This design comes from an exercise in tuning for small area and a short achievable clock period on the open sky130 flow, not from production work. Function was checked by simulation only, so behaviour that the tests miss may differ from the original. Some runs may be left out. An edit can pass the tests and still lose a function that they never use. Power figures rest on the tool's default switching activity, not on a simulated workload.

File: design/flow/design.v
module mac
#(
  parameter IFMAP_WIDTH = 16,
  parameter WEIGHT_WIDTH = 16,
  parameter OFMAP_WIDTH = 32
)(
  input clk,
  input rst_n,
  input en,
  input weight_wen,
  input signed [IFMAP_WIDTH - 1 : 0] ifmap_in,
  input signed [WEIGHT_WIDTH - 1 : 0] weight_in,
  input signed [OFMAP_WIDTH - 1 : 0] ofmap_in,
  output signed [IFMAP_WIDTH - 1 : 0] ifmap_out,
  output signed [OFMAP_WIDTH - 1 : 0] ofmap_out
);
  reg signed [WEIGHT_WIDTH - 1 : 0] weight_r;
  reg signed [IFMAP_WIDTH - 1 : 0] ifmap_r;
  reg signed [OFMAP_WIDTH - 1 : 0] ofmap_r;
  always @(posedge clk) begin
    if (!rst_n) begin
      weight_r <= 0;
      ifmap_r <= 0;
      ofmap_r <= 0;
    end else begin
      if (weight_wen) begin
        weight_r <= weight_in;
      end
      if (en) begin
        ifmap_r <= ifmap_in;
        ofmap_r <= weight_r * ifmap_in + ofmap_in;
      end
    end
  end
  assign ifmap_out = ifmap_r;
  assign ofmap_out = ofmap_r;
endmodule
module en_reg #(parameter DATA_WIDTH) (
  input clk,
  input rst_n,
  input en,
  input [DATA_WIDTH - 1 : 0] din,
  output [DATA_WIDTH - 1 : 0] dout
);
  reg [DATA_WIDTH - 1 : 0] r;
  always @ (posedge clk) begin
    if (rst_n) begin
      if (en) begin
        r <= din;
      end
    end else begin
      r <= 0;
    end
  end
  assign dout = r;
endmodule
module skew_registers
#(
  parameter DATA_WIDTH = 16,
  parameter N = 4
)(
  input clk,
  input rst_n,
  input en,
  input signed [N - 1 : 0] [DATA_WIDTH - 1 : 0] din,
  output signed [N - 1 : 0] [DATA_WIDTH - 1 : 0] dout
);
  wire signed [N : 0][N - 1 : 0] [DATA_WIDTH - 1 : 0] d_w;
  genvar y, x;
  generate
    for (y = 0; y < N; y = y + 1) begin: row
      for (x = 0; x < y; x = x + 1) begin: col
        if (x == 0) begin
          assign d_w[x][y] = din[y];
        end
        if (x == y - 1) begin
          assign dout[y] = d_w[x + 1][y];
        end
        en_reg #(.DATA_WIDTH(DATA_WIDTH)) skew_r (
          .clk(clk),
          .rst_n(rst_n),
          .en(en),
          .din(d_w[x][y]),
          .dout(d_w[x + 1][y])
        );
      end
    end
  endgenerate
  assign dout[0] = din[0];
endmodule
module systolic_array
#( 
  parameter IFMAP_WIDTH = 16,
  parameter WEIGHT_WIDTH = 16,
  parameter OFMAP_WIDTH = 32,
  parameter ARRAY_HEIGHT = 4,
  parameter ARRAY_WIDTH = 4
)(
  input clk,
  input rst_n,
  input en,
  input weight_en,
  input [ARRAY_HEIGHT - 1 : 0] weight_wen,
  input signed [ARRAY_HEIGHT - 1 : 0] [IFMAP_WIDTH - 1 : 0] ifmap_in,
  input signed [ARRAY_WIDTH - 1 : 0] [WEIGHT_WIDTH - 1 : 0] weight_in,
  input signed [ARRAY_WIDTH - 1 : 0] [OFMAP_WIDTH - 1 : 0] ofmap_in,
  output signed [ARRAY_WIDTH - 1 : 0] [OFMAP_WIDTH - 1 : 0] ofmap_out
);
  wire signed [ARRAY_WIDTH - 1 : 0] [WEIGHT_WIDTH - 1 : 0] weight_in_skewed;
  skew_registers
  #(
    .DATA_WIDTH(WEIGHT_WIDTH),
    .N(ARRAY_WIDTH)
  ) weight_in_skew_registers_inst (
    .clk(clk),
    .rst_n(rst_n),
    .en(weight_en),
    .din(weight_in),
    .dout(weight_in_skewed)
  );
  wire [ARRAY_WIDTH - 1 : 0][ARRAY_HEIGHT - 1 : 0] weight_wen_w; 
  genvar x, y; 
  generate
    for (x = 0; x < ARRAY_WIDTH; x = x + 1) begin: row_reg
      for (y = 0; y < ARRAY_HEIGHT; y = y + 1) begin: col_reg
        if (x == 0) begin
          assign weight_wen_w[x][y] = weight_wen[y];
        end else begin
          en_reg #(.DATA_WIDTH(1)) skew_r (
            .clk(clk),
            .rst_n(rst_n),
            .en(weight_en),
            .din(weight_wen_w[x - 1][y]),
            .dout(weight_wen_w[x][y])
          );
        end
      end
    end
  endgenerate
wire signed [ARRAY_WIDTH - 1 : 0][ARRAY_HEIGHT - 1 : 0] [IFMAP_WIDTH - 1 : 0] ifmap_w;
wire signed [ARRAY_WIDTH - 1 : 0][ARRAY_HEIGHT - 1 : 0] [OFMAP_WIDTH - 1 : 0] ofmap_w;
generate
  for (x = 0; x < ARRAY_WIDTH; x = x + 1) begin: col
    for (y = 0; y < ARRAY_HEIGHT; y = y + 1) begin: row
      if (x == 0 && y == 0) begin
        mac #(
          .IFMAP_WIDTH(IFMAP_WIDTH),
          .WEIGHT_WIDTH(WEIGHT_WIDTH),
          .OFMAP_WIDTH(OFMAP_WIDTH)
        ) mac_inst (
          .clk(clk),
          .rst_n(rst_n),
          .en(en),
          .weight_wen(weight_wen_w[x][y]),
          .ifmap_in(ifmap_in[y]),
          .weight_in(weight_in_skewed[x]),
          .ofmap_in(ofmap_in[x]),
          .ifmap_out(ifmap_w[x][y]),
          .ofmap_out(ofmap_w[x][y])
        );
      end else if (x == 0) begin
        mac #(
          .IFMAP_WIDTH(IFMAP_WIDTH),
          .WEIGHT_WIDTH(WEIGHT_WIDTH),
          .OFMAP_WIDTH(OFMAP_WIDTH)
        ) mac_inst (
          .clk(clk),
          .rst_n(rst_n),
          .en(en),
          .weight_wen(weight_wen_w[x][y]),
          .ifmap_in(ifmap_in[y]),
          .weight_in(weight_in_skewed[x]),
          .ofmap_in(ofmap_w[x][y-1]),
          .ifmap_out(ifmap_w[x][y]),
          .ofmap_out(ofmap_w[x][y])
        );
      end else if (y == 0) begin
        mac #(
          .IFMAP_WIDTH(IFMAP_WIDTH),
          .WEIGHT_WIDTH(WEIGHT_WIDTH),
          .OFMAP_WIDTH(OFMAP_WIDTH)
        ) mac_inst (
          .clk(clk),
          .rst_n(rst_n),
          .en(en),
          .weight_wen(weight_wen_w[x][y]),
          .ifmap_in(ifmap_w[x-1][y]),
          .weight_in(weight_in_skewed[x]),
          .ofmap_in(ofmap_in[x]),
          .ifmap_out(ifmap_w[x][y]),
          .ofmap_out(ofmap_w[x][y])
        );
      end else begin
        mac #(
          .IFMAP_WIDTH(IFMAP_WIDTH),
          .WEIGHT_WIDTH(WEIGHT_WIDTH),
          .OFMAP_WIDTH(OFMAP_WIDTH)
        ) mac_inst (
          .clk(clk),
          .rst_n(rst_n),
          .en(en),
          .weight_wen(weight_wen_w[x][y]),
          .ifmap_in(ifmap_w[x-1][y]),
          .weight_in(weight_in_skewed[x]),
          .ofmap_in(ofmap_w[x][y-1]),
          .ifmap_out(ifmap_w[x][y]),
          .ofmap_out(ofmap_w[x][y])
        );
      end
    end
  end
endgenerate
generate
  for (x = 0; x < ARRAY_WIDTH; x = x + 1) begin: output_conn
    assign ofmap_out[x] = ofmap_w[x][ARRAY_HEIGHT - 1];
  end
endgenerate
endmodule
module systolic_array_with_skew
#( 
  parameter IFMAP_WIDTH = 16,
  parameter WEIGHT_WIDTH = 16,
  parameter OFMAP_WIDTH = 32,
  parameter ARRAY_HEIGHT = 4,
  parameter ARRAY_WIDTH = 4
)(
  input clk,
  input rst_n,
  input en,
  input weight_en,
  input [ARRAY_HEIGHT - 1 : 0] weight_wen,
  input signed [ARRAY_HEIGHT - 1 : 0] [IFMAP_WIDTH - 1 : 0] ifmap_in,
  input signed [ARRAY_WIDTH - 1 : 0] [WEIGHT_WIDTH - 1 : 0] weight_in,
  input signed [ARRAY_WIDTH - 1 : 0] [OFMAP_WIDTH - 1 : 0] ofmap_in,
  output signed [ARRAY_WIDTH - 1 : 0] [OFMAP_WIDTH - 1 : 0] ofmap_out
);
  wire signed [ARRAY_HEIGHT - 1 : 0] [IFMAP_WIDTH - 1 : 0] ifmap;
  wire signed [ARRAY_WIDTH - 1 : 0] [OFMAP_WIDTH - 1 : 0] ofmap;
  wire signed [ARRAY_WIDTH - 1 : 0] [OFMAP_WIDTH - 1 : 0] ofmap_reversed;
  wire signed [ARRAY_WIDTH - 1 : 0] [OFMAP_WIDTH - 1 : 0] ofmap_out_reversed;
  skew_registers
  #(
    .DATA_WIDTH(IFMAP_WIDTH),
    .N(ARRAY_HEIGHT)
  ) ifmap_skew_registers (
    .clk(clk),
    .rst_n(rst_n),
    .en(en),
    .din(ifmap_in),
    .dout(ifmap)
  );
  systolic_array
  #( 
    .IFMAP_WIDTH(IFMAP_WIDTH),
    .WEIGHT_WIDTH(WEIGHT_WIDTH),
    .OFMAP_WIDTH(OFMAP_WIDTH),
    .ARRAY_HEIGHT(ARRAY_HEIGHT),
    .ARRAY_WIDTH(ARRAY_WIDTH)
  ) systolic_array_inst (
    .clk(clk),
    .rst_n(rst_n),
    .en(en),
    .weight_en(weight_en),
    .weight_wen(weight_wen),
    .ifmap_in(ifmap),
    .weight_in(weight_in),
    .ofmap_in(ofmap_in),
    .ofmap_out(ofmap)
  );
  skew_registers
  #(
    .DATA_WIDTH(OFMAP_WIDTH),
    .N(ARRAY_WIDTH)
  ) ofmap_skew_registers (
    .clk(clk),
    .rst_n(rst_n),
    .en(en),
    .din(ofmap_reversed),
    .dout(ofmap_out_reversed)
  );
  genvar x;
  generate
    for (x = 0; x < ARRAY_WIDTH; x++) begin: reverse 
      assign ofmap_reversed[x] = ofmap[ARRAY_WIDTH - 1 - x];
      assign ofmap_out[x] = ofmap_out_reversed[ARRAY_WIDTH - 1 - x];
    end
  endgenerate
endmodule
module systolic_array_top
#(
  parameter IFMAP_WIDTH = 16,
  parameter WEIGHT_WIDTH = 16,
  parameter OFMAP_WIDTH = 32,
  parameter ARRAY_HEIGHT = 4,
  parameter ARRAY_WIDTH = 4
)(
  input clk,
  input rst_n,
  input en,
  input weight_en,
  input [ARRAY_HEIGHT - 1 : 0] weight_wen,
  input [ARRAY_HEIGHT*IFMAP_WIDTH - 1 : 0] ifmap_in,
  input [ARRAY_WIDTH*WEIGHT_WIDTH - 1 : 0] weight_in,
  input [ARRAY_WIDTH*OFMAP_WIDTH - 1 : 0] ofmap_in,
  output [ARRAY_WIDTH*OFMAP_WIDTH - 1 : 0] ofmap_out
);
  systolic_array_with_skew
  #(
    .IFMAP_WIDTH(IFMAP_WIDTH),
    .WEIGHT_WIDTH(WEIGHT_WIDTH),
    .OFMAP_WIDTH(OFMAP_WIDTH),
    .ARRAY_HEIGHT(ARRAY_HEIGHT),
    .ARRAY_WIDTH(ARRAY_WIDTH)
  ) systolic_array_with_skew_inst (
    .clk(clk),
    .rst_n(rst_n),
    .en(en),
    .weight_en(weight_en),
    .weight_wen(weight_wen),
    .ifmap_in(ifmap_in),
    .weight_in(weight_in),
    .ofmap_in(ofmap_in),
    .ofmap_out(ofmap_out)
  );
endmodule
File: design/flow/run.sh
#!/bin/bash
# synth_recipe.tcl (not shown) runs the flow's synth.tcl, then flattens the netlist and writes it again
# the make line also repeats each setting of config.mk as NAME=value (left out here)
make -C /OpenROAD-flow-scripts/flow DESIGN_CONFIG=/design/flow/config.mk WORK_HOME=/design/flow/orfs CLKGATE_MAP_FILE= SYNTH_SCRIPT=/design/flow/synth_recipe.tcl finish
File: design/flow/config.mk
export PLATFORM = sky130hd
export DESIGN_NAME = systolic_array_top
export DESIGN_NICKNAME = systolic_array_top
export VERILOG_FILES = /design/flow/design.v
export SDC_FILE = /design/flow/constraint.sdc
export NUM_CORES = 4
export LEC_CHECK = 0
export CAP_MARGIN = 20
export CORE_MARGIN = 2
export CORE_UTILIZATION = 40
export PLACE_DENSITY = 0.6
export SLEW_MARGIN = 20
File: design/flow/constraint.sdc
create_clock -name core_clock -period 10.0 [get_ports {clk}]
set_input_delay 2.0000 -clock core_clock [delete_from_list [all_inputs] [get_ports {clk}]]
set_output_delay 2.0000 -clock core_clock [all_outputs]
set_load 0.01 [all_outputs]
==> run_1/final_placement.png <==
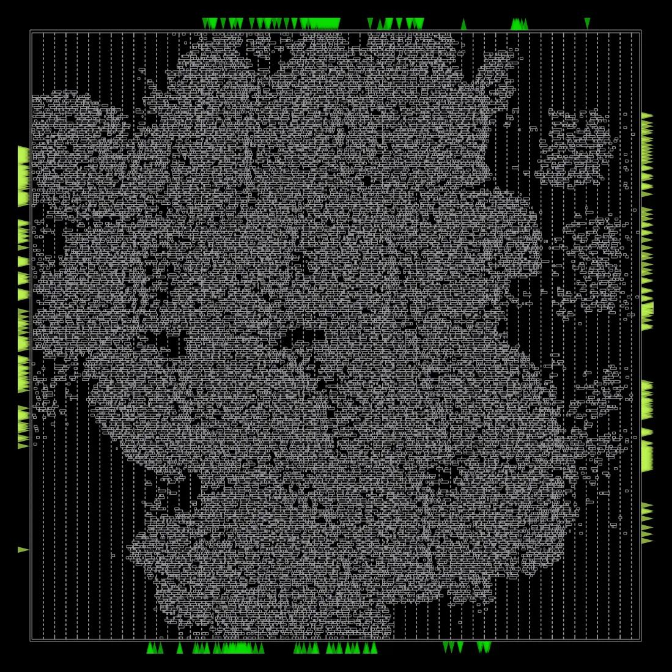
Tapcells: 7261
Site Rows: 272
Seq/total area: 11.48%
final core occ: 43.11%
fill count: 53414

==> run_1/final_congestion.png <==
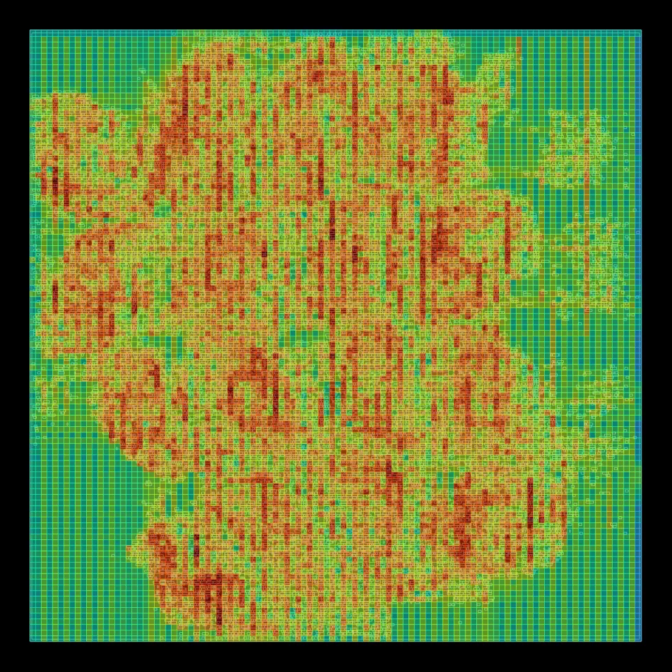
GRT Max-Usage Layer: met2
WL/cell: 19.75 um
GR Layer Usage met1: 31.82%
GRT Total Usage: 21.97%

==> run_1/port_nets.png <==
Scale bar: 200 um.
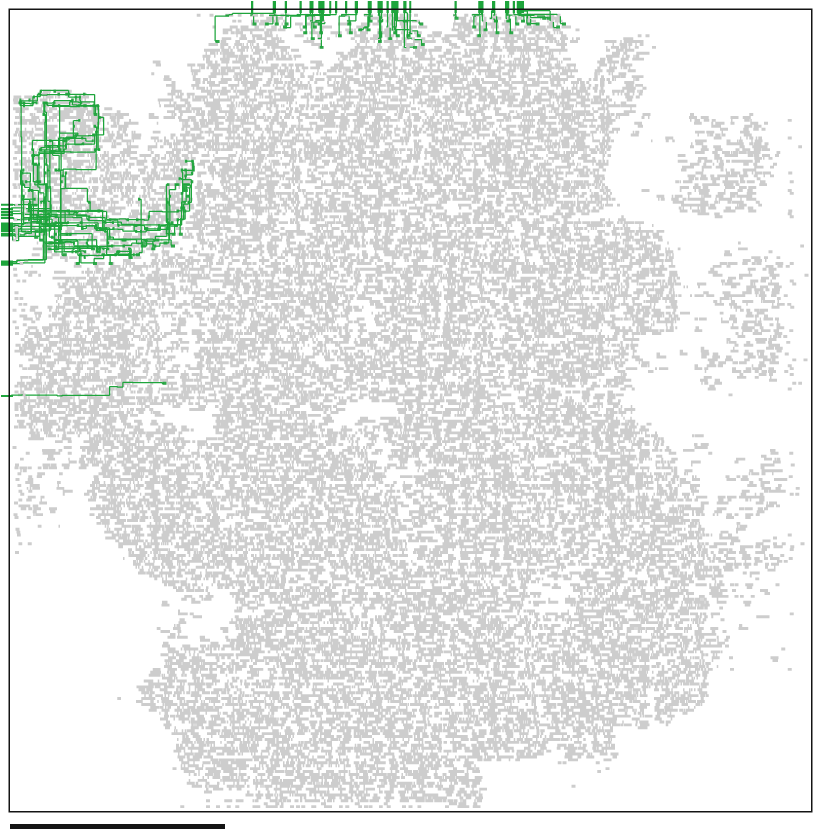
color	port	direction	edge	end cells	wire
green	ifmap_in	input	47 top, 17 left	309	6790 um
port bufs: 391
IO Pins: 392

==> impl_results.md, run 1 <==
* HP Class: flip-flop to flip-flop
* CP max stage delay at 1.12 ns
* Data required, critical path at 10.80 ns
* Die width at 746.1 um
* EDFF count, synth at 0
* Layout overhead on the synthesized area at 7.345%
* Root Buffer: clkbuf_16
* Distinct cells, synth at 88
* PwrDens at 86.80 mW/mm^2
* Worst skew pair latency at 0.93 ns
* Starting Density at 40.16%
* Wl on met1 at 282.8 mm
* Fin. max-slew vios at 0
* Largest net degree at the start of global routing at 174
* Via-to-Cell Ratio at 4.963
* Synth warnings at 4
* Synth Area per Inst at 9.364 sq um
* Final Instance Count excl. Fillers at 30616
* Net Sw Frac at 37.60%
* Area contributors post-synth: fa_1 (42%), dfxtp_1 (12%), inv_1 (9.2%)
* GP Congestion at 0.9016
* Switching power total at 7.718 mW
* Mux share of post-synthesis cell area at 4.791%
* CP startpoint kind: input port
* Residual DRC count at 0
* Outcome: timing/DRC/antenna clean
* Register share of total power at 30.4%
* CP Capture Type: flip-flop
* Max_cap viols at 0
* Post-synth top cells: inv_1 (5394), fa_1 (4672), nand2_1 (2223)
* Met2 Usage GRT at 34.48%
* CTS tree: done
* Seq/Total Area, Yosys at 12.32%
* Worst Clk Skew at 0.07769 ns
* Vias in the first global route at 162076
* CTS Buffer Depth at 4
* Fin crit share at 78.12%
* Synth Area in XOR/XNOR at 2.318%
* Cell Chain, Critical Path: clkdlybuf4s50_1, nand2_1, fa_1, inv_1, fa_1, inv_1, fa_1, inv_1, fa_1, fa_1, inv_1, fa_1, inv_1, ha_1, o21a_1, o2111ai_1, a211oi_1, nor2_1, o21ai_1, a311oi_1, xnor2_1, o21ai_1
* First-pass GRT wire length at 959.1 mm
* WP data arrival at 8.61 ns
* Routed wl met2 at 265.7 mm
* Final wirelength at 604.8 mm
* Fin nets at 29698
* Synth async-reset ratio at 0%
* Hold_buf cts at 0
* Antenna violations before repair at 35
* Worst-path clk slew at 0.06 ns
* Largest family of logic cells by synthesized area: adder cells
* Grt ovf at 0
* Compound-gate portion of the synthesized area at 4.382%
* DRT Pass-1 Iters at 6
* Max FO, Critical Path at 17
* DR iter-0 viols at 9414
* Post-route ant nets at 0
* Worst setup path class: input port to flip-flop
* CP most frequent cell: fa_1
* Synth Register Bits at 1356
* P_int at 12.81 mW
* Placed cell count at 30270
* RSZ-0062 raised after global routing: false
* Vias at 151961
* Clock network power share at 33.8%
* TritonCTS buffer count at 182
* Post-CTS Setup Inserts at 0
* Post-CTS sizing at 0
* Total core area at 0.5486 sq mm
* Yosys top cell area share at 42.46%
* Minimum clock period at 7.812 ns
* Crit-path slowest cell: clkdlybuf4s50_1
* Mapped cell area at 0.2203 sq mm
* Leading area contributor after synthesis: fa_1
* Peak supply drop at 0.0001663 V
* H-tree Lvls at 4
* Layout cells sized above 1 at 2.224%
* Setup_tns at 0 ns
* Combinational Power Share at 35.8%
* Met3 usage at 3.755%
* Met3 WL at 41.79 mm
* Fmax at 128.0 MHz
* Synth Instances at 23526
* Setup Viol. Count Final at 0
* Slew HR at 21.95%
* DP Wirelength at 481.1 mm
* Hold Violations, Final at 0
* Clock Sinks at 1356
* Adder-cell area share of the yosys netlist at 51.36%
* Primary FF master, synth: dfxtp_1
* Worst-Margin Slew at 1.169 ns
* Die area at 0.5567 sq mm
* Pleak at 121.7 nW
* Max layer used: met5
* Most common cell in the netlist: inv_1
* Die span in y at 746.1 um
* Post-synthesis simple-gate area fraction at 13.59%
* Synthesized net count at 30030
==> run 1: per-stage QoR <==
stage / hold WS, ns / area, sq um / total power [mW] / utilization [%] / worst slack, ns
3_3_place_gp: 0.4372 / 230200 / 13.56 / 41.97 / 1.357
2_1_floorplan: 0.4196 / 220300 / 11.46 / - / 2.394
5_1_grt: 0.4662 / 236500 / 21.98 / 43.10 / 1.964
3_5_place_dp: 0.4412 / 230200 / 13.69 / 41.97 / 1.311
6_report: 0.4473 / 236500 / 20.53 / 43.11 / 2.188
4_1_cts: 0.4446 / 236400 / 20.79 / 43.10 / 2.321
==> run 1: final cells by class <==
class	instances	area, sq um
Tap cell	7261	9085
Timing Repair Buffer	555	5309
Clock buffer	239	5132
Inverter	5394	20260
Multi-Input combinational cell	15705	168400
Clock inverter	92	1077
Fill cell	53414	312100
Antenna cell	14	35.03
Sequential cell	1356	27150
==> run 1: placed cells by master (no fill, tap or decap), drive strengths merged, types with 15 or more instances in the layout <==
cell type and n:
inv 5414, fa 4672, nand2 2223, and2 1963
nor2 1597, ha 1568, dfxtp 1356, mux2i 1051
xnor2 410, clkdlybuf4s50 388, a21oi 387, o21ai 349
clkbuf 240, xor2 173, buf 166, a21o 160
nand2b 113, a211oi 110, nand3 104, nor3 96
o21a 86, nor2b 62, o21bai 55, a31oi 46
clkinv 41, and3 39, or3 37, o211ai 36
o31ai 33, nand4 28, a211o 19, o41ai 19
a2111oi 19, a31o 18, or2 17, bufinv 16
clkinvlp 15
==> run 1: worst max-delay path, delay by kind of cell <==
family / cells / cell delay [ns]
fa+ha+maj: 7 / 3.37
buf+inv: 6 / 1.37
compound gates: 6 / 1.16
simple gates: 2 / 0.52
xor+xnor: 1 / 0.16
==> run 1: final timing paths <==
path	depth (start not counted)	start	to	slack [ns]
worst min-delay path	2	flip-flop	flip-flop	0.45
worst max register to register	22	flip-flop	flip-flop	2.50
worst min register to register	2	flip-flop	flip-flop	0.45
worst max-delay path	22	ifmap_in[7]	flip-flop	2.19
==> run 1: power groups by stage <==
stage / clock network, mW / registers (mW) / logic [mW]
2_1_floorplan: 0 / 5.97 / 5.50
3_5_place_dp: 0 / 6.34 / 7.35
5_1_grt: 7.35 / 6.26 / 8.36
4_1_cts: 7.17 / 6.23 / 7.39
3_3_place_gp: 0 / 6.34 / 7.22
6_report: 6.94 / 6.24 / 7.35
## Run 2: files that changed since run 1, shown whole
==> design/flow/design.v <==
module mac_core (
  input  [15:0] a,
  input  [7:0] neg, input [7:0] one, input [7:0] two,
  input  [31:0] p,
  output [31:0] s
);
  wire [16:0] ae = {a[15], a};
  wire [17:0] a2 = {a[15], a, 1'b0};
  wire [16:0] x0 = (({17{one[0]}} & ae) | ({17{two[0]}} & a2[16:0])) ^ {17{neg[0]}};
  wire [16:0] x1 = (({17{one[1]}} & ae) | ({17{two[1]}} & a2[16:0])) ^ {17{neg[1]}};
  wire [16:0] x2 = (({17{one[2]}} & ae) | ({17{two[2]}} & a2[16:0])) ^ {17{neg[2]}};
  wire [16:0] x3 = (({17{one[3]}} & ae) | ({17{two[3]}} & a2[16:0])) ^ {17{neg[3]}};
  wire [16:0] x4 = (({17{one[4]}} & ae) | ({17{two[4]}} & a2[16:0])) ^ {17{neg[4]}};
  wire [16:0] x5 = (({17{one[5]}} & ae) | ({17{two[5]}} & a2[16:0])) ^ {17{neg[5]}};
  wire [16:0] x6 = (({17{one[6]}} & ae) | ({17{two[6]}} & a2[16:0])) ^ {17{neg[6]}};
  wire [16:0] x7 = (({17{one[7]}} & ae) | ({17{two[7]}} & a2[16:0])) ^ {17{neg[7]}};
  wire t0s = p[14] ^ neg[7];
  wire t0c = p[14] & neg[7];
  wire t1s = p[15] ^ x0[15];
  wire t1c = p[15] & x0[15];
  wire t2s = ~(p[16] ^ ~x0[16]);
  wire t2c = p[16] | ~x0[16];
  wire t3s = ~p[17];
  wire t3c = p[17];
  wire t4s = p[8] ^ neg[4];
  wire t4c = p[8] & neg[4];
  wire t5s = p[9] ^ x0[9];
  wire t5c = p[9] & x0[9];
  wire t6s = p[10] ^ neg[5] ^ x0[10];
  wire t6c = (p[10] & neg[5]) | (x0[10] & (p[10] ^ neg[5]));
  wire t7s = x1[8] ^ x2[6];
  wire t7c = x1[8] & x2[6];
  wire t8s = p[11] ^ x0[11] ^ x1[9];
  wire t8c = (p[11] & x0[11]) | (x1[9] & (p[11] ^ x0[11]));
  wire t9s = x2[7] ^ x3[5];
  wire t9c = x2[7] & x3[5];
  wire t10s = p[12] ^ neg[6] ^ x0[12];
  wire t10c = (p[12] & neg[6]) | (x0[12] & (p[12] ^ neg[6]));
  wire t11s = x1[10] ^ x2[8] ^ x3[6];
  wire t11c = (x1[10] & x2[8]) | (x3[6] & (x1[10] ^ x2[8]));
  wire t12s = x4[4] ^ x5[2];
  wire t12c = x4[4] & x5[2];
  wire t13s = p[13] ^ x0[13] ^ x1[11];
  wire t13c = (p[13] & x0[13]) | (x1[11] & (p[13] ^ x0[13]));
  wire t14s = x2[9] ^ x3[7] ^ x4[5];
  wire t14c = (x2[9] & x3[7]) | (x4[5] & (x2[9] ^ x3[7]));
  wire t15s = x5[3] ^ x6[1];
  wire t15c = x5[3] & x6[1];
  wire t16s = t0s ^ x0[14] ^ x1[12];
  wire t16c = (t0s & x0[14]) | (x1[12] & (t0s ^ x0[14]));
  wire t17s = x2[10] ^ x3[8] ^ x4[6];
  wire t17c = (x2[10] & x3[8]) | (x4[6] & (x2[10] ^ x3[8]));
  wire t18s = x5[4] ^ x6[2] ^ x7[0];
  wire t18c = (x5[4] & x6[2]) | (x7[0] & (x5[4] ^ x6[2]));
  wire t19s = t0c ^ x1[13] ^ x2[11];
  wire t19c = (t0c & x1[13]) | (x2[11] & (t0c ^ x1[13]));
  wire t20s = x3[9] ^ x4[7] ^ x5[5];
  wire t20c = (x3[9] & x4[7]) | (x5[5] & (x3[9] ^ x4[7]));
  wire t21s = x6[3] ^ x7[1] ^ t1s;
  wire t21c = (x6[3] & x7[1]) | (t1s & (x6[3] ^ x7[1]));
  wire t22s = x1[14] ^ x2[12] ^ x3[10];
  wire t22c = (x1[14] & x2[12]) | (x3[10] & (x1[14] ^ x2[12]));
  wire t23s = x4[8] ^ x5[6] ^ x6[4];
  wire t23c = (x4[8] & x5[6]) | (x6[4] & (x4[8] ^ x5[6]));
  wire t24s = x7[2] ^ t1c ^ t2s;
  wire t24c = (x7[2] & t1c) | (t2s & (x7[2] ^ t1c));
  wire t25s = t3s ^ x1[15] ^ x2[13];
  wire t25c = (t3s & x1[15]) | (x2[13] & (t3s ^ x1[15]));
  wire t26s = x3[11] ^ x4[9] ^ x5[7];
  wire t26c = (x3[11] & x4[9]) | (x5[7] & (x3[11] ^ x4[9]));
  wire t27s = x6[5] ^ x7[3] ^ t2c;
  wire t27c = (x6[5] & x7[3]) | (t2c & (x6[5] ^ x7[3]));
  wire t28s = t3c ^ p[18] ^ ~x1[16];
  wire t28c = (t3c & p[18]) | (~x1[16] & (t3c ^ p[18]));
  wire t29s = x2[14] ^ x3[12] ^ x4[10];
  wire t29c = (x2[14] & x3[12]) | (x4[10] & (x2[14] ^ x3[12]));
  wire t30s = x5[8] ^ x6[6] ^ x7[4];
  wire t30c = (x5[8] & x6[6]) | (x7[4] & (x5[8] ^ x6[6]));
  wire t31s = ~(p[19] ^ x2[15]);
  wire t31c = p[19] | x2[15];
  wire t32s = x3[13] ^ x4[11] ^ x5[9];
  wire t32c = (x3[13] & x4[11]) | (x5[9] & (x3[13] ^ x4[11]));
  wire t33s = x6[7] ^ x7[5];
  wire t33c = x6[7] & x7[5];
  wire t34s = p[20] ^ ~x2[16] ^ x3[14];
  wire t34c = (p[20] & ~x2[16]) | (x3[14] & (p[20] ^ ~x2[16]));
  wire t35s = x4[12] ^ x5[10] ^ x6[8];
  wire t35c = (x4[12] & x5[10]) | (x6[8] & (x4[12] ^ x5[10]));
  wire t36s = ~(p[21] ^ x3[15]);
  wire t36c = p[21] | x3[15];
  wire t37s = x4[13] ^ x5[11];
  wire t37c = x4[13] & x5[11];
  wire t38s = p[22] ^ ~x3[16] ^ x4[14];
  wire t38c = (p[22] & ~x3[16]) | (x4[14] & (p[22] ^ ~x3[16]));
  wire t39s = ~p[23];
  wire t39c = p[23];
  wire t40s = p[4] ^ neg[2];
  wire t40c = p[4] & neg[2];
  wire t41s = p[5] ^ x0[5];
  wire t41c = p[5] & x0[5];
  wire t42s = p[6] ^ neg[3] ^ x0[6];
  wire t42c = (p[6] & neg[3]) | (x0[6] & (p[6] ^ neg[3]));
  wire t43s = x1[4] ^ x2[2];
  wire t43c = x1[4] & x2[2];
  wire t44s = p[7] ^ x0[7] ^ x1[5];
  wire t44c = (p[7] & x0[7]) | (x1[5] & (p[7] ^ x0[7]));
  wire t45s = x2[3] ^ x3[1];
  wire t45c = x2[3] & x3[1];
  wire t46s = t4s ^ x0[8] ^ x1[6];
  wire t46c = (t4s & x0[8]) | (x1[6] & (t4s ^ x0[8]));
  wire t47s = x2[4] ^ x3[2] ^ x4[0];
  wire t47c = (x2[4] & x3[2]) | (x4[0] & (x2[4] ^ x3[2]));
  wire t48s = t4c ^ x1[7] ^ x2[5];
  wire t48c = (t4c & x1[7]) | (x2[5] & (t4c ^ x1[7]));
  wire t49s = x3[3] ^ x4[1] ^ t5s;
  wire t49c = (x3[3] & x4[1]) | (t5s & (x3[3] ^ x4[1]));
  wire t50s = x3[4] ^ x4[2] ^ x5[0];
  wire t50c = (x3[4] & x4[2]) | (x5[0] & (x3[4] ^ x4[2]));
  wire t51s = t5c ^ t7s ^ t6s;
  wire t51c = (t5c & t7s) | (t6s & (t5c ^ t7s));
  wire t52s = x4[3] ^ x5[1] ^ t7c;
  wire t52c = (x4[3] & x5[1]) | (t7c & (x4[3] ^ x5[1]));
  wire t53s = t9s ^ t6c ^ t8s;
  wire t53c = (t9s & t6c) | (t8s & (t9s ^ t6c));
  wire t54s = x6[0] ^ t9c ^ t12s;
  wire t54c = (x6[0] & t9c) | (t12s & (x6[0] ^ t9c));
  wire t55s = t8c ^ t10s ^ t11s;
  wire t55c = (t8c & t10s) | (t11s & (t8c ^ t10s));
  wire t56s = t12c ^ t15s ^ t10c;
  wire t56c = (t12c & t15s) | (t10c & (t12c ^ t15s));
  wire t57s = t11c ^ t13s ^ t14s;
  wire t57c = (t11c & t13s) | (t14s & (t11c ^ t13s));
  wire t58s = t15c ^ t13c ^ t14c;
  wire t58c = (t15c & t13c) | (t14c & (t15c ^ t13c));
  wire t59s = t16s ^ t17s ^ t18s;
  wire t59c = (t16s & t17s) | (t18s & (t16s ^ t17s));
  wire t60s = t16c ^ t17c ^ t18c;
  wire t60c = (t16c & t17c) | (t18c & (t16c ^ t17c));
  wire t61s = t19s ^ t20s ^ t21s;
  wire t61c = (t19s & t20s) | (t21s & (t19s ^ t20s));
  wire t62s = t19c ^ t20c ^ t22s;
  wire t62c = (t19c & t20c) | (t22s & (t19c ^ t20c));
  wire t63s = t23s ^ t21c ^ t24s;
  wire t63c = (t23s & t21c) | (t24s & (t23s ^ t21c));
  wire t64s = t22c ^ t23c ^ t25s;
  wire t64c = (t22c & t23c) | (t25s & (t22c ^ t23c));
  wire t65s = t26s ^ t24c ^ t27s;
  wire t65c = (t26s & t24c) | (t27s & (t26s ^ t24c));
  wire t66s = t25c ^ t26c ^ t28s;
  wire t66c = (t25c & t26c) | (t28s & (t25c ^ t26c));
  wire t67s = t29s ^ t30s ^ t27c;
  wire t67c = (t29s & t30s) | (t27c & (t29s ^ t30s));
  wire t68s = t31s ^ t33s ^ t28c;
  wire t68c = (t31s & t33s) | (t28c & (t31s ^ t33s));
  wire t69s = t29c ^ t30c ^ t32s;
  wire t69c = (t29c & t30c) | (t32s & (t29c ^ t30c));
  wire t70s = x7[6] ^ t31c ^ t33c;
  wire t70c = (x7[6] & t31c) | (t33c & (x7[6] ^ t31c));
  wire t71s = t32c ^ t34s ^ t35s;
  wire t71c = (t32c & t34s) | (t35s & (t32c ^ t34s));
  wire t72s = x6[9] ^ x7[7] ^ t36s;
  wire t72c = (x6[9] & x7[7]) | (t36s & (x6[9] ^ x7[7]));
  wire t73s = t37s ^ t34c ^ t35c;
  wire t73c = (t37s & t34c) | (t35c & (t37s ^ t34c));
  wire t74s = x5[12] ^ x6[10] ^ x7[8];
  wire t74c = (x5[12] & x6[10]) | (x7[8] & (x5[12] ^ x6[10]));
  wire t75s = t36c ^ t37c ^ t38s;
  wire t75c = (t36c & t37c) | (t38s & (t36c ^ t37c));
  wire t76s = t39s ^ x4[15] ^ x5[13];
  wire t76c = (t39s & x4[15]) | (x5[13] & (t39s ^ x4[15]));
  wire t77s = x6[11] ^ x7[9] ^ t38c;
  wire t77c = (x6[11] & x7[9]) | (t38c & (x6[11] ^ x7[9]));
  wire t78s = t39c ^ p[24] ^ ~x4[16];
  wire t78c = (t39c & p[24]) | (~x4[16] & (t39c ^ p[24]));
  wire t79s = x5[14] ^ x6[12] ^ x7[10];
  wire t79c = (x5[14] & x6[12]) | (x7[10] & (x5[14] ^ x6[12]));
  wire t80s = ~(p[25] ^ x5[15]);
  wire t80c = p[25] | x5[15];
  wire t81s = x6[13] ^ x7[11];
  wire t81c = x6[13] & x7[11];
  wire t82s = p[26] ^ ~x5[16] ^ x6[14];
  wire t82c = (p[26] & ~x5[16]) | (x6[14] & (p[26] ^ ~x5[16]));
  wire t83s = ~p[27];
  wire t83c = p[27];
  wire t84s = p[2] ^ neg[1];
  wire t84c = p[2] & neg[1];
  wire t85s = p[3] ^ x0[3];
  wire t85c = p[3] & x0[3];
  wire t86s = t40s ^ x0[4] ^ x1[2];
  wire t86c = (t40s & x0[4]) | (x1[2] & (t40s ^ x0[4]));
  wire t87s = t40c ^ x1[3] ^ x2[1];
  wire t87c = (t40c & x1[3]) | (x2[1] & (t40c ^ x1[3]));
  wire t88s = x3[0] ^ t41c ^ t43s;
  wire t88c = (x3[0] & t41c) | (t43s & (x3[0] ^ t41c));
  wire t89s = t43c ^ t45s ^ t42c;
  wire t89c = (t43c & t45s) | (t42c & (t43c ^ t45s));
  wire t90s = t45c ^ t44c ^ t46s;
  wire t90c = (t45c & t44c) | (t46s & (t45c ^ t44c));
  wire t91s = t46c ^ t47c ^ t48s;
  wire t91c = (t46c & t47c) | (t48s & (t46c ^ t47c));
  wire t92s = t48c ^ t50s ^ t49c;
  wire t92c = (t48c & t50s) | (t49c & (t48c ^ t50s));
  wire t93s = t50c ^ t52s ^ t51c;
  wire t93c = (t50c & t52s) | (t51c & (t50c ^ t52s));
  wire t94s = t52c ^ t54s ^ t53c;
  wire t94c = (t52c & t54s) | (t53c & (t52c ^ t54s));
  wire t95s = t54c ^ t55c ^ t56s;
  wire t95c = (t54c & t55c) | (t56s & (t54c ^ t55c));
  wire t96s = t56c ^ t57c ^ t58s;
  wire t96c = (t56c & t57c) | (t58s & (t56c ^ t57c));
  wire t97s = t58c ^ t59c ^ t60s;
  wire t97c = (t58c & t59c) | (t60s & (t58c ^ t59c));
  wire t98s = t60c ^ t62s ^ t61c;
  wire t98c = (t60c & t62s) | (t61c & (t60c ^ t62s));
  wire t99s = t62c ^ t64s ^ t63c;
  wire t99c = (t62c & t64s) | (t63c & (t62c ^ t64s));
  wire t100s = t64c ^ t66s ^ t65c;
  wire t100c = (t64c & t66s) | (t65c & (t64c ^ t66s));
  wire t101s = t66c ^ t68s ^ t69s;
  wire t101c = (t66c & t68s) | (t69s & (t66c ^ t68s));
  wire t102s = t70s ^ t68c ^ t69c;
  wire t102c = (t70s & t68c) | (t69c & (t70s ^ t68c));
  wire t103s = t70c ^ t72s ^ t71c;
  wire t103c = (t70c & t72s) | (t71c & (t70c ^ t72s));
  wire t104s = t74s ^ t72c ^ t73c;
  wire t104c = (t74s & t72c) | (t73c & (t74s ^ t72c));
  wire t105s = t74c ^ t76s ^ t75c;
  wire t105c = (t74c & t76s) | (t75c & (t74c ^ t76s));
  wire t106s = t76c ^ t78s ^ t79s;
  wire t106c = (t76c & t78s) | (t79s & (t76c ^ t78s));
  wire t107s = t80s ^ t81s ^ t78c;
  wire t107c = (t80s & t81s) | (t78c & (t80s ^ t81s));
  wire t108s = x7[12] ^ t80c ^ t81c;
  wire t108c = (x7[12] & t80c) | (t81c & (x7[12] ^ t80c));
  wire t109s = t83s ^ x6[15] ^ x7[13];
  wire t109c = (t83s & x6[15]) | (x7[13] & (t83s ^ x6[15]));
  wire t110s = t83c ^ p[28] ^ ~x6[16];
  wire t110c = (t83c & p[28]) | (~x6[16] & (t83c ^ p[28]));
  wire t111s = ~p[29];
  wire t111c = p[29];
  wire t112s = p[0] ^ neg[0];
  wire t112c = p[0] & neg[0];
  wire t113s = p[1] ^ x0[1];
  wire t113c = p[1] & x0[1];
  wire t114s = t84s ^ x0[2] ^ x1[0];
  wire t114c = (t84s & x0[2]) | (x1[0] & (t84s ^ x0[2]));
  wire t115s = t84c ^ x1[1] ^ t85s;
  wire t115c = (t84c & x1[1]) | (t85s & (t84c ^ x1[1]));
  wire t116s = x2[0] ^ t85c ^ t86s;
  wire t116c = (x2[0] & t85c) | (t86s & (x2[0] ^ t85c));
  wire t117s = t41s ^ t86c ^ t87s;
  wire t117c = (t41s & t86c) | (t87s & (t41s ^ t86c));
  wire t118s = t87c ^ t42s ^ t88s;
  wire t118c = (t87c & t42s) | (t88s & (t87c ^ t42s));
  wire t119s = t44s ^ t88c ^ t89s;
  wire t119c = (t44s & t88c) | (t89s & (t44s ^ t88c));
  wire t120s = t47s ^ t89c ^ t90s;
  wire t120c = (t47s & t89c) | (t90s & (t47s ^ t89c));
  wire t121s = t49s ^ t90c ^ t91s;
  wire t121c = (t49s & t90c) | (t91s & (t49s ^ t90c));
  wire t122s = t91c ^ t51s ^ t92s;
  wire t122c = (t91c & t51s) | (t92s & (t91c ^ t51s));
  wire t123s = t53s ^ t92c ^ t93s;
  wire t123c = (t53s & t92c) | (t93s & (t53s ^ t92c));
  wire t124s = t55s ^ t93c ^ t94s;
  wire t124c = (t55s & t93c) | (t94s & (t55s ^ t93c));
  wire t125s = t57s ^ t94c ^ t95s;
  wire t125c = (t57s & t94c) | (t95s & (t57s ^ t94c));
  wire t126s = t59s ^ t95c ^ t96s;
  wire t126c = (t59s & t95c) | (t96s & (t59s ^ t95c));
  wire t127s = t61s ^ t96c ^ t97s;
  wire t127c = (t61s & t96c) | (t97s & (t61s ^ t96c));
  wire t128s = t63s ^ t97c ^ t98s;
  wire t128c = (t63s & t97c) | (t98s & (t63s ^ t97c));
  wire t129s = t65s ^ t98c ^ t99s;
  wire t129c = (t65s & t98c) | (t99s & (t65s ^ t98c));
  wire t130s = t67s ^ t99c ^ t100s;
  wire t130c = (t67s & t99c) | (t100s & (t67s ^ t99c));
  wire t131s = t67c ^ t101s ^ t100c;
  wire t131c = (t67c & t101s) | (t100c & (t67c ^ t101s));
  wire t132s = t71s ^ t101c ^ t102s;
  wire t132c = (t71s & t101c) | (t102s & (t71s ^ t101c));
  wire t133s = t73s ^ t102c ^ t103s;
  wire t133c = (t73s & t102c) | (t103s & (t73s ^ t102c));
  wire t134s = t75s ^ t103c ^ t104s;
  wire t134c = (t75s & t103c) | (t104s & (t75s ^ t103c));
  wire t135s = t77s ^ t104c ^ t105s;
  wire t135c = (t77s & t104c) | (t105s & (t77s ^ t104c));
  wire t136s = t77c ^ t106s ^ t105c;
  wire t136c = (t77c & t106s) | (t105c & (t77c ^ t106s));
  wire t137s = t79c ^ t106c ^ t107s;
  wire t137c = (t79c & t106c) | (t107s & (t79c ^ t106c));
  wire t138s = t82s ^ t108s ^ t107c;
  wire t138c = (t82s & t108s) | (t107c & (t82s ^ t108s));
  wire t139s = t82c ^ t109s ^ t108c;
  wire t139c = (t82c & t109s) | (t108c & (t82c ^ t109s));
  wire t140s = x7[14] ^ t109c ^ t110s;
  wire t140c = (x7[14] & t109c) | (t110s & (x7[14] ^ t109c));
  wire t141s = t111s ^ x7[15] ^ t110c;
  wire t141c = (t111s & x7[15]) | (t110c & (t111s ^ x7[15]));
  wire t142s = t111c ^ p[30] ^ ~x7[16];
  wire t142c = (t111c & p[30]) | (~x7[16] & (t111c ^ p[30]));
  wire t143s = ~p[31];
  wire t143c = p[31];
  wire [31:0] r0 = {t142c, t141c, t140c, t139c, t138c, t137c, t136c, t135c, t134c, t133c, t132c, t131c, t130c, t129c, t128c, t127c, t126c, t125c, t124c, t123c, t122c, t121c, t120c, t119c, t118c, t117c, t116c, t115c, t114c, t113c, t112c, t112s};
  wire [31:0] r1 = {t143s, t142s, t141s, t140s, t139s, t138s, t137s, t136s, t135s, t134s, t133s, t132s, t131s, t130s, t129s, t128s, t127s, t126s, t125s, t124s, t123s, t122s, t121s, t120s, t119s, t118s, t117s, t116s, t115s, t114s, t113s, x0[0]};
  assign s = r0 + r1;
endmodule
module mac_core_pin (
  input  [15:0] a,
  input  [7:0] neg, input [7:0] one, input [7:0] two,
  input  [31:0] p,
  output [31:0] s
);
  wire [16:0] ae = {a[15], a};
  wire [17:0] a2 = {a[15], a, 1'b0};
  wire [16:0] x0 = (({17{one[0]}} & ae) | ({17{two[0]}} & a2[16:0])) ^ {17{neg[0]}};
  wire [16:0] x1 = (({17{one[1]}} & ae) | ({17{two[1]}} & a2[16:0])) ^ {17{neg[1]}};
  wire [16:0] x2 = (({17{one[2]}} & ae) | ({17{two[2]}} & a2[16:0])) ^ {17{neg[2]}};
  wire [16:0] x3 = (({17{one[3]}} & ae) | ({17{two[3]}} & a2[16:0])) ^ {17{neg[3]}};
  wire [16:0] x4 = (({17{one[4]}} & ae) | ({17{two[4]}} & a2[16:0])) ^ {17{neg[4]}};
  wire [16:0] x5 = (({17{one[5]}} & ae) | ({17{two[5]}} & a2[16:0])) ^ {17{neg[5]}};
  wire [16:0] x6 = (({17{one[6]}} & ae) | ({17{two[6]}} & a2[16:0])) ^ {17{neg[6]}};
  wire [16:0] x7 = (({17{one[7]}} & ae) | ({17{two[7]}} & a2[16:0])) ^ {17{neg[7]}};
  wire t0s = neg[7] ^ x0[14];
  wire t0c = neg[7] & x0[14];
  wire t1s = x0[15] ^ x1[13];
  wire t1c = x0[15] & x1[13];
  wire t2s = ~(~x0[16] ^ x1[14]);
  wire t2c = ~x0[16] | x1[14];
  wire t3s = ~x1[15];
  wire t3c = x1[15];
  wire t4s = neg[4] ^ x0[8];
  wire t4c = neg[4] & x0[8];
  wire t5s = x0[9] ^ x1[7];
  wire t5c = x0[9] & x1[7];
  wire t6s = neg[5] ^ x0[10] ^ x1[8];
  wire t6c = (neg[5] & x0[10]) | (x1[8] & (neg[5] ^ x0[10]));
  wire t7s = x2[6] ^ x3[4];
  wire t7c = x2[6] & x3[4];
  wire t8s = x0[11] ^ x1[9] ^ x2[7];
  wire t8c = (x0[11] & x1[9]) | (x2[7] & (x0[11] ^ x1[9]));
  wire t9s = x3[5] ^ x4[3];
  wire t9c = x3[5] & x4[3];
  wire t10s = neg[6] ^ x0[12] ^ x1[10];
  wire t10c = (neg[6] & x0[12]) | (x1[10] & (neg[6] ^ x0[12]));
  wire t11s = x2[8] ^ x3[6] ^ x4[4];
  wire t11c = (x2[8] & x3[6]) | (x4[4] & (x2[8] ^ x3[6]));
  wire t12s = x5[2] ^ x6[0];
  wire t12c = x5[2] & x6[0];
  wire t13s = x0[13] ^ x1[11] ^ x2[9];
  wire t13c = (x0[13] & x1[11]) | (x2[9] & (x0[13] ^ x1[11]));
  wire t14s = x3[7] ^ x4[5] ^ x5[3];
  wire t14c = (x3[7] & x4[5]) | (x5[3] & (x3[7] ^ x4[5]));
  wire t15s = x6[1] ^ p[13];
  wire t15c = x6[1] & p[13];
  wire t16s = x1[12] ^ x2[10] ^ x3[8];
  wire t16c = (x1[12] & x2[10]) | (x3[8] & (x1[12] ^ x2[10]));
  wire t17s = x4[6] ^ x5[4] ^ x6[2];
  wire t17c = (x4[6] & x5[4]) | (x6[2] & (x4[6] ^ x5[4]));
  wire t18s = x7[0] ^ t0s ^ p[14];
  wire t18c = (x7[0] & t0s) | (p[14] & (x7[0] ^ t0s));
  wire t19s = x2[11] ^ x3[9] ^ x4[7];
  wire t19c = (x2[11] & x3[9]) | (x4[7] & (x2[11] ^ x3[9]));
  wire t20s = x5[5] ^ x6[3] ^ x7[1];
  wire t20c = (x5[5] & x6[3]) | (x7[1] & (x5[5] ^ x6[3]));
  wire t21s = t0c ^ t1s ^ p[15];
  wire t21c = (t0c & t1s) | (p[15] & (t0c ^ t1s));
  wire t22s = x2[12] ^ x3[10] ^ x4[8];
  wire t22c = (x2[12] & x3[10]) | (x4[8] & (x2[12] ^ x3[10]));
  wire t23s = x5[6] ^ x6[4] ^ x7[2];
  wire t23c = (x5[6] & x6[4]) | (x7[2] & (x5[6] ^ x6[4]));
  wire t24s = t1c ^ t2s ^ p[16];
  wire t24c = (t1c & t2s) | (p[16] & (t1c ^ t2s));
  wire t25s = x2[13] ^ x3[11] ^ x4[9];
  wire t25c = (x2[13] & x3[11]) | (x4[9] & (x2[13] ^ x3[11]));
  wire t26s = x5[7] ^ x6[5] ^ x7[3];
  wire t26c = (x5[7] & x6[5]) | (x7[3] & (x5[7] ^ x6[5]));
  wire t27s = t3s ^ t2c ^ p[17];
  wire t27c = (t3s & t2c) | (p[17] & (t3s ^ t2c));
  wire t28s = t3c ^ ~x1[16] ^ x2[14];
  wire t28c = (t3c & ~x1[16]) | (x2[14] & (t3c ^ ~x1[16]));
  wire t29s = x3[12] ^ x4[10] ^ x5[8];
  wire t29c = (x3[12] & x4[10]) | (x5[8] & (x3[12] ^ x4[10]));
  wire t30s = x6[6] ^ x7[4] ^ p[18];
  wire t30c = (x6[6] & x7[4]) | (p[18] & (x6[6] ^ x7[4]));
  wire t31s = ~(x2[15] ^ x3[13]);
  wire t31c = x2[15] | x3[13];
  wire t32s = x4[11] ^ x5[9] ^ x6[7];
  wire t32c = (x4[11] & x5[9]) | (x6[7] & (x4[11] ^ x5[9]));
  wire t33s = x7[5] ^ p[19];
  wire t33c = x7[5] & p[19];
  wire t34s = ~x2[16] ^ x3[14] ^ x4[12];
  wire t34c = (~x2[16] & x3[14]) | (x4[12] & (~x2[16] ^ x3[14]));
  wire t35s = x5[10] ^ x6[8] ^ x7[6];
  wire t35c = (x5[10] & x6[8]) | (x7[6] & (x5[10] ^ x6[8]));
  wire t36s = ~(x3[15] ^ x4[13]);
  wire t36c = x3[15] | x4[13];
  wire t37s = x5[11] ^ x6[9];
  wire t37c = x5[11] & x6[9];
  wire t38s = ~x3[16] ^ x4[14] ^ x5[12];
  wire t38c = (~x3[16] & x4[14]) | (x5[12] & (~x3[16] ^ x4[14]));
  wire t39s = ~x4[15];
  wire t39c = x4[15];
  wire t40s = neg[2] ^ x0[4];
  wire t40c = neg[2] & x0[4];
  wire t41s = x0[5] ^ x1[3];
  wire t41c = x0[5] & x1[3];
  wire t42s = neg[3] ^ x0[6] ^ x1[4];
  wire t42c = (neg[3] & x0[6]) | (x1[4] & (neg[3] ^ x0[6]));
  wire t43s = x2[2] ^ x3[0];
  wire t43c = x2[2] & x3[0];
  wire t44s = x0[7] ^ x1[5] ^ x2[3];
  wire t44c = (x0[7] & x1[5]) | (x2[3] & (x0[7] ^ x1[5]));
  wire t45s = x3[1] ^ p[7];
  wire t45c = x3[1] & p[7];
  wire t46s = x1[6] ^ x2[4] ^ x3[2];
  wire t46c = (x1[6] & x2[4]) | (x3[2] & (x1[6] ^ x2[4]));
  wire t47s = x4[0] ^ t4s ^ p[8];
  wire t47c = (x4[0] & t4s) | (p[8] & (x4[0] ^ t4s));
  wire t48s = x2[5] ^ x3[3] ^ x4[1];
  wire t48c = (x2[5] & x3[3]) | (x4[1] & (x2[5] ^ x3[3]));
  wire t49s = t4c ^ t5s ^ p[9];
  wire t49c = (t4c & t5s) | (p[9] & (t4c ^ t5s));
  wire t50s = x4[2] ^ x5[0] ^ t5c;
  wire t50c = (x4[2] & x5[0]) | (t5c & (x4[2] ^ x5[0]));
  wire t51s = t7s ^ t6s ^ p[10];
  wire t51c = (t7s & t6s) | (p[10] & (t7s ^ t6s));
  wire t52s = x5[1] ^ t7c ^ t9s;
  wire t52c = (x5[1] & t7c) | (t9s & (x5[1] ^ t7c));
  wire t53s = t6c ^ t8s ^ p[11];
  wire t53c = (t6c & t8s) | (p[11] & (t6c ^ t8s));
  wire t54s = t9c ^ t12s ^ t8c;
  wire t54c = (t9c & t12s) | (t8c & (t9c ^ t12s));
  wire t55s = t10s ^ t11s ^ p[12];
  wire t55c = (t10s & t11s) | (p[12] & (t10s ^ t11s));
  wire t56s = t12c ^ t10c ^ t11c;
  wire t56c = (t12c & t10c) | (t11c & (t12c ^ t10c));
  wire t57s = t13s ^ t14s ^ t15s;
  wire t57c = (t13s & t14s) | (t15s & (t13s ^ t14s));
  wire t58s = t13c ^ t14c ^ t16s;
  wire t58c = (t13c & t14c) | (t16s & (t13c ^ t14c));
  wire t59s = t17s ^ t15c ^ t18s;
  wire t59c = (t17s & t15c) | (t18s & (t17s ^ t15c));
  wire t60s = t16c ^ t17c ^ t19s;
  wire t60c = (t16c & t17c) | (t19s & (t16c ^ t17c));
  wire t61s = t20s ^ t18c ^ t21s;
  wire t61c = (t20s & t18c) | (t21s & (t20s ^ t18c));
  wire t62s = t19c ^ t20c ^ t22s;
  wire t62c = (t19c & t20c) | (t22s & (t19c ^ t20c));
  wire t63s = t23s ^ t21c ^ t24s;
  wire t63c = (t23s & t21c) | (t24s & (t23s ^ t21c));
  wire t64s = t22c ^ t23c ^ t25s;
  wire t64c = (t22c & t23c) | (t25s & (t22c ^ t23c));
  wire t65s = t26s ^ t24c ^ t27s;
  wire t65c = (t26s & t24c) | (t27s & (t26s ^ t24c));
  wire t66s = t25c ^ t26c ^ t28s;
  wire t66c = (t25c & t26c) | (t28s & (t25c ^ t26c));
  wire t67s = t29s ^ t27c ^ t30s;
  wire t67c = (t29s & t27c) | (t30s & (t29s ^ t27c));
  wire t68s = t31s ^ t28c ^ t29c;
  wire t68c = (t31s & t28c) | (t29c & (t31s ^ t28c));
  wire t69s = t32s ^ t33s ^ t30c;
  wire t69c = (t32s & t33s) | (t30c & (t32s ^ t33s));
  wire t70s = t31c ^ t32c ^ t34s;
  wire t70c = (t31c & t32c) | (t34s & (t31c ^ t32c));
  wire t71s = t35s ^ p[20] ^ t33c;
  wire t71c = (t35s & p[20]) | (t33c & (t35s ^ p[20]));
  wire t72s = x7[7] ^ t36s ^ t37s;
  wire t72c = (x7[7] & t36s) | (t37s & (x7[7] ^ t36s));
  wire t73s = t34c ^ t35c ^ p[21];
  wire t73c = (t34c & t35c) | (p[21] & (t34c ^ t35c));
  wire t74s = x6[10] ^ x7[8] ^ t36c;
  wire t74c = (x6[10] & x7[8]) | (t36c & (x6[10] ^ x7[8]));
  wire t75s = t37c ^ t38s ^ p[22];
  wire t75c = (t37c & t38s) | (p[22] & (t37c ^ t38s));
  wire t76s = x5[13] ^ x6[11] ^ x7[9];
  wire t76c = (x5[13] & x6[11]) | (x7[9] & (x5[13] ^ x6[11]));
  wire t77s = t39s ^ t38c ^ p[23];
  wire t77c = (t39s & t38c) | (p[23] & (t39s ^ t38c));
  wire t78s = t39c ^ ~x4[16] ^ x5[14];
  wire t78c = (t39c & ~x4[16]) | (x5[14] & (t39c ^ ~x4[16]));
  wire t79s = x6[12] ^ x7[10] ^ p[24];
  wire t79c = (x6[12] & x7[10]) | (p[24] & (x6[12] ^ x7[10]));
  wire t80s = ~(x5[15] ^ x6[13]);
  wire t80c = x5[15] | x6[13];
  wire t81s = x7[11] ^ p[25];
  wire t81c = x7[11] & p[25];
  wire t82s = ~x5[16] ^ x6[14] ^ x7[12];
  wire t82c = (~x5[16] & x6[14]) | (x7[12] & (~x5[16] ^ x6[14]));
  wire t83s = ~x6[15];
  wire t83c = x6[15];
  wire t84s = neg[1] ^ x0[2];
  wire t84c = neg[1] & x0[2];
  wire t85s = x0[3] ^ x1[1];
  wire t85c = x0[3] & x1[1];
  wire t86s = x1[2] ^ x2[0] ^ t40s;
  wire t86c = (x1[2] & x2[0]) | (t40s & (x1[2] ^ x2[0]));
  wire t87s = x2[1] ^ t40c ^ t41s;
  wire t87c = (x2[1] & t40c) | (t41s & (x2[1] ^ t40c));
  wire t88s = t41c ^ t43s ^ t42s;
  wire t88c = (t41c & t43s) | (t42s & (t41c ^ t43s));
  wire t89s = t43c ^ t42c ^ t44s;
  wire t89c = (t43c & t42c) | (t44s & (t43c ^ t42c));
  wire t90s = t44c ^ t46s ^ t45c;
  wire t90c = (t44c & t46s) | (t45c & (t44c ^ t46s));
  wire t91s = t46c ^ t48s ^ t47c;
  wire t91c = (t46c & t48s) | (t47c & (t46c ^ t48s));
  wire t92s = t48c ^ t50s ^ t49c;
  wire t92c = (t48c & t50s) | (t49c & (t48c ^ t50s));
  wire t93s = t50c ^ t52s ^ t51c;
  wire t93c = (t50c & t52s) | (t51c & (t50c ^ t52s));
  wire t94s = t52c ^ t54s ^ t53c;
  wire t94c = (t52c & t54s) | (t53c & (t52c ^ t54s));
  wire t95s = t54c ^ t56s ^ t55c;
  wire t95c = (t54c & t56s) | (t55c & (t54c ^ t56s));
  wire t96s = t56c ^ t58s ^ t57c;
  wire t96c = (t56c & t58s) | (t57c & (t56c ^ t58s));
  wire t97s = t58c ^ t60s ^ t59c;
  wire t97c = (t58c & t60s) | (t59c & (t58c ^ t60s));
  wire t98s = t60c ^ t62s ^ t61c;
  wire t98c = (t60c & t62s) | (t61c & (t60c ^ t62s));
  wire t99s = t62c ^ t64s ^ t63c;
  wire t99c = (t62c & t64s) | (t63c & (t62c ^ t64s));
  wire t100s = t64c ^ t66s ^ t65c;
  wire t100c = (t64c & t66s) | (t65c & (t64c ^ t66s));
  wire t101s = t66c ^ t68s ^ t67c;
  wire t101c = (t66c & t68s) | (t67c & (t66c ^ t68s));
  wire t102s = t68c ^ t70s ^ t71s;
  wire t102c = (t68c & t70s) | (t71s & (t68c ^ t70s));
  wire t103s = t72s ^ t70c ^ t73s;
  wire t103c = (t72s & t70c) | (t73s & (t72s ^ t70c));
  wire t104s = t72c ^ t74s ^ t73c;
  wire t104c = (t72c & t74s) | (t73c & (t72c ^ t74s));
  wire t105s = t76s ^ t74c ^ t75c;
  wire t105c = (t76s & t74c) | (t75c & (t76s ^ t74c));
  wire t106s = t76c ^ t78s ^ t77c;
  wire t106c = (t76c & t78s) | (t77c & (t76c ^ t78s));
  wire t107s = t80s ^ t78c ^ t81s;
  wire t107c = (t80s & t78c) | (t81s & (t80s ^ t78c));
  wire t108s = t80c ^ t82s ^ p[26];
  wire t108c = (t80c & t82s) | (p[26] & (t80c ^ t82s));
  wire t109s = x7[13] ^ t83s ^ t82c;
  wire t109c = (x7[13] & t83s) | (t82c & (x7[13] ^ t83s));
  wire t110s = t83c ^ ~x6[16] ^ x7[14];
  wire t110c = (t83c & ~x6[16]) | (x7[14] & (t83c ^ ~x6[16]));
  wire t111s = ~x7[15];
  wire t111c = x7[15];
  wire t112s = neg[0] ^ x0[0];
  wire t112c = neg[0] & x0[0];
  wire t113s = x0[1] ^ p[1];
  wire t113c = x0[1] & p[1];
  wire t114s = x1[0] ^ t84s ^ p[2];
  wire t114c = (x1[0] & t84s) | (p[2] & (x1[0] ^ t84s));
  wire t115s = t84c ^ t85s ^ p[3];
  wire t115c = (t84c & t85s) | (p[3] & (t84c ^ t85s));
  wire t116s = t85c ^ t86s ^ p[4];
  wire t116c = (t85c & t86s) | (p[4] & (t85c ^ t86s));
  wire t117s = t86c ^ t87s ^ p[5];
  wire t117c = (t86c & t87s) | (p[5] & (t86c ^ t87s));
  wire t118s = t87c ^ p[6] ^ t88s;
  wire t118c = (t87c & p[6]) | (t88s & (t87c ^ p[6]));
  wire t119s = t88c ^ t89s ^ t45s;
  wire t119c = (t88c & t89s) | (t45s & (t88c ^ t89s));
  wire t120s = t89c ^ t47s ^ t90s;
  wire t120c = (t89c & t47s) | (t90s & (t89c ^ t47s));
  wire t121s = t49s ^ t90c ^ t91s;
  wire t121c = (t49s & t90c) | (t91s & (t49s ^ t90c));
  wire t122s = t51s ^ t91c ^ t92s;
  wire t122c = (t51s & t91c) | (t92s & (t51s ^ t91c));
  wire t123s = t53s ^ t92c ^ t93s;
  wire t123c = (t53s & t92c) | (t93s & (t53s ^ t92c));
  wire t124s = t55s ^ t93c ^ t94s;
  wire t124c = (t55s & t93c) | (t94s & (t55s ^ t93c));
  wire t125s = t57s ^ t94c ^ t95s;
  wire t125c = (t57s & t94c) | (t95s & (t57s ^ t94c));
  wire t126s = t95c ^ t59s ^ t96s;
  wire t126c = (t95c & t59s) | (t96s & (t95c ^ t59s));
  wire t127s = t61s ^ t96c ^ t97s;
  wire t127c = (t61s & t96c) | (t97s & (t61s ^ t96c));
  wire t128s = t63s ^ t97c ^ t98s;
  wire t128c = (t63s & t97c) | (t98s & (t63s ^ t97c));
  wire t129s = t65s ^ t98c ^ t99s;
  wire t129c = (t65s & t98c) | (t99s & (t65s ^ t98c));
  wire t130s = t67s ^ t99c ^ t100s;
  wire t130c = (t67s & t99c) | (t100s & (t67s ^ t99c));
  wire t131s = t69s ^ t100c ^ t101s;
  wire t131c = (t69s & t100c) | (t101s & (t69s ^ t100c));
  wire t132s = t69c ^ t102s ^ t101c;
  wire t132c = (t69c & t102s) | (t101c & (t69c ^ t102s));
  wire t133s = t71c ^ t103s ^ t102c;
  wire t133c = (t71c & t103s) | (t102c & (t71c ^ t103s));
  wire t134s = t75s ^ t103c ^ t104s;
  wire t134c = (t75s & t103c) | (t104s & (t75s ^ t103c));
  wire t135s = t77s ^ t104c ^ t105s;
  wire t135c = (t77s & t104c) | (t105s & (t77s ^ t104c));
  wire t136s = t79s ^ t105c ^ t106s;
  wire t136c = (t79s & t105c) | (t106s & (t79s ^ t105c));
  wire t137s = t79c ^ t107s ^ t106c;
  wire t137c = (t79c & t107s) | (t106c & (t79c ^ t107s));
  wire t138s = t81c ^ t108s ^ t107c;
  wire t138c = (t81c & t108s) | (t107c & (t81c ^ t108s));
  wire t139s = p[27] ^ t109s ^ t108c;
  wire t139c = (p[27] & t109s) | (t108c & (p[27] ^ t109s));
  wire t140s = t110s ^ p[28] ^ t109c;
  wire t140c = (t110s & p[28]) | (t109c & (t110s ^ p[28]));
  wire t141s = t111s ^ t110c ^ p[29];
  wire t141c = (t111s & t110c) | (p[29] & (t111s ^ t110c));
  wire t142s = t111c ^ ~x7[16] ^ p[30];
  wire t142c = (t111c & ~x7[16]) | (p[30] & (t111c ^ ~x7[16]));
  wire t143s = ~p[31];
  wire t143c = p[31];
  wire [31:0] r0 = {t142c, t141c, t140c, t139c, t138c, t137c, t136c, t135c, t134c, t133c, t132c, t131c, t130c, t129c, t128c, t127c, t126c, t125c, t124c, t123c, t122c, t121c, t120c, t119c, t118c, t117c, t116c, t115c, t114c, t113c, t112c, t112s};
  wire [31:0] r1 = {t143s, t142s, t141s, t140s, t139s, t138s, t137s, t136s, t135s, t134s, t133s, t132s, t131s, t130s, t129s, t128s, t127s, t126s, t125s, t124s, t123s, t122s, t121s, t120s, t119s, t118s, t117s, t116s, t115s, t114s, t113s, p[0]};
  assign s = r0 + r1;
endmodule
module en_reg #(parameter DATA_WIDTH = 1) (
  input clk,
  input rst_n,
  input en,
  input [DATA_WIDTH - 1 : 0] din,
  output [DATA_WIDTH - 1 : 0] dout
);
  reg [DATA_WIDTH - 1 : 0] r;
  always @(posedge clk) begin
    if (!rst_n) r <= 0;
    else if (en) r <= din;
  end
  assign dout = r;
endmodule
module delay_line #(parameter DATA_WIDTH = 1, parameter N = 1) (
  input clk,
  input rst_n,
  input en,
  input [DATA_WIDTH - 1 : 0] din,
  output [DATA_WIDTH - 1 : 0] dout
);
  wire [DATA_WIDTH - 1 : 0] d [0 : N];
  assign d[0] = din;
  genvar i;
  generate
    for (i = 0; i < N; i = i + 1) begin : st
      en_reg #(.DATA_WIDTH(DATA_WIDTH)) r (
        .clk(clk), .rst_n(rst_n), .en(en), .din(d[i]), .dout(d[i + 1]));
    end
  endgenerate
  assign dout = d[N];
endmodule
module booth_enc (
  input  [15:0] w,
  output [7:0] neg,
  output [7:0] one,
  output [7:0] two
);
  wire [16:0] b = {w, 1'b0};
  genvar i;
  generate
    for (i = 0; i < 8; i = i + 1) begin : dig
      wire b0 = b[2 * i];
      wire b1 = b[2 * i + 1];
      wire b2 = b[2 * i + 2];
      assign one[i] = b1 ^ b0;
      assign two[i] = (b2 & ~b1 & ~b0) | (~b2 & b1 & b0);
      assign neg[i] = b2 & ~(b1 & b0);
    end
  endgenerate
endmodule
module mac_pe #(parameter PIN = 0) (
  input clk,
  input rst_n,
  input en,
  input wen,
  input [23:0] wenc_in,
  input [15:0] ifmap_in,
  input [31:0] ofmap_in,
  output [15:0] ifmap_out,
  output [31:0] ofmap_out
);
  reg [23:0] wenc_r;
  reg [15:0] ifmap_r;
  reg [31:0] ofmap_r;
  wire [31:0] sum;
  generate
    if (PIN) begin : cin
      mac_core_pin core (.a(ifmap_in), .neg(wenc_r[7:0]), .one(wenc_r[15:8]),
                         .two(wenc_r[23:16]), .p(ofmap_in), .s(sum));
    end else begin : creg
      mac_core core (.a(ifmap_in), .neg(wenc_r[7:0]), .one(wenc_r[15:8]),
                     .two(wenc_r[23:16]), .p(ofmap_in), .s(sum));
    end
  endgenerate
  always @(posedge clk) begin
    if (!rst_n) begin
      wenc_r <= 0;
      ifmap_r <= 0;
      ofmap_r <= 0;
    end else begin
      if (wen) wenc_r <= wenc_in;
      if (en) begin
        ifmap_r <= ifmap_in;
        ofmap_r <= sum;
      end
    end
  end
  assign ifmap_out = ifmap_r;
  assign ofmap_out = ofmap_r;
endmodule
module mac_pe_late (
  input clk,
  input rst_n,
  input en,
  input wen,
  input [15:0] weight_in,
  input [15:0] ifmap_in,
  input [31:0] late_in,
  output [15:0] ifmap_out,
  output [31:0] late_out
);
  reg [15:0] weight_r;
  reg [23:0] wsnap_r;
  reg [15:0] ifmap_r;
  reg [31:0] late_r;
  wire [7:0] neg, one, two;
  wire [31:0] sum;
  booth_enc enc (.w(weight_r), .neg(neg), .one(one), .two(two));
  mac_core core (.a(ifmap_r), .neg(wsnap_r[7:0]), .one(wsnap_r[15:8]),
                 .two(wsnap_r[23:16]), .p(late_in), .s(sum));
  always @(posedge clk) begin
    if (!rst_n) begin
      weight_r <= 0;
      wsnap_r <= 0;
      ifmap_r <= 0;
      late_r <= 0;
    end else begin
      if (wen) weight_r <= weight_in;
      if (en) begin
        wsnap_r <= {two, one, neg};
        ifmap_r <= ifmap_in;
        late_r <= sum;
      end
    end
  end
  assign ifmap_out = ifmap_r;
  assign late_out = late_r;
endmodule
module systolic_array_top (
  input clk,
  input rst_n,
  input en,
  input weight_en,
  input [3:0] weight_wen,
  input [63:0] ifmap_in,
  input [63:0] weight_in,
  input [127:0] ofmap_in,
  output [127:0] ofmap_out
);
  genvar x, y;
  wire [15:0] a_in [0:3];
  generate
    for (y = 0; y < 4; y = y + 1) begin : iskew
      delay_line #(.DATA_WIDTH(16), .N(y)) d (
        .clk(clk), .rst_n(rst_n), .en(en),
        .din(ifmap_in[16 * y +: 16]), .dout(a_in[y]));
    end
  endgenerate
  wire [23:0] wenc [1:3];
  generate
    for (x = 1; x < 4; x = x + 1) begin : wskew
      wire [15:0] w;
      wire [7:0] neg, one, two;
      delay_line #(.DATA_WIDTH(16), .N(x)) d (
        .clk(clk), .rst_n(rst_n), .en(weight_en),
        .din(weight_in[16 * x +: 16]), .dout(w));
      booth_enc enc (.w(w), .neg(neg), .one(one), .two(two));
      assign wenc[x] = {two, one, neg};
    end
  endgenerate
  wire [3:0] wen [0:3];
  assign wen[0] = weight_wen;
  generate
    for (x = 1; x < 4; x = x + 1) begin : wenskew
      en_reg #(.DATA_WIDTH(4)) r (
        .clk(clk), .rst_n(rst_n), .en(weight_en),
        .din(wen[x - 1]), .dout(wen[x]));
    end
  endgenerate
  wire [15:0] ifm [0:3][0:3];    
  wire [31:0] psum [0:3][0:3];   
  wire [31:0] ofmap_in0_r;
  en_reg #(.DATA_WIDTH(32)) pin0 (
    .clk(clk), .rst_n(rst_n), .en(en),
    .din(ofmap_in[31:0]), .dout(ofmap_in0_r));
  generate
    for (y = 0; y < 4; y = y + 1) begin : c0
      mac_pe_late pe (
        .clk(clk), .rst_n(rst_n), .en(en), .wen(weight_wen[y]),
        .weight_in(weight_in[15:0]), .ifmap_in(a_in[y]),
        .late_in(y == 0 ? ofmap_in0_r : psum[0][y == 0 ? 0 : y - 1]),
        .ifmap_out(ifm[0][y]), .late_out(psum[0][y]));
    end
  endgenerate
  generate
    for (x = 1; x < 4; x = x + 1) begin : cx
      for (y = 0; y < 4; y = y + 1) begin : ry
        mac_pe #(.PIN(y == 0)) pe (
          .clk(clk), .rst_n(rst_n), .en(en), .wen(wen[x][y]),
          .wenc_in(wenc[x]), .ifmap_in(ifm[x - 1][y]),
          .ofmap_in(y == 0 ? ofmap_in[32 * x +: 32] : psum[x][y == 0 ? 0 : y - 1]),
          .ifmap_out(ifm[x][y]), .ofmap_out(psum[x][y]));
      end
    end
  endgenerate
  generate
    for (x = 0; x < 4; x = x + 1) begin : oskew
      delay_line #(.DATA_WIDTH(32), .N(x == 0 ? 2 : 3 - x)) d (
        .clk(clk), .rst_n(rst_n), .en(en),
        .din(psum[x][3]), .dout(ofmap_out[32 * x +: 32]));
    end
  endgenerate
endmodule
==> run_2/density.png <==
The die is cut into 33 by 33 equal tiles; dark purple is low, yellow is high, 0 to 100% covered.
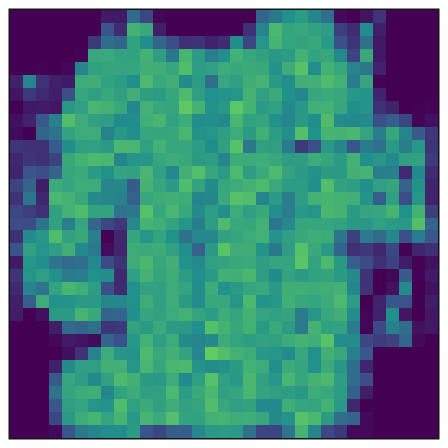
fullest tile	76%
emptiest ninth of the die	lower right
tiles over 75% full	0.20%
Starting Density: 40.20%
total core area: 0.4172 sq mm
final core occ: 43.42%

==> run_2/hierarchy.png <==
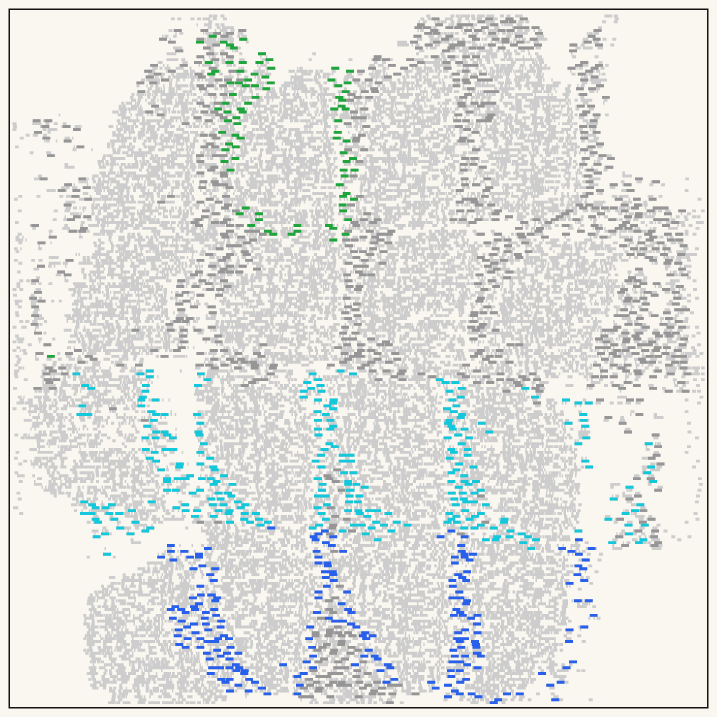
color	scope	sequential cells
cyan	cx[2]	288
blue	cx[3]	224
green	c0[1]	88
Final Instance Count excl. Fillers: 23647
die area: 0.4245 sq mm

==> run 2 against run 1 <==
Still clean on timing, DRC and antenna. Via count shrank 16%. Flip-flop and latch count is 192 higher. Synthesized cell count decreased by 20%. Hold slack lost 0.0049 ns. Design area fell by 23%. Synthesized area shrank 24%. Wire length is 16% lower. Clock-buffer cell count grew 18. Maximum frequency up 20%. Register-to-register slack improved by 1.0 ns. Global-route usage rose by 1.2 points. Critical path depth fell by 3.
==> impl_results.md, run 2 <==
* Outcome: timing/DRC/antenna clean
* Power Total at 29.05 mW (+42%)
* EDFF count, synth at 0 (unchanged)
* Largest Register: cx.ry.pe.ofmap_r
* Grt ovf at 0 (unchanged)
* Largest net degree at the start of global routing at 210 (+21%)
* CP bufs+invs at 3 (-3)
* TritonCTS buffer count at 191 (+4.9%)
* Top Family by Delay on Critical Path: adder cells
* Data required, critical path at 10.84 ns (+0.04 ns)
* Final wirelength at 505.8 mm (-16%)
* Pleak at 77.42 nW (-36%)
* Minimum clock period at 6.525 ns (-1.287 ns)
* Slew HR at 16.73% (-5.2 points)
* CP startpoint kind: input port
* Port bufs at 391 (unchanged)
* Crit Reg-Reg Endpoint: c0[0].pe.late_r[30]
* Synth Instances at 18834 (-20%)
* Clock Sinks at 1548 (+14%)
* Yosys top cell area share at 22.34% (-20 points)
* Worst Clk Skew at 0.1019 ns (+0.02425 ns)
* Cell Chain, Critical Path: clkdlybuf4s50_1, fa_1, fa_1, fa_1, inv_1, fa_1, inv_1, ha_1, and2_4, a21o_1, a221oi_2, o21ai_1, a41o_1, o21ai_2, a21oi_2, a221o_1, a211o_1, or4_1, o21ai_1
* First-pass GRT wire length at 779.1 mm (-19%)
* GRT Max-Usage Layer: met1
* Layout overhead on the synthesized area at 7.993%
* IO Pins at 392 (unchanged)
* Commonest non-fill, non-tap cell in the layout: inv_1
* Setup Viol. Count Final at 0 (unchanged)
* Post-route ant nets at 0 (unchanged)
* PwrDens at 160.4 mW/mm^2 (+85%)
* Worst-path clk slew at 0.06 ns (about the same)
* Post-CTS Setup Inserts at 0 (unchanged)
* Post-synthesis simple-gate area fraction at 6.799% (-6.8 points)
* CP Capture Type: flip-flop
* R2r setup slk at 3.51 ns (+1.01 ns)
* Antenna violations before repair at 20 (-43%)
* Hold Startpoint: cx[3].ry[3].pe.ofmap_r[31]
* Met3 usage at 5.434% (+1.7 points)
* Compound-gate portion of the synthesized area at 15.91% (+12 points)
* DRT Pass-1 Iters at 8 (+2)
* Synth Area per Inst at 8.906 sq um (-4.9%)
* Fin nets at 21039 (-29%)
* GR Layer Usage met1 at 35.16% (+3.3 points)
* Site Rows at 237 (-13%)
* CP max stage delay at 0.54 ns (-0.58 ns)
* Worst-Margin Slew at 1.249 ns (+0.07992 ns)
* Root Buffer: clkbuf_16
* Worst skew pair latency at 0.99 ns (+0.06 ns)
* Layout cells sized above 1 at 3.974% (+1.8 points)
* CTS Buffer Depth at 4 (unchanged)
* Max reg flops at 384
* Via-to-Cell Ratio at 5.420 (+9.2%)
* Hold_buf cts at 0 (unchanged)
* Distinct cells, synth at 93 (+5.7%)
* Vias in the first global route at 124655 (-23%)
* H-tree Lvls at 4 (unchanged)
* Setup_tns at 0 ns (unchanged)
* Adder-cell area share of the yosys netlist at 29.15% (-22 points)
* CP most frequent cell: fa_1
* Residual DRC count at 0 (unchanged)
* Hold_ws at 0.4424 ns (-0.004931 ns)
* WP data arrival at 7.37 ns (-1.24 ns)
* Commonest non-fill, non-tap cells in the layout: inv_1 (2390), a22oi_1 (1923), fa_1 (1872)
* WL/cell at 21.39 um (+8.3%)
* Synth Register Bits at 1548 (+14%)
* Worst setup path class: input port to flip-flop
* DP Wirelength at 374.4 mm (-22%)
* Fin. max-slew vios at 0 (unchanged)
* Max FO, Critical Path at 6 (-11)
* RR Startpoint: c0[0].pe.ifmap_r[4]
* Fill count at 40759 (-24%)
* Post-CTS sizing at 0 (unchanged)
* Met2 Usage GRT at 33.08% (-1.4 points)
* Largest family of logic cells by synthesized area: adder cells
* Seq/Total Area, Yosys at 18.48% (+6.2 points)
* Most common cell in the netlist: inv_1
* Die width at 651.6 um (-13%)
* Synth warnings at 14 (+10)
* Fmax at 153.3 MHz (+20%)
* Fin crit share at 65.25% (-13 points)
* Max_cap viols at 0 (unchanged)
* Crit-path slowest cell: fa_1
* Leading area contributor after synthesis: fa_1
* CTS tree: done
* Synthesized net count at 21883 (-27%)
* GRT Total Usage at 23.20% (+1.2 points)
* Post-synth top cells: inv_1 (2391), a22oi_1 (1923), fa_1 (1872)
* Worst Hold End: cx[3].ry[3].pe.ofmap_r[31]
* Mux share of post-synthesis cell area at 6.649% (+1.9 points)
* HP Class: flip-flop to flip-flop
* Die span in y at 651.6 um (-13%)
* Area contributors post-synth: fa_1 (22%), dfxtp_1 (18%), xnor2_1 (9.4%)
* Peak supply drop at 0.0001543 V (-7.2%)
* Hold Violations, Final at 0 (unchanged)
* Synth async-reset ratio at 0% (unchanged)
* Top flop regs: cx.ry.pe.ofmap_r (384), cx.ry.pe.wenc_r (288), oskew.d.st.r.r (160)
* Reg2Reg Depth at 20 (-9.1%)
* Synth Area in XOR/XNOR at 13.71% (+11 points)
* RSZ-0062 raised after global routing: false
* DR iter-0 viols at 12159 (+29%)
* GP Congestion at 0.9055 (+0.43%)
* Hold depth at 2 (unchanged)
* Mapped cell area at 0.1677 sq mm (-24%)
* Primary FF master, synth: dfxtp_1
* Vias at 128158 (-16%)
==> run_2/port_nets.png <==
Scale bar: 200 um.
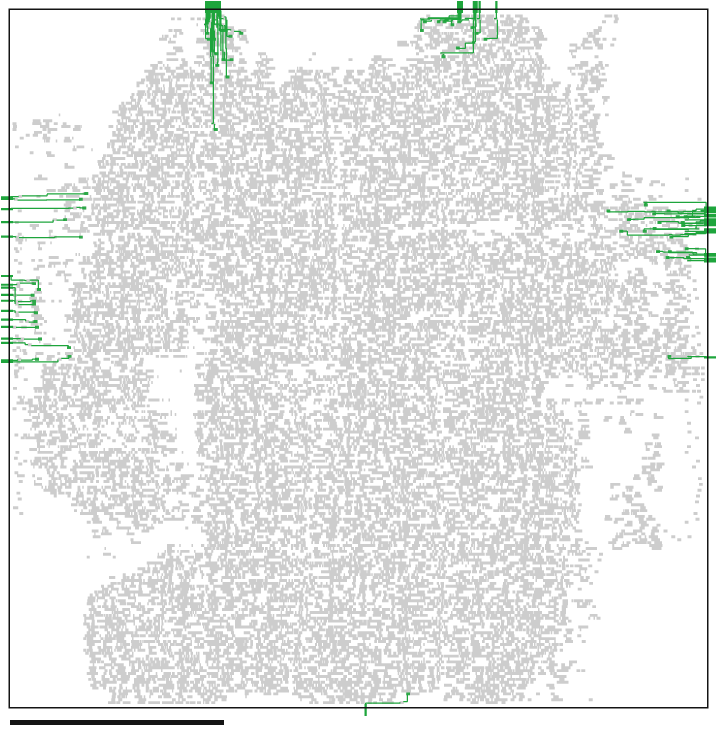
color	port	direction	edge	end cells	wire
green	ifmap_in	input	26 top, 20 right, 17 left, 1 bottom	64	2830 um

run 2: cell count changes after synthesis, sizes merged, moves of 607 or more:
cell / before / now
xnor2: 410 / 1809
inv: 5394 / 2421
ha: 1568 / 913
fa: 4672 / 1872
and2: 1963 / 21
clkbuf: 901 / 1508
xor2: 173 / 816
nand2: 2223 / 592
a22oi: 6 / 1923
run 2: per-layer routing:
layer	wire (um)	share of wire, %
met3	46150	9.1
met4	10740	2.1
met5	78	0.015
met2	205100	41
met1	243700	48
run 2: power breakdown:
part | leakage [nW] | total [mW] | internal, mW | switching, mW
clock | 3.22 | 7.40 | 4.39 | 3.02
sequential | 12.6 | 7.51 | 6.79 | 0.717
combinational | 61.6 | 14.1 | 5.93 | 8.21
run 2: how the worst max path moves through the flow:
stage | from | to | cells past startpoint
2_1_floorplan | ofmap_in[78] | cx[2].ry[0].pe.ofmap_r[31] | 18
3_3_place_gp | ofmap_in[78] | cx[2].ry[0].pe.ofmap_r[31] | 19
3_5_place_dp | ofmap_in[78] | cx[2].ry[0].pe.ofmap_r[31] | 19
4_1_cts | ofmap_in[78] | cx[2].ry[0].pe.ofmap_r[31] | 19
5_1_grt | c0[0].pe.ifmap_r[4] | c0[0].pe.late_r[30] | 20
6_report | ofmap_in[78] | cx[2].ry[0].pe.ofmap_r[31] | 19
run 2: cell families (layout without fill, tap and decap cells):
kind of cell,count (synthesis),in the layout
xor gates and xnor gates,2625,2625
buffers and inverters,4158,3467
AOI/OAI and AO/OA,3867,3867
other,0,7
adders and majority gates,2785,2785
and+or+nand+nor,2737,2737
DFF,1548,1548
muxes,1114,1114
run 2: final cells by class:
type	instances	area, sq um	area share [%]
tap	5497	6878	3.797
clock buffer	257	5411	2.987
timing repair buffer	697	6317	3.488
sequential	1548	31000	17.12
multi-input combinational	13128	121200	66.91
inverter	2424	9111	5.030
clock inverter	89	1207	0.6666
antenna	7	17.52	0.009670
run 2: stage by stage:
stage | instance area [sq um] | setup slack, ns | std cells
3_5_place_dp | 174500 | 2.536 | 23293
5_1_grt | 181100 | 3.230 | 23643
4_1_cts | 181100 | 3.538 | 23639
6_report | 181100 | 3.475 | 23647
3_3_place_gp | 174500 | 2.503 | 23292
2_1_floorplan | 167700 | 3.295 | 18834
## Run 3: large edit since run 2, in outline
design/flow/design.v: 820 -> 1509 lines; modules unchanged: 2
  mac_core: edited, 308 -> 327 lines
  mac_core_np: new, 251 lines
  mac_core_q: new, 392 lines
  mac_core_last: new, 321 lines
  pcs_resolve: new, 6 lines
  en_reg: edited, 14 -> 14 lines
  mac_pe: edited, 40 -> 51 lines
  mac_pe_late: edited, 38 -> 29 lines
  systolic_array_top: edited, 75 -> 81 lines
  removed: mac_core_pin
==> module pcs_resolve as of run 3 <==
module pcs_resolve (
  input  [38:0] v,
  output [31:0] y
);
  assign y = v[31:0] + {1'b0, 1'b0, 1'b0, v[38], 1'b0, 1'b0, 1'b0, v[37], 1'b0, 1'b0, 1'b0, v[36], 1'b0, 1'b0, 1'b0, v[35], 1'b0, 1'b0, 1'b0, v[34], 1'b0, 1'b0, 1'b0, v[33], 1'b0, 1'b0, 1'b0, v[32], 1'b0, 1'b0, 1'b0, 1'b0};
endmodule
==> module en_reg as of run 3 <==
module en_reg #(parameter DATA_WIDTH = 1) (
  input clk,
  input rst_n,
  input en,
  input [DATA_WIDTH - 1 : 0] din,
  output [DATA_WIDTH - 1 : 0] dout
);
  reg [DATA_WIDTH - 1 : 0] r;
  wire load = rst_n & en;
  wire hold = rst_n & ~en;
  always @(posedge clk)
    r <= ({DATA_WIDTH{load}} & din) | ({DATA_WIDTH{hold}} & r);
  assign dout = r;
endmodule
==> module mac_pe as of run 3 <==
module mac_pe #(parameter KIND = 0) (
  input clk,
  input rst_n,
  input en,
  input wen,
  input [23:0] wenc_in,
  input [15:0] ifmap_in,
  input [39 - 1:0] ofmap_in,
  input [31:0] q_in,
  output [15:0] ifmap_out,
  output [39 - 1:0] ofmap_out
);
  wire [23:0] wenc_r;
  wire [15:0] ifmap_r;
  wire [39 - 1:0] ofmap_r;
  wire [31:0] sum;
  wire [7 - 1:0] sc;
  wire sc16;   
  generate
    if (KIND == 1) begin : cnp
      mac_core_np core (.a(ifmap_in), .neg(wenc_r[7:0]), .one(wenc_r[15:8]),
                        .two(wenc_r[23:16]), .sc(sc), .s(sum));
    end else if (KIND == 2) begin : cq
      mac_core_q core (.a(ifmap_in), .neg(wenc_r[7:0]), .one(wenc_r[15:8]),
                       .two(wenc_r[23:16]), .p(ofmap_in[31:0]), .pc(ofmap_in[39 - 1:32]),
                       .q(q_in), .sc(sc), .s(sum));
    end else if (KIND == 3) begin : clast
      mac_core_last core (.a(ifmap_in), .neg(wenc_r[7:0]), .one(wenc_r[15:8]),
                          .two(wenc_r[23:16]), .p(ofmap_in[31:0]), .pc(ofmap_in[39 - 1:32]),
                          .sc(sc16), .s(sum));
      assign sc = 0;
    end else begin : creg
      mac_core core (.a(ifmap_in), .neg(wenc_r[7:0]), .one(wenc_r[15:8]),
                     .two(wenc_r[23:16]), .p(ofmap_in[31:0]), .pc(ofmap_in[39 - 1:32]),
                     .sc(sc), .s(sum));
    end
  endgenerate
  en_reg #(.DATA_WIDTH(24)) wenc_q (.clk(clk), .rst_n(rst_n), .en(wen), .din(wenc_in), .dout(wenc_r));
  en_reg #(.DATA_WIDTH(16)) ifmap_q (.clk(clk), .rst_n(rst_n), .en(en), .din(ifmap_in), .dout(ifmap_r));
  generate
    if (KIND == 3) begin : olast
      wire [32:0] r;
      en_reg #(.DATA_WIDTH(33)) ofmap_q (.clk(clk), .rst_n(rst_n), .en(en), .din({sc16, sum}), .dout(r));
      assign ofmap_r = {3'b0, r[32], 3'b0, r[31:0]};
    end else begin : onorm
      en_reg #(.DATA_WIDTH(39)) ofmap_q (.clk(clk), .rst_n(rst_n), .en(en), .din({sc, sum}), .dout(ofmap_r));
    end
  endgenerate
  assign ifmap_out = ifmap_r;
  assign ofmap_out = ofmap_r;
endmodule
==> module systolic_array_top as of run 3 <==
module systolic_array_top (
  input clk,
  input rst_n,
  input en,
  input weight_en,
  input [3:0] weight_wen,
  input [63:0] ifmap_in,
  input [63:0] weight_in,
  input [127:0] ofmap_in,
  output [127:0] ofmap_out
);
  genvar x, y;
  wire [15:0] a_in [0:3];
  generate
    for (y = 0; y < 4; y = y + 1) begin : iskew
      delay_line #(.DATA_WIDTH(16), .N(y)) d (
        .clk(clk), .rst_n(rst_n), .en(en),
        .din(ifmap_in[16 * y +: 16]), .dout(a_in[y]));
    end
  endgenerate
  wire [23:0] wenc [1:3];
  generate
    for (x = 1; x < 4; x = x + 1) begin : wskew
      wire [15:0] w;
      wire [7:0] neg, one, two;
      delay_line #(.DATA_WIDTH(16), .N(x)) d (
        .clk(clk), .rst_n(rst_n), .en(weight_en),
        .din(weight_in[16 * x +: 16]), .dout(w));
      booth_enc enc (.w(w), .neg(neg), .one(one), .two(two));
      assign wenc[x] = {two, one, neg};
    end
  endgenerate
  wire [3:0] wen [0:3];
  assign wen[0] = weight_wen;
  generate
    for (x = 1; x < 4; x = x + 1) begin : wenskew
      en_reg #(.DATA_WIDTH(4)) r (
        .clk(clk), .rst_n(rst_n), .en(weight_en),
        .din(wen[x - 1]), .dout(wen[x]));
    end
  endgenerate
  wire [15:0] ifm [0:3][0:3];        
  wire [39 - 1:0] psum [0:3][0:3];  
  wire [31:0] ofmap_in0_r;
  en_reg #(.DATA_WIDTH(32)) pin0 (
    .clk(clk), .rst_n(rst_n), .en(en),
    .din(ofmap_in[31:0]), .dout(ofmap_in0_r));
  generate
    for (y = 0; y < 4; y = y + 1) begin : c0
      mac_pe_late pe (
        .clk(clk), .rst_n(rst_n), .en(en), .wen(weight_wen[y]),
        .weight_in(weight_in[15:0]), .ifmap_in(a_in[y]),
        .late_in(y == 0 ? {{7{1'b0}}, ofmap_in0_r} : psum[0][y == 0 ? 0 : y - 1]),
        .ifmap_out(ifm[0][y]), .late_out(psum[0][y]));
    end
  endgenerate
  generate
    for (x = 1; x < 4; x = x + 1) begin : cx
      wire [31:0] pin_r;
      en_reg #(.DATA_WIDTH(32)) pin (
        .clk(clk), .rst_n(rst_n), .en(en),
        .din(ofmap_in[32 * x +: 32]), .dout(pin_r));
      for (y = 0; y < 4; y = y + 1) begin : ry
        mac_pe #(.KIND(y == 0 ? 1 : (y == 1 ? 2 : (x == 3 && y == 3 ? 3 : 0)))) pe (
          .clk(clk), .rst_n(rst_n), .en(en), .wen(wen[x][y]),
          .wenc_in(wenc[x]), .ifmap_in(ifm[x - 1][y]),
          .ofmap_in(psum[x][y == 0 ? 0 : y - 1]), .q_in(pin_r),
          .ifmap_out(ifm[x][y]), .ofmap_out(psum[x][y]));
      end
    end
  endgenerate
  generate
    for (x = 0; x < 4; x = x + 1) begin : oskew
      wire [31:0] res;
      pcs_resolve rv (.v(psum[x][3]), .y(res));
      delay_line #(.DATA_WIDTH(32), .N(x == 0 ? 2 : 3 - x)) d (
        .clk(clk), .rst_n(rst_n), .en(en),
        .din(res), .dout(ofmap_out[32 * x +: 32]));
    end
  endgenerate
endmodule
==> module mac_pe_late as of run 3 <==
module mac_pe_late (
  input clk,
  input rst_n,
  input en,
  input wen,
  input [15:0] weight_in,
  input [15:0] ifmap_in,
  input [39 - 1:0] late_in,
  output [15:0] ifmap_out,
  output [39 - 1:0] late_out
);
  wire [15:0] weight_r;
  wire [23:0] wsnap_r;
  wire [15:0] ifmap_r;
  wire [39 - 1:0] late_r;
  wire [7:0] neg, one, two;
  wire [31:0] sum;
  wire [7 - 1:0] sc;
  booth_enc enc (.w(weight_r), .neg(neg), .one(one), .two(two));
  mac_core core (.a(ifmap_r), .neg(wsnap_r[7:0]), .one(wsnap_r[15:8]),
                 .two(wsnap_r[23:16]), .p(late_in[31:0]), .pc(late_in[39 - 1:32]),
                 .sc(sc), .s(sum));
  en_reg #(.DATA_WIDTH(16)) weight_q (.clk(clk), .rst_n(rst_n), .en(wen), .din(weight_in), .dout(weight_r));
  en_reg #(.DATA_WIDTH(24)) wsnap_q (.clk(clk), .rst_n(rst_n), .en(en), .din({two, one, neg}), .dout(wsnap_r));
  en_reg #(.DATA_WIDTH(16)) ifmap_q (.clk(clk), .rst_n(rst_n), .en(en), .din(ifmap_in), .dout(ifmap_r));
  en_reg #(.DATA_WIDTH(39)) late_q (.clk(clk), .rst_n(rst_n), .en(en), .din({sc, sum}), .dout(late_r));
  assign ifmap_out = ifmap_r;
  assign late_out = late_r;
endmodule
--- a/design/flow/config.mk
+++ b/design/flow/config.mk
@@ -6,7 +6,9 @@
 export NUM_CORES = 4
 export LEC_CHECK = 0
+export ABC_AREA = 1
 export CAP_MARGIN = 20
 export CORE_MARGIN = 2
 export CORE_UTILIZATION = 40
 export PLACE_DENSITY = 0.6
+export SETUP_SLACK_MARGIN = 5
 export SLEW_MARGIN = 20
==> run_3/pdn.png <==
Pins as bars on the die edge. Tap cells in gray.
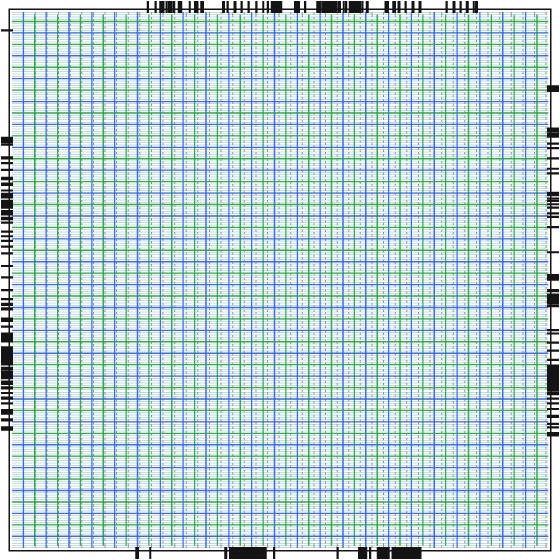
color	net
green	VDD
blue	VSS
met1 rails	235
met5 straps	46
signal pins	392
met4 straps	46
rows	234
die span in y: 642.0 um
peak supply drop: 0.0001385 V
die width: 642.0 um
total core area: 0.4058 sq mm

==> run_3/hierarchy.png <==
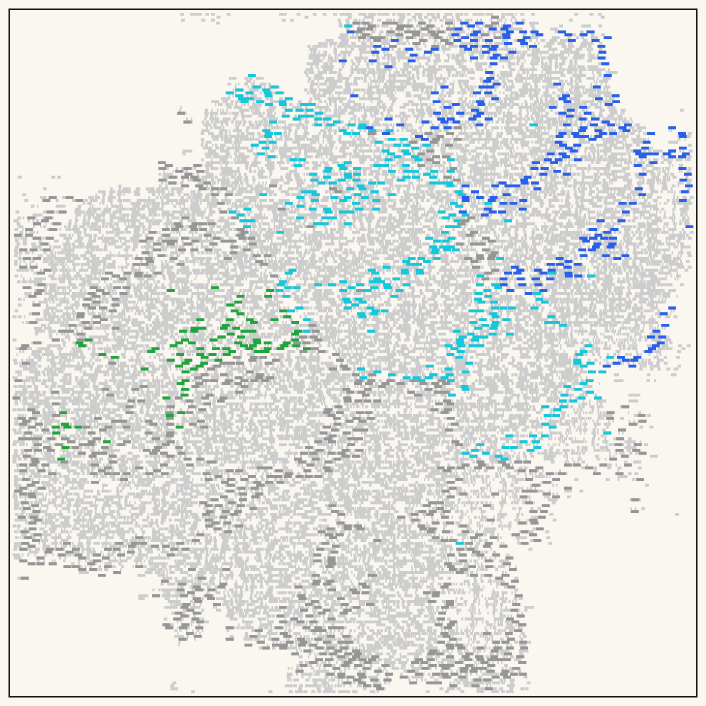
color	scope	sequential cells
green	c0[1]	95
blue	cx[3]	278
cyan	cx[2]	348
final core occ: 44.25%
die area: 0.4121 sq mm
Final Instance Count excl. Fillers: 24009

==> run 3 against run 2 <==
Core utilization increased by 0.84 points. Global-route usage is 3.3 points higher. Combinational power down 24%. Maximum frequency grew 33%. Critical endpoint is now cx[3].ry[0].pe.onorm.ofmap_q.r[37]. Largest power group unchanged. Highest routed layer unchanged.
==> impl_results.md, run 3 <==
* Outcome: timing/DRC/antenna clean
* Max FO, Critical Path at 17 (+11)
* Hold depth at 2 (unchanged)
* Hold_buf cts at 0 (unchanged)
* Port bufs at 391 (unchanged)
* Fin. max-slew vios at 0 (unchanged)
* Net Sw Frac at 39.21% (-1.9 points)
* Setup Viol. Count Final at 0 (unchanged)
* Synth Area per Inst at 8.773 sq um (-1.5%)
* Register share of total power at 29.8% (+4.0 points)
* Fin crit share at 49.06% (-16 points)
* Largest family of logic cells by synthesized area: adder cells
* Synthesized net count at 21823 (-0.27%)
* Max reg flops at 429 (+12%)
* WL/cell at 23.58 um (+10%)
* Worst-Margin Slew at 1.125 ns (-0.1244 ns)
* Post-synthesis simple-gate area fraction at 5.694% (-1.1 points)
* Yosys top cell area share at 25.04% (+2.7 points)
* Top flop regs: cx.ry.pe.onorm.ofmap_q.r (429), cx.ry.pe.wenc_q.r (288), oskew.d.st.r.r (160)
* Adder-cell area share of the yosys netlist at 32.46% (+3.3 points)
* TritonCTS buffer count at 215 (+13%)
* Compound-gate portion of the synthesized area at 16.06% (+0.15 points)
* DP Wirelength at 420.7 mm (+12%)
* Hold Violations, Final at 0 (unchanged)
* Final wirelength at 566.2 mm (+12%)
* Seq/Total Area, Yosys at 21.52% (+3.0 points)
* DRT Pass-1 Iters at 8 (unchanged)
* Worst Clk Skew at 0.08614 ns (-0.01580 ns)
* Data required, critical path at 10.85 ns (about the same)
* Leading area contributor after synthesis: fa_1
* Layout overhead on the synthesized area at 10.31%
* Synth async-reset ratio at 0% (unchanged)
* Max_cap viols at 0 (unchanged)
* Slew HR at 24.84% (+8.1 points)
* Vias in the first global route at 129565 (+3.9%)
* Commonest non-fill, non-tap cell in the layout: inv_1
* DR iter-0 viols at 12752 (+4.9%)
* Commonest non-fill, non-tap cells in the layout: inv_1 (3431), o22ai_1 (2722), xor2_1 (2310)
* Fin nets at 21656 (+2.9%)
* Crit Reg-Reg Endpoint: cx[3].ry[0].pe.onorm.ofmap_q.r[37]
* H-tree Lvls at 4 (unchanged)
* Root Buffer: clkbuf_16
* Vias at 132762 (+3.6%)
* P_int at 16.53 mW (-3.4%)
* Post-synth top cells: inv_1 (3485), o22ai_1 (2723), xor2_1 (2311)
* Fill count at 40000 (-1.9%)
* WP data arrival at 5.76 ns (-1.61 ns)
* HP Class: flip-flop to flip-flop
* Post-CTS sizing at 63 (+63)
* CP Capture Type: flip-flop
* CP max stage delay at 0.53 ns (about the same)
* Distinct cells, synth at 44 (-53%)
* Worst setup path class: flip-flop to flip-flop
* Pleak at 81.96 nW (+5.9%)
* Post-route ant nets at 0 (unchanged)
* GP Congestion at 0.9538 (+5.3%)
* Area contributors post-synth: fa_1 (25%), dfxtp_1 (22%), xor2_1 (12%)
* Antenna violations before repair at 21 (+5.0%)
* IO Pins at 392 (unchanged)
* Largest net degree at the start of global routing at 170 (-19%)
* Worst skew pair latency at 0.97 ns (-0.02 ns)
* CP endpoint: cx[3].ry[0].pe.onorm.ofmap_q.r[37]
* CP Launch Point: cx[2].ry[0].pe.ifmap_q.r[7]
* CTS tree: done
* Grt ovf at 0 (unchanged)
* R2r setup slk at 5.09 ns (+1.58 ns)
* Placed cell count at 23381 (+0.38%)
* Residual DRC count at 0 (unchanged)
* Worst-path clk slew at 0.07 ns (about the same)
* Most common cell in the netlist: inv_1
* Primary FF master, synth: dfxtp_1
* Synth warnings at 14 (unchanged)
* Setup_tns at 0 ns (unchanged)
* Mux share of post-synthesis cell area at 0% (-6.6 points)
* Starting Density at 40.12% (-0.084 points)
* Clock network power share at 30.7% (+5.2 points)
* RR Startpoint: cx[2].ry[0].pe.ifmap_q.r[7]
* EDFF count, synth at 0 (unchanged)
* Switching power total at 10.66 mW (-11%)
* Clock Sinks at 1750 (+13%)
* Combinational Power Share at 39.5% (-9.2 points)
* Reg2Reg Depth at 14 (-30%)
* RSZ-0062 raised after global routing: true
* Layout cells sized above 1 at 5.731% (+1.8 points)
* Worst Hold End: oskew[1].d.st[1].r.r[18]
* CTS Buffer Depth at 4 (unchanged)
* PwrDens at 151.4 mW/mm^2 (-5.6%)
* Fmax at 203.8 MHz (+33%)
* Largest Register: cx.ry.pe.onorm.ofmap_q.r
* Mapped cell area at 0.1628 sq mm (-2.9%)
* Synth Instances at 18557 (-1.5%)
* Cell Chain, Critical Path: clkinv_1, o22ai_1, xor2_1, fa_1, inv_1, fa_1, fa_1, fa_1, ha_1, fa_1, nand2_1, a21oi_1, o21ai_1, nand2_1
* Via-to-Cell Ratio at 5.530 (+2.0%)
* Crit-path slowest cell: clkinv_1
* Site Rows at 234 (-1.3%)
* First-pass GRT wire length at 840.9 mm (+7.9%)
* Post-CTS Setup Inserts at 8 (+8)
* Synth Register Bits at 1750 (+13%)
* Minimum clock period at 4.906 ns (-1.619 ns)
* Synth Area in XOR/XNOR at 12.56% (-1.2 points)
* Hold Startpoint: oskew[1].d.st[1].r.r[18]
* CP startpoint kind: flip-flop
* CP most frequent cell: fa_1
==> run_3/final_congestion.png <==
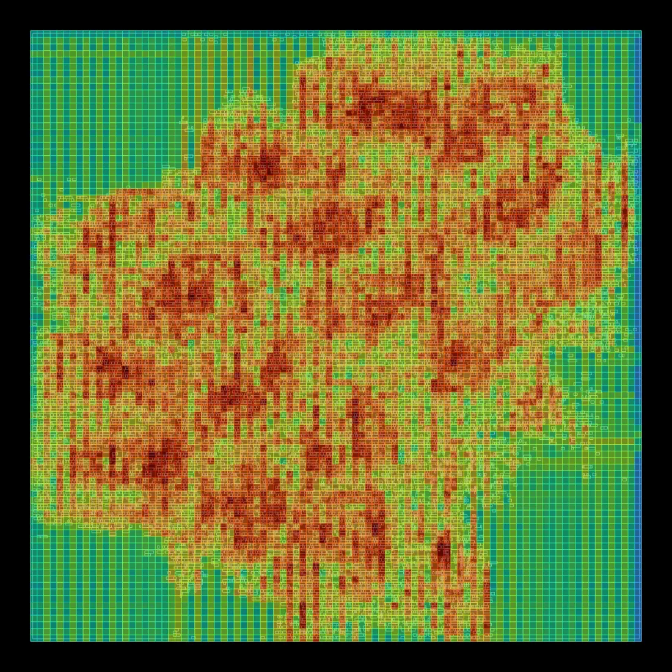
GR Layer Usage met1: 35.69%
GRT Total Usage: 26.52%

run 3: cell types whose count changed after synthesis, sizes merged, moves of 303 or more:
| cell | change |
|---|---|
| mux2i | -1112 |
| a21oi | -303 |
| o22ai | +2720 |
| a22oi | -1923 |
| clkbuf | -870 |
| nand2 | +1108 |
| xnor2 | -1786 |
| nor2 | -1318 |
| inv | +1155 |
| xor2 | +1495 |
run 3: logic make-up after synthesis:
logic type | after synthesis
compound gates | 4230
xor+xnor | 2334
fa+ha+maj | 3002
buf+inv | 4902
flops | 1750
simple gates | 2339
run 3: power groups by stage:
| stage | clock (mW) | sequential [mW] | combinational (mW) |
|---|---|---|---|
| 6_report | 8.34 | 8.11 | 10.7 |
| 5_1_grt | 8.74 | 8.18 | 12.0 |
| 4_1_cts | 8.47 | 8.10 | 10.7 |
| 3_5_place_dp | 0 | 8.25 | 10.6 |
| 3_3_place_gp | 0 | 8.24 | 10.5 |
| 2_1_floorplan | 0 | 8.04 | 7.09 |
run 3: cell type report:
| class | count | area (sq um) | share of cell area, % |
|---|---|---|---|
| diodes | 16 | 40.04 | 0.02230 |
| flip-flops and latches | 1750 | 35080 | 19.54 |
| inverters | 3776 | 14720 | 8.194 |
| multi-input cells | 11905 | 108800 | 60.57 |
| repair buffers | 742 | 6783 | 3.777 |
| well taps | 5428 | 6792 | 3.782 |
| clock buffers | 279 | 6012 | 3.348 |
| clock inverters | 113 | 1390 | 0.7741 |
run 3: layer usage:
layer / vias to the layer above / global-route usage (%) / part of all wire (%)
met4: 26 / 13.21 / 5.7
met2: 6341 / 40.21 / 43
li1: 59901 / - / -
met5: - / 0 / 0.031
met3: 1348 / 5.712 / 9.5
met1: 65146 / 35.69 / 41
run 3: worst max-delay path: cells and delay by family (launching register included):
family                     cells  cell delay (ns)
adders and majority gates      6             2.61
AOI/OAI and AO/OA              3             0.95
and+or+nand+nor                2             0.19
buffers and inverters          2             0.59
DFF                            1             0.31
xor gates and xnor gates       1             0.13
run 3: per-stage QoR:
step / power, mW / worst slack [ns] / hold slack [ns] / area (sq um)
final: 27.19 / 5.094 / 0.4431 / 179600
after global routing: 28.94 / 4.930 / 0.4621 / 179600
after CTS: 27.23 / 5.004 / 0.4451 / 177300
after detailed placement: 18.84 / 4.137 / 0.4322 / 169700
after global placement: 18.72 / 4.251 / 0.4297 / 169700
after floorplan: 15.12 / 5.299 / 0.4263 / 162800
==> run 3 -> run 4 <==
--- a/design/flow/config.mk
+++ b/design/flow/config.mk
@@ -8,7 +8,7 @@
 export ABC_AREA = 1
 export CAP_MARGIN = 20
 export CORE_MARGIN = 2
-export CORE_UTILIZATION = 40
-export PLACE_DENSITY = 0.6
+export CORE_UTILIZATION = 60
+export PLACE_DENSITY = 0.75
 export SETUP_SLACK_MARGIN = 5
 export SLEW_MARGIN = 20
==> run_4/final_congestion.png <==
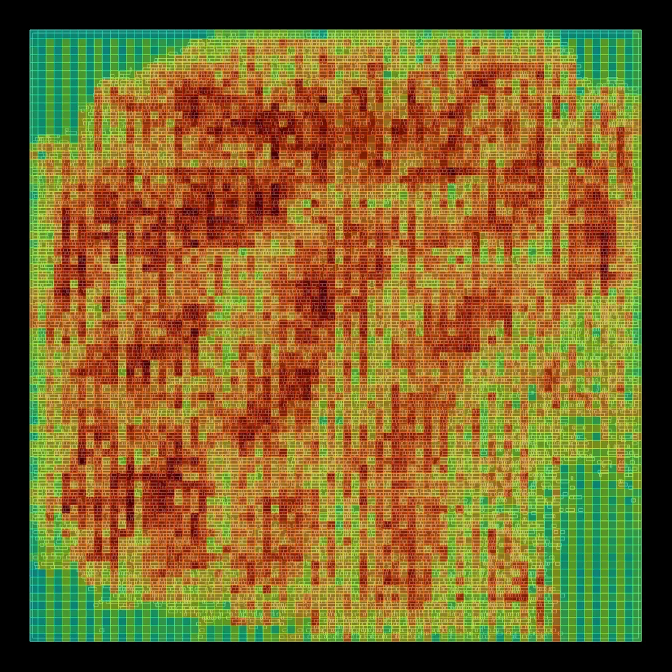
WL/cell: 23.97 um
met2 Usage GRT: 53.85%
GRT Total Usage: 37.23%
GR Layer Usage met1: 49.69%

==> run_4/pdn.png <==
Pins as bars on the die edge. Tap cells in gray.
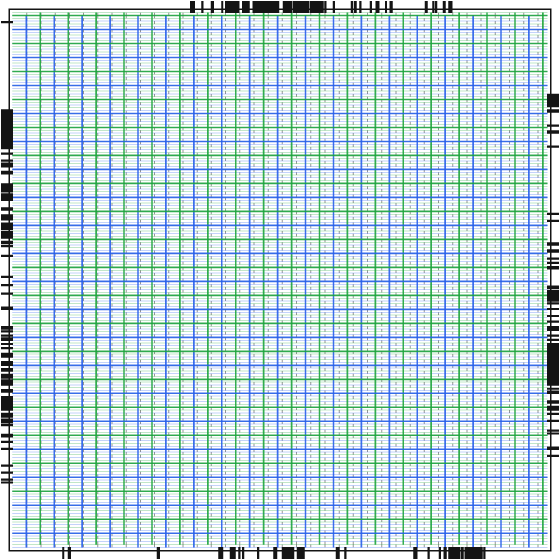
color	net
blue	VSS
green	VDD
met5 straps	38
tap cells	3570
met1 rails	192
die width: 524.9 um
peak supply drop: 0.0001687 V
total core area: 0.2703 sq mm
die span in y: 524.9 um

==> run 4 against run 3 <==
Core utilization rose by 21 points. Combinational power about the same. Sequential share of layout area grew 0.35 points. Clock-buffer cell count fell by 10. Synthesized area is the same. First-iteration DRC count up 31%. Wire length down 6.4%. Setup slack worse by 0.013 ns. Non-clock buffer count decreased by 26. Synthesized cell count stayed put. Via count rose by 2.4%. Critical path depth decreased by 7. Largest cell class unchanged.
==> impl_results.md, run 4 <==
* Outcome: timing/DRC/antenna clean
* Largest Register: cx.ry.pe.onorm.ofmap_q.r
* DRT Pass-1 Iters at 8 (unchanged)
* Cell Chain, Critical Path: ha_1, nand3_2, nor3_4, nand3_2, nor3_1, xor2_1, clkdlybuf4s50_1
* Post-layout worst setup margin at 5.081 ns (-0.01324 ns)
* Fin. max-slew vios at 0 (unchanged)
* Residual DRC count at 0 (unchanged)
* DP Wirelength at 388.6 mm (-7.6%)
* Hold Violations, Final at 0 (unchanged)
* Synth warnings at 14 (unchanged)
* Worst Hold End: oskew[0].d.st[1].r.r[20]
* Fmax at 203.3 MHz (-0.27%)
* Final wirelength at 529.9 mm (-6.4%)
* Layout cells sized above 1 at 5.327% (-0.40 points)
* EDFF count, synth at 0 (unchanged)
* Via-to-Cell Ratio at 6.151 (+11%)
* Worst-path clk slew at 0.06 ns (about the same)
* Top Family by Delay on Critical Path: simple AND/OR/NAND/NOR gates
* Minimum clock period at 4.919 ns (+0.01324 ns)
* GP Congestion at 1.017 (+6.7%)
* Synth Area per Inst at 8.773 sq um (unchanged)
* Hold_ws at 0.4487 ns (+0.005642 ns)
* Seq/Total Area, Yosys at 21.52% (unchanged)
* Leading area contributor after synthesis: fa_1
* First-pass GRT wire length at 797.4 mm (-5.2%)
* Hold_buf cts at 0 (unchanged)
* PwrDens at 150.1 mW/mm^2 (-0.89%)
* Worst-Margin Slew at 1.200 ns (+0.07572 ns)
* Site Rows at 191 (-18%)
* Vias at 135995 (+2.4%)
* Yosys top cell area share at 25.04% (unchanged)
* Register area at 0.03509 sq mm (about the same)
* Crit-path slowest cell: clkdlybuf4s50_1
* WP data arrival at 2.92 ns (-2.84 ns)
* RSZ-0062 raised after global routing: true
* Vias in the first global route at 130905 (+1.0%)
* Reg2Reg Depth at 15 (+1)
* Post-synth top cells: inv_1 (3485), o22ai_1 (2723), xor2_1 (2311)
* Mapped cell area at 0.1628 sq mm (unchanged)
* Max FO, Critical Path at 3 (-14)
* Layout overhead on the synthesized area at 8.384%
* Fin nets at 21616 (-0.18%)
* Starting Density at 60.23% (+20 points)
* Hold depth at 2 (unchanged)
* Port bufs at 391 (unchanged)
* CP max stage delay at 0.54 ns (about the same)
* CP most frequent cell: nand3_2
* Primary FF master, synth: dfxtp_1
* Slew HR at 19.88% (-5.0 points)
* CP startpoint kind: flip-flop
* Worst Clk Skew at 0.05823 ns (-0.02791 ns)
* DR iter-0 viols at 16679 (+31%)
* CP Capture Type: output pin
* Synth Register Bits at 1750 (unchanged)
* Antenna violations before repair at 29 (+38%)
* Synth Instances at 18557 (unchanged)
* HP Class: flip-flop to flip-flop
* Die area at 0.2755 sq mm (-33%)
* Commonest non-fill, non-tap cells in the layout: inv_1 (3448), o22ai_1 (2719), xor2_1 (2309)
* Max reg flops at 429 (unchanged)
* Synthesized net count at 21823 (unchanged)
* Fill count at 22210 (-44%)
* Pre-CTS setup slack at 4.468 ns (+0.3311 ns)
* Worst setup path class: flip-flop to output pin
* Top flop regs: cx.ry.pe.onorm.ofmap_q.r (429), cx.ry.pe.wenc_q.r (288), oskew.d.st.r.r (160)
* Root Buffer: clkbuf_16
* Fin crit share at 49.19% (+0.13 points)
* R2r setup slk at 5.09 ns (about the same)
* Area of the multi-input gates at 0.1088 sq mm (about the same)
* Area contributors post-synth: fa_1 (25%), dfxtp_1 (22%), xor2_1 (12%)
* Largest net degree at the start of global routing at 185 (+8.8%)
* TritonCTS buffer count at 199 (-7.4%)
* Post-route ant nets at 0 (unchanged)
* CTS tree: done
* Synth async-reset ratio at 0% (unchanged)
* CP bufs+invs at 1 (-1)
* Pleak at 81.53 nW (-0.52%)
* Hold Startpoint: oskew[0].d.st[1].r.r[20]
* Clock Sinks at 1750 (unchanged)
* Data required, critical path at 8.00 ns (-2.85 ns)
* Most common cell in the netlist: inv_1
* RR Startpoint: c0[3].pe.wsnap_q.r[6]
* Setup Viol. Count Final at 0 (unchanged)
* Max_cap viols at 0 (unchanged)
* H-tree Lvls at 4 (unchanged)
* Crit Reg-Reg Endpoint: c0[3].pe.late_q.r[38]
* Setup_tns at 0 ns (unchanged)
* Commonest non-fill, non-tap cell in the layout: inv_1
* CTS Buffer Depth at 4 (unchanged)
* Worst skew pair latency at 0.94 ns (-0.03 ns)
* IO Pins at 392 (unchanged)
* Grt ovf at 0 (unchanged)
* Distinct cells, synth at 44 (unchanged)
==> run_4/port_nets.png <==
Scale bar: 200 um.
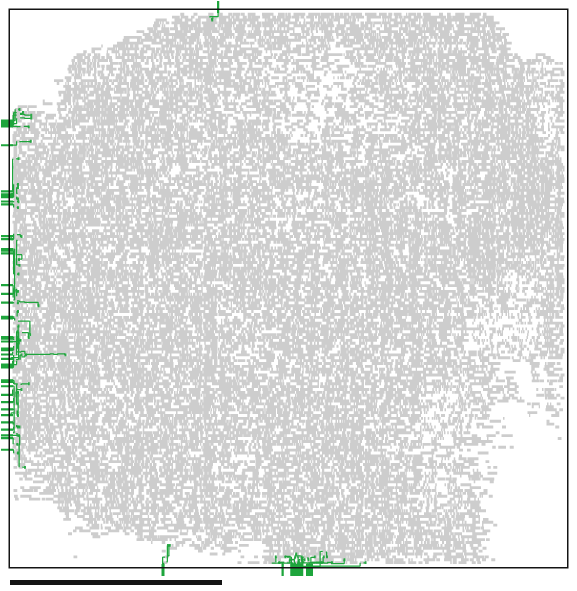
color	port	direction	edge	end cells	wire
green	ifmap_in	input	44 left, 19 bottom, 1 top	64	1280 um

run 4: area by class of cell:
cell class	count	area share, %
clock buffers	269	3.182
diodes	27	0.03829
clock inverters	93	0.7261
repair inverters	2	0.005673
flip-flops and latches	1750	19.89
repair buffers	716	3.685
inverters	3776	8.298
well taps	3570	2.532
multi-input cells	11905	61.65
run 4: kinds of logic (layout without fill, tap and decap cells):
kind of cell | after synthesis | after routing | synth area share [%]
buf+inv | 4902 | 4856 | 11.71
compound gates | 4230 | 4230 | 16.06
fa+ha+maj | 3002 | 3002 | 32.46
simple gates | 2339 | 2339 | 5.694
xor+xnor | 2334 | 2334 | 12.56
flops | 1750 | 1750 | 21.52
other cells | 0 | 27 | 0
run 4: repair_timing:
action / in CTS / in global routing
pin swaps: 0 / 2
endpoints found under the setup margin: 79 / 94
resized for setup: 43 / 172
setup buffers: 2 / 207
cloned: 0 / 2
run 4: where the power goes:
group	internal [mW]	switching [mW]	leakage (nW)
Clock	4.54	3.29	3.36
Combinational	4.06	6.47	63.9
Sequential	7.61	0.508	14.3
run 4: worst max-delay path by stage:
stage / startpoint / end / slack (ns) / cells after the start
after floorplan: cx[2].ry[3].pe.ifmap_q.r[14] / cx[3].ry[3].pe.olast.ofmap_q.r[24] / 5.30 / 19
after global placement: c0[1].pe.ifmap_q.r[15] / cx[1].ry[1].pe.onorm.ofmap_q.r[36] / 4.53 / 21
after detailed placement: c0[1].pe.ifmap_q.r[0] / c0[1].pe.late_q.r[36] / 4.47 / 14
after CTS: cx[2].ry[3].pe.ifmap_q.r[10] / cx[3].ry[3].pe.olast.ofmap_q.r[24] / 5.00 / 18
after global routing: cx[3].ry[3].pe.olast.ofmap_q.r[32] / ofmap_out[125] / 4.97 / 7
final: cx[3].ry[3].pe.olast.ofmap_q.r[32] / ofmap_out[125] / 5.08 / 7
run 4: per-stage QoR:
stage               instance area, sq um  util [%]  instances  power, mW
floorplan                         162800         -      18557      15.12
global placement                  167300     61.88      21508      18.25
detailed placement                167300     61.88      21508      18.49
CTS                               174200     64.46      21872      26.30
global route                      176400     65.26      22089      28.08
finish                            176400     65.28      22108      26.48
run 4: per-layer routing:
layer,global-route usage (%),vias up,routed length (um)
met2,53.85,8851,221700
met1,49.69,65437,205600
met3,11.42,1887,68330
met4,20.34,34,33970
met5,0.1385,-,283
li1,-,59786,-

==> separate check: timing with driven ports <==
In the flow no input, the clock included, has a driving cell. The finished layouts below were timed again as built, in two steps.
Step 1 (the two cells are an assumption about what drives the block):
set clk [get_ports {clk}]
set_driving_cell -lib_cell sky130_fd_sc_hd__clkbuf_16 $clk
set_driving_cell -lib_cell sky130_fd_sc_hd__buf_2 [delete_from_list [all_inputs] $clk]
Step 2 also shifts input and output timing later by t, the mid clock arrival at the registers, as if the neighbouring blocks saw the same clock.
a / b / c = no drivers / after step 1 / after step 2; a / b = the first two.
| run | t, ns | setup WS [ns] | hold slack, ns | worst setup path at the end | worst register clock-pin slew, ns |
|---|---|---|---|---|---|
| run 1 | 1.037 | 2.188 / 2.283 / 1.246 | 0.447 / 0.447 / 0.447 | input to register | 0.07 / 0.07 |
| run 2 | 1.038 | 3.475 / 3.514 / 2.521 | 0.442 / 0.442 / 0.442 | input to register | 0.08 / 0.08 |
| run 3 | 1.055 | 5.094 / 5.094 / 4.292 | 0.443 / 0.443 / 0.443 | input to register | 0.08 / 0.08 |
| run 4 | 1.016 | 5.081 / 4.975 / 4.622 | 0.449 / 0.449 / 0.449 | input to register | 0.07 / 0.07 |
After both steps every run listed still meets setup and hold. For run 2, which loses most, drivers alone change the setup slack by +0.039 ns; drivers and shift together by -0.954 ns.
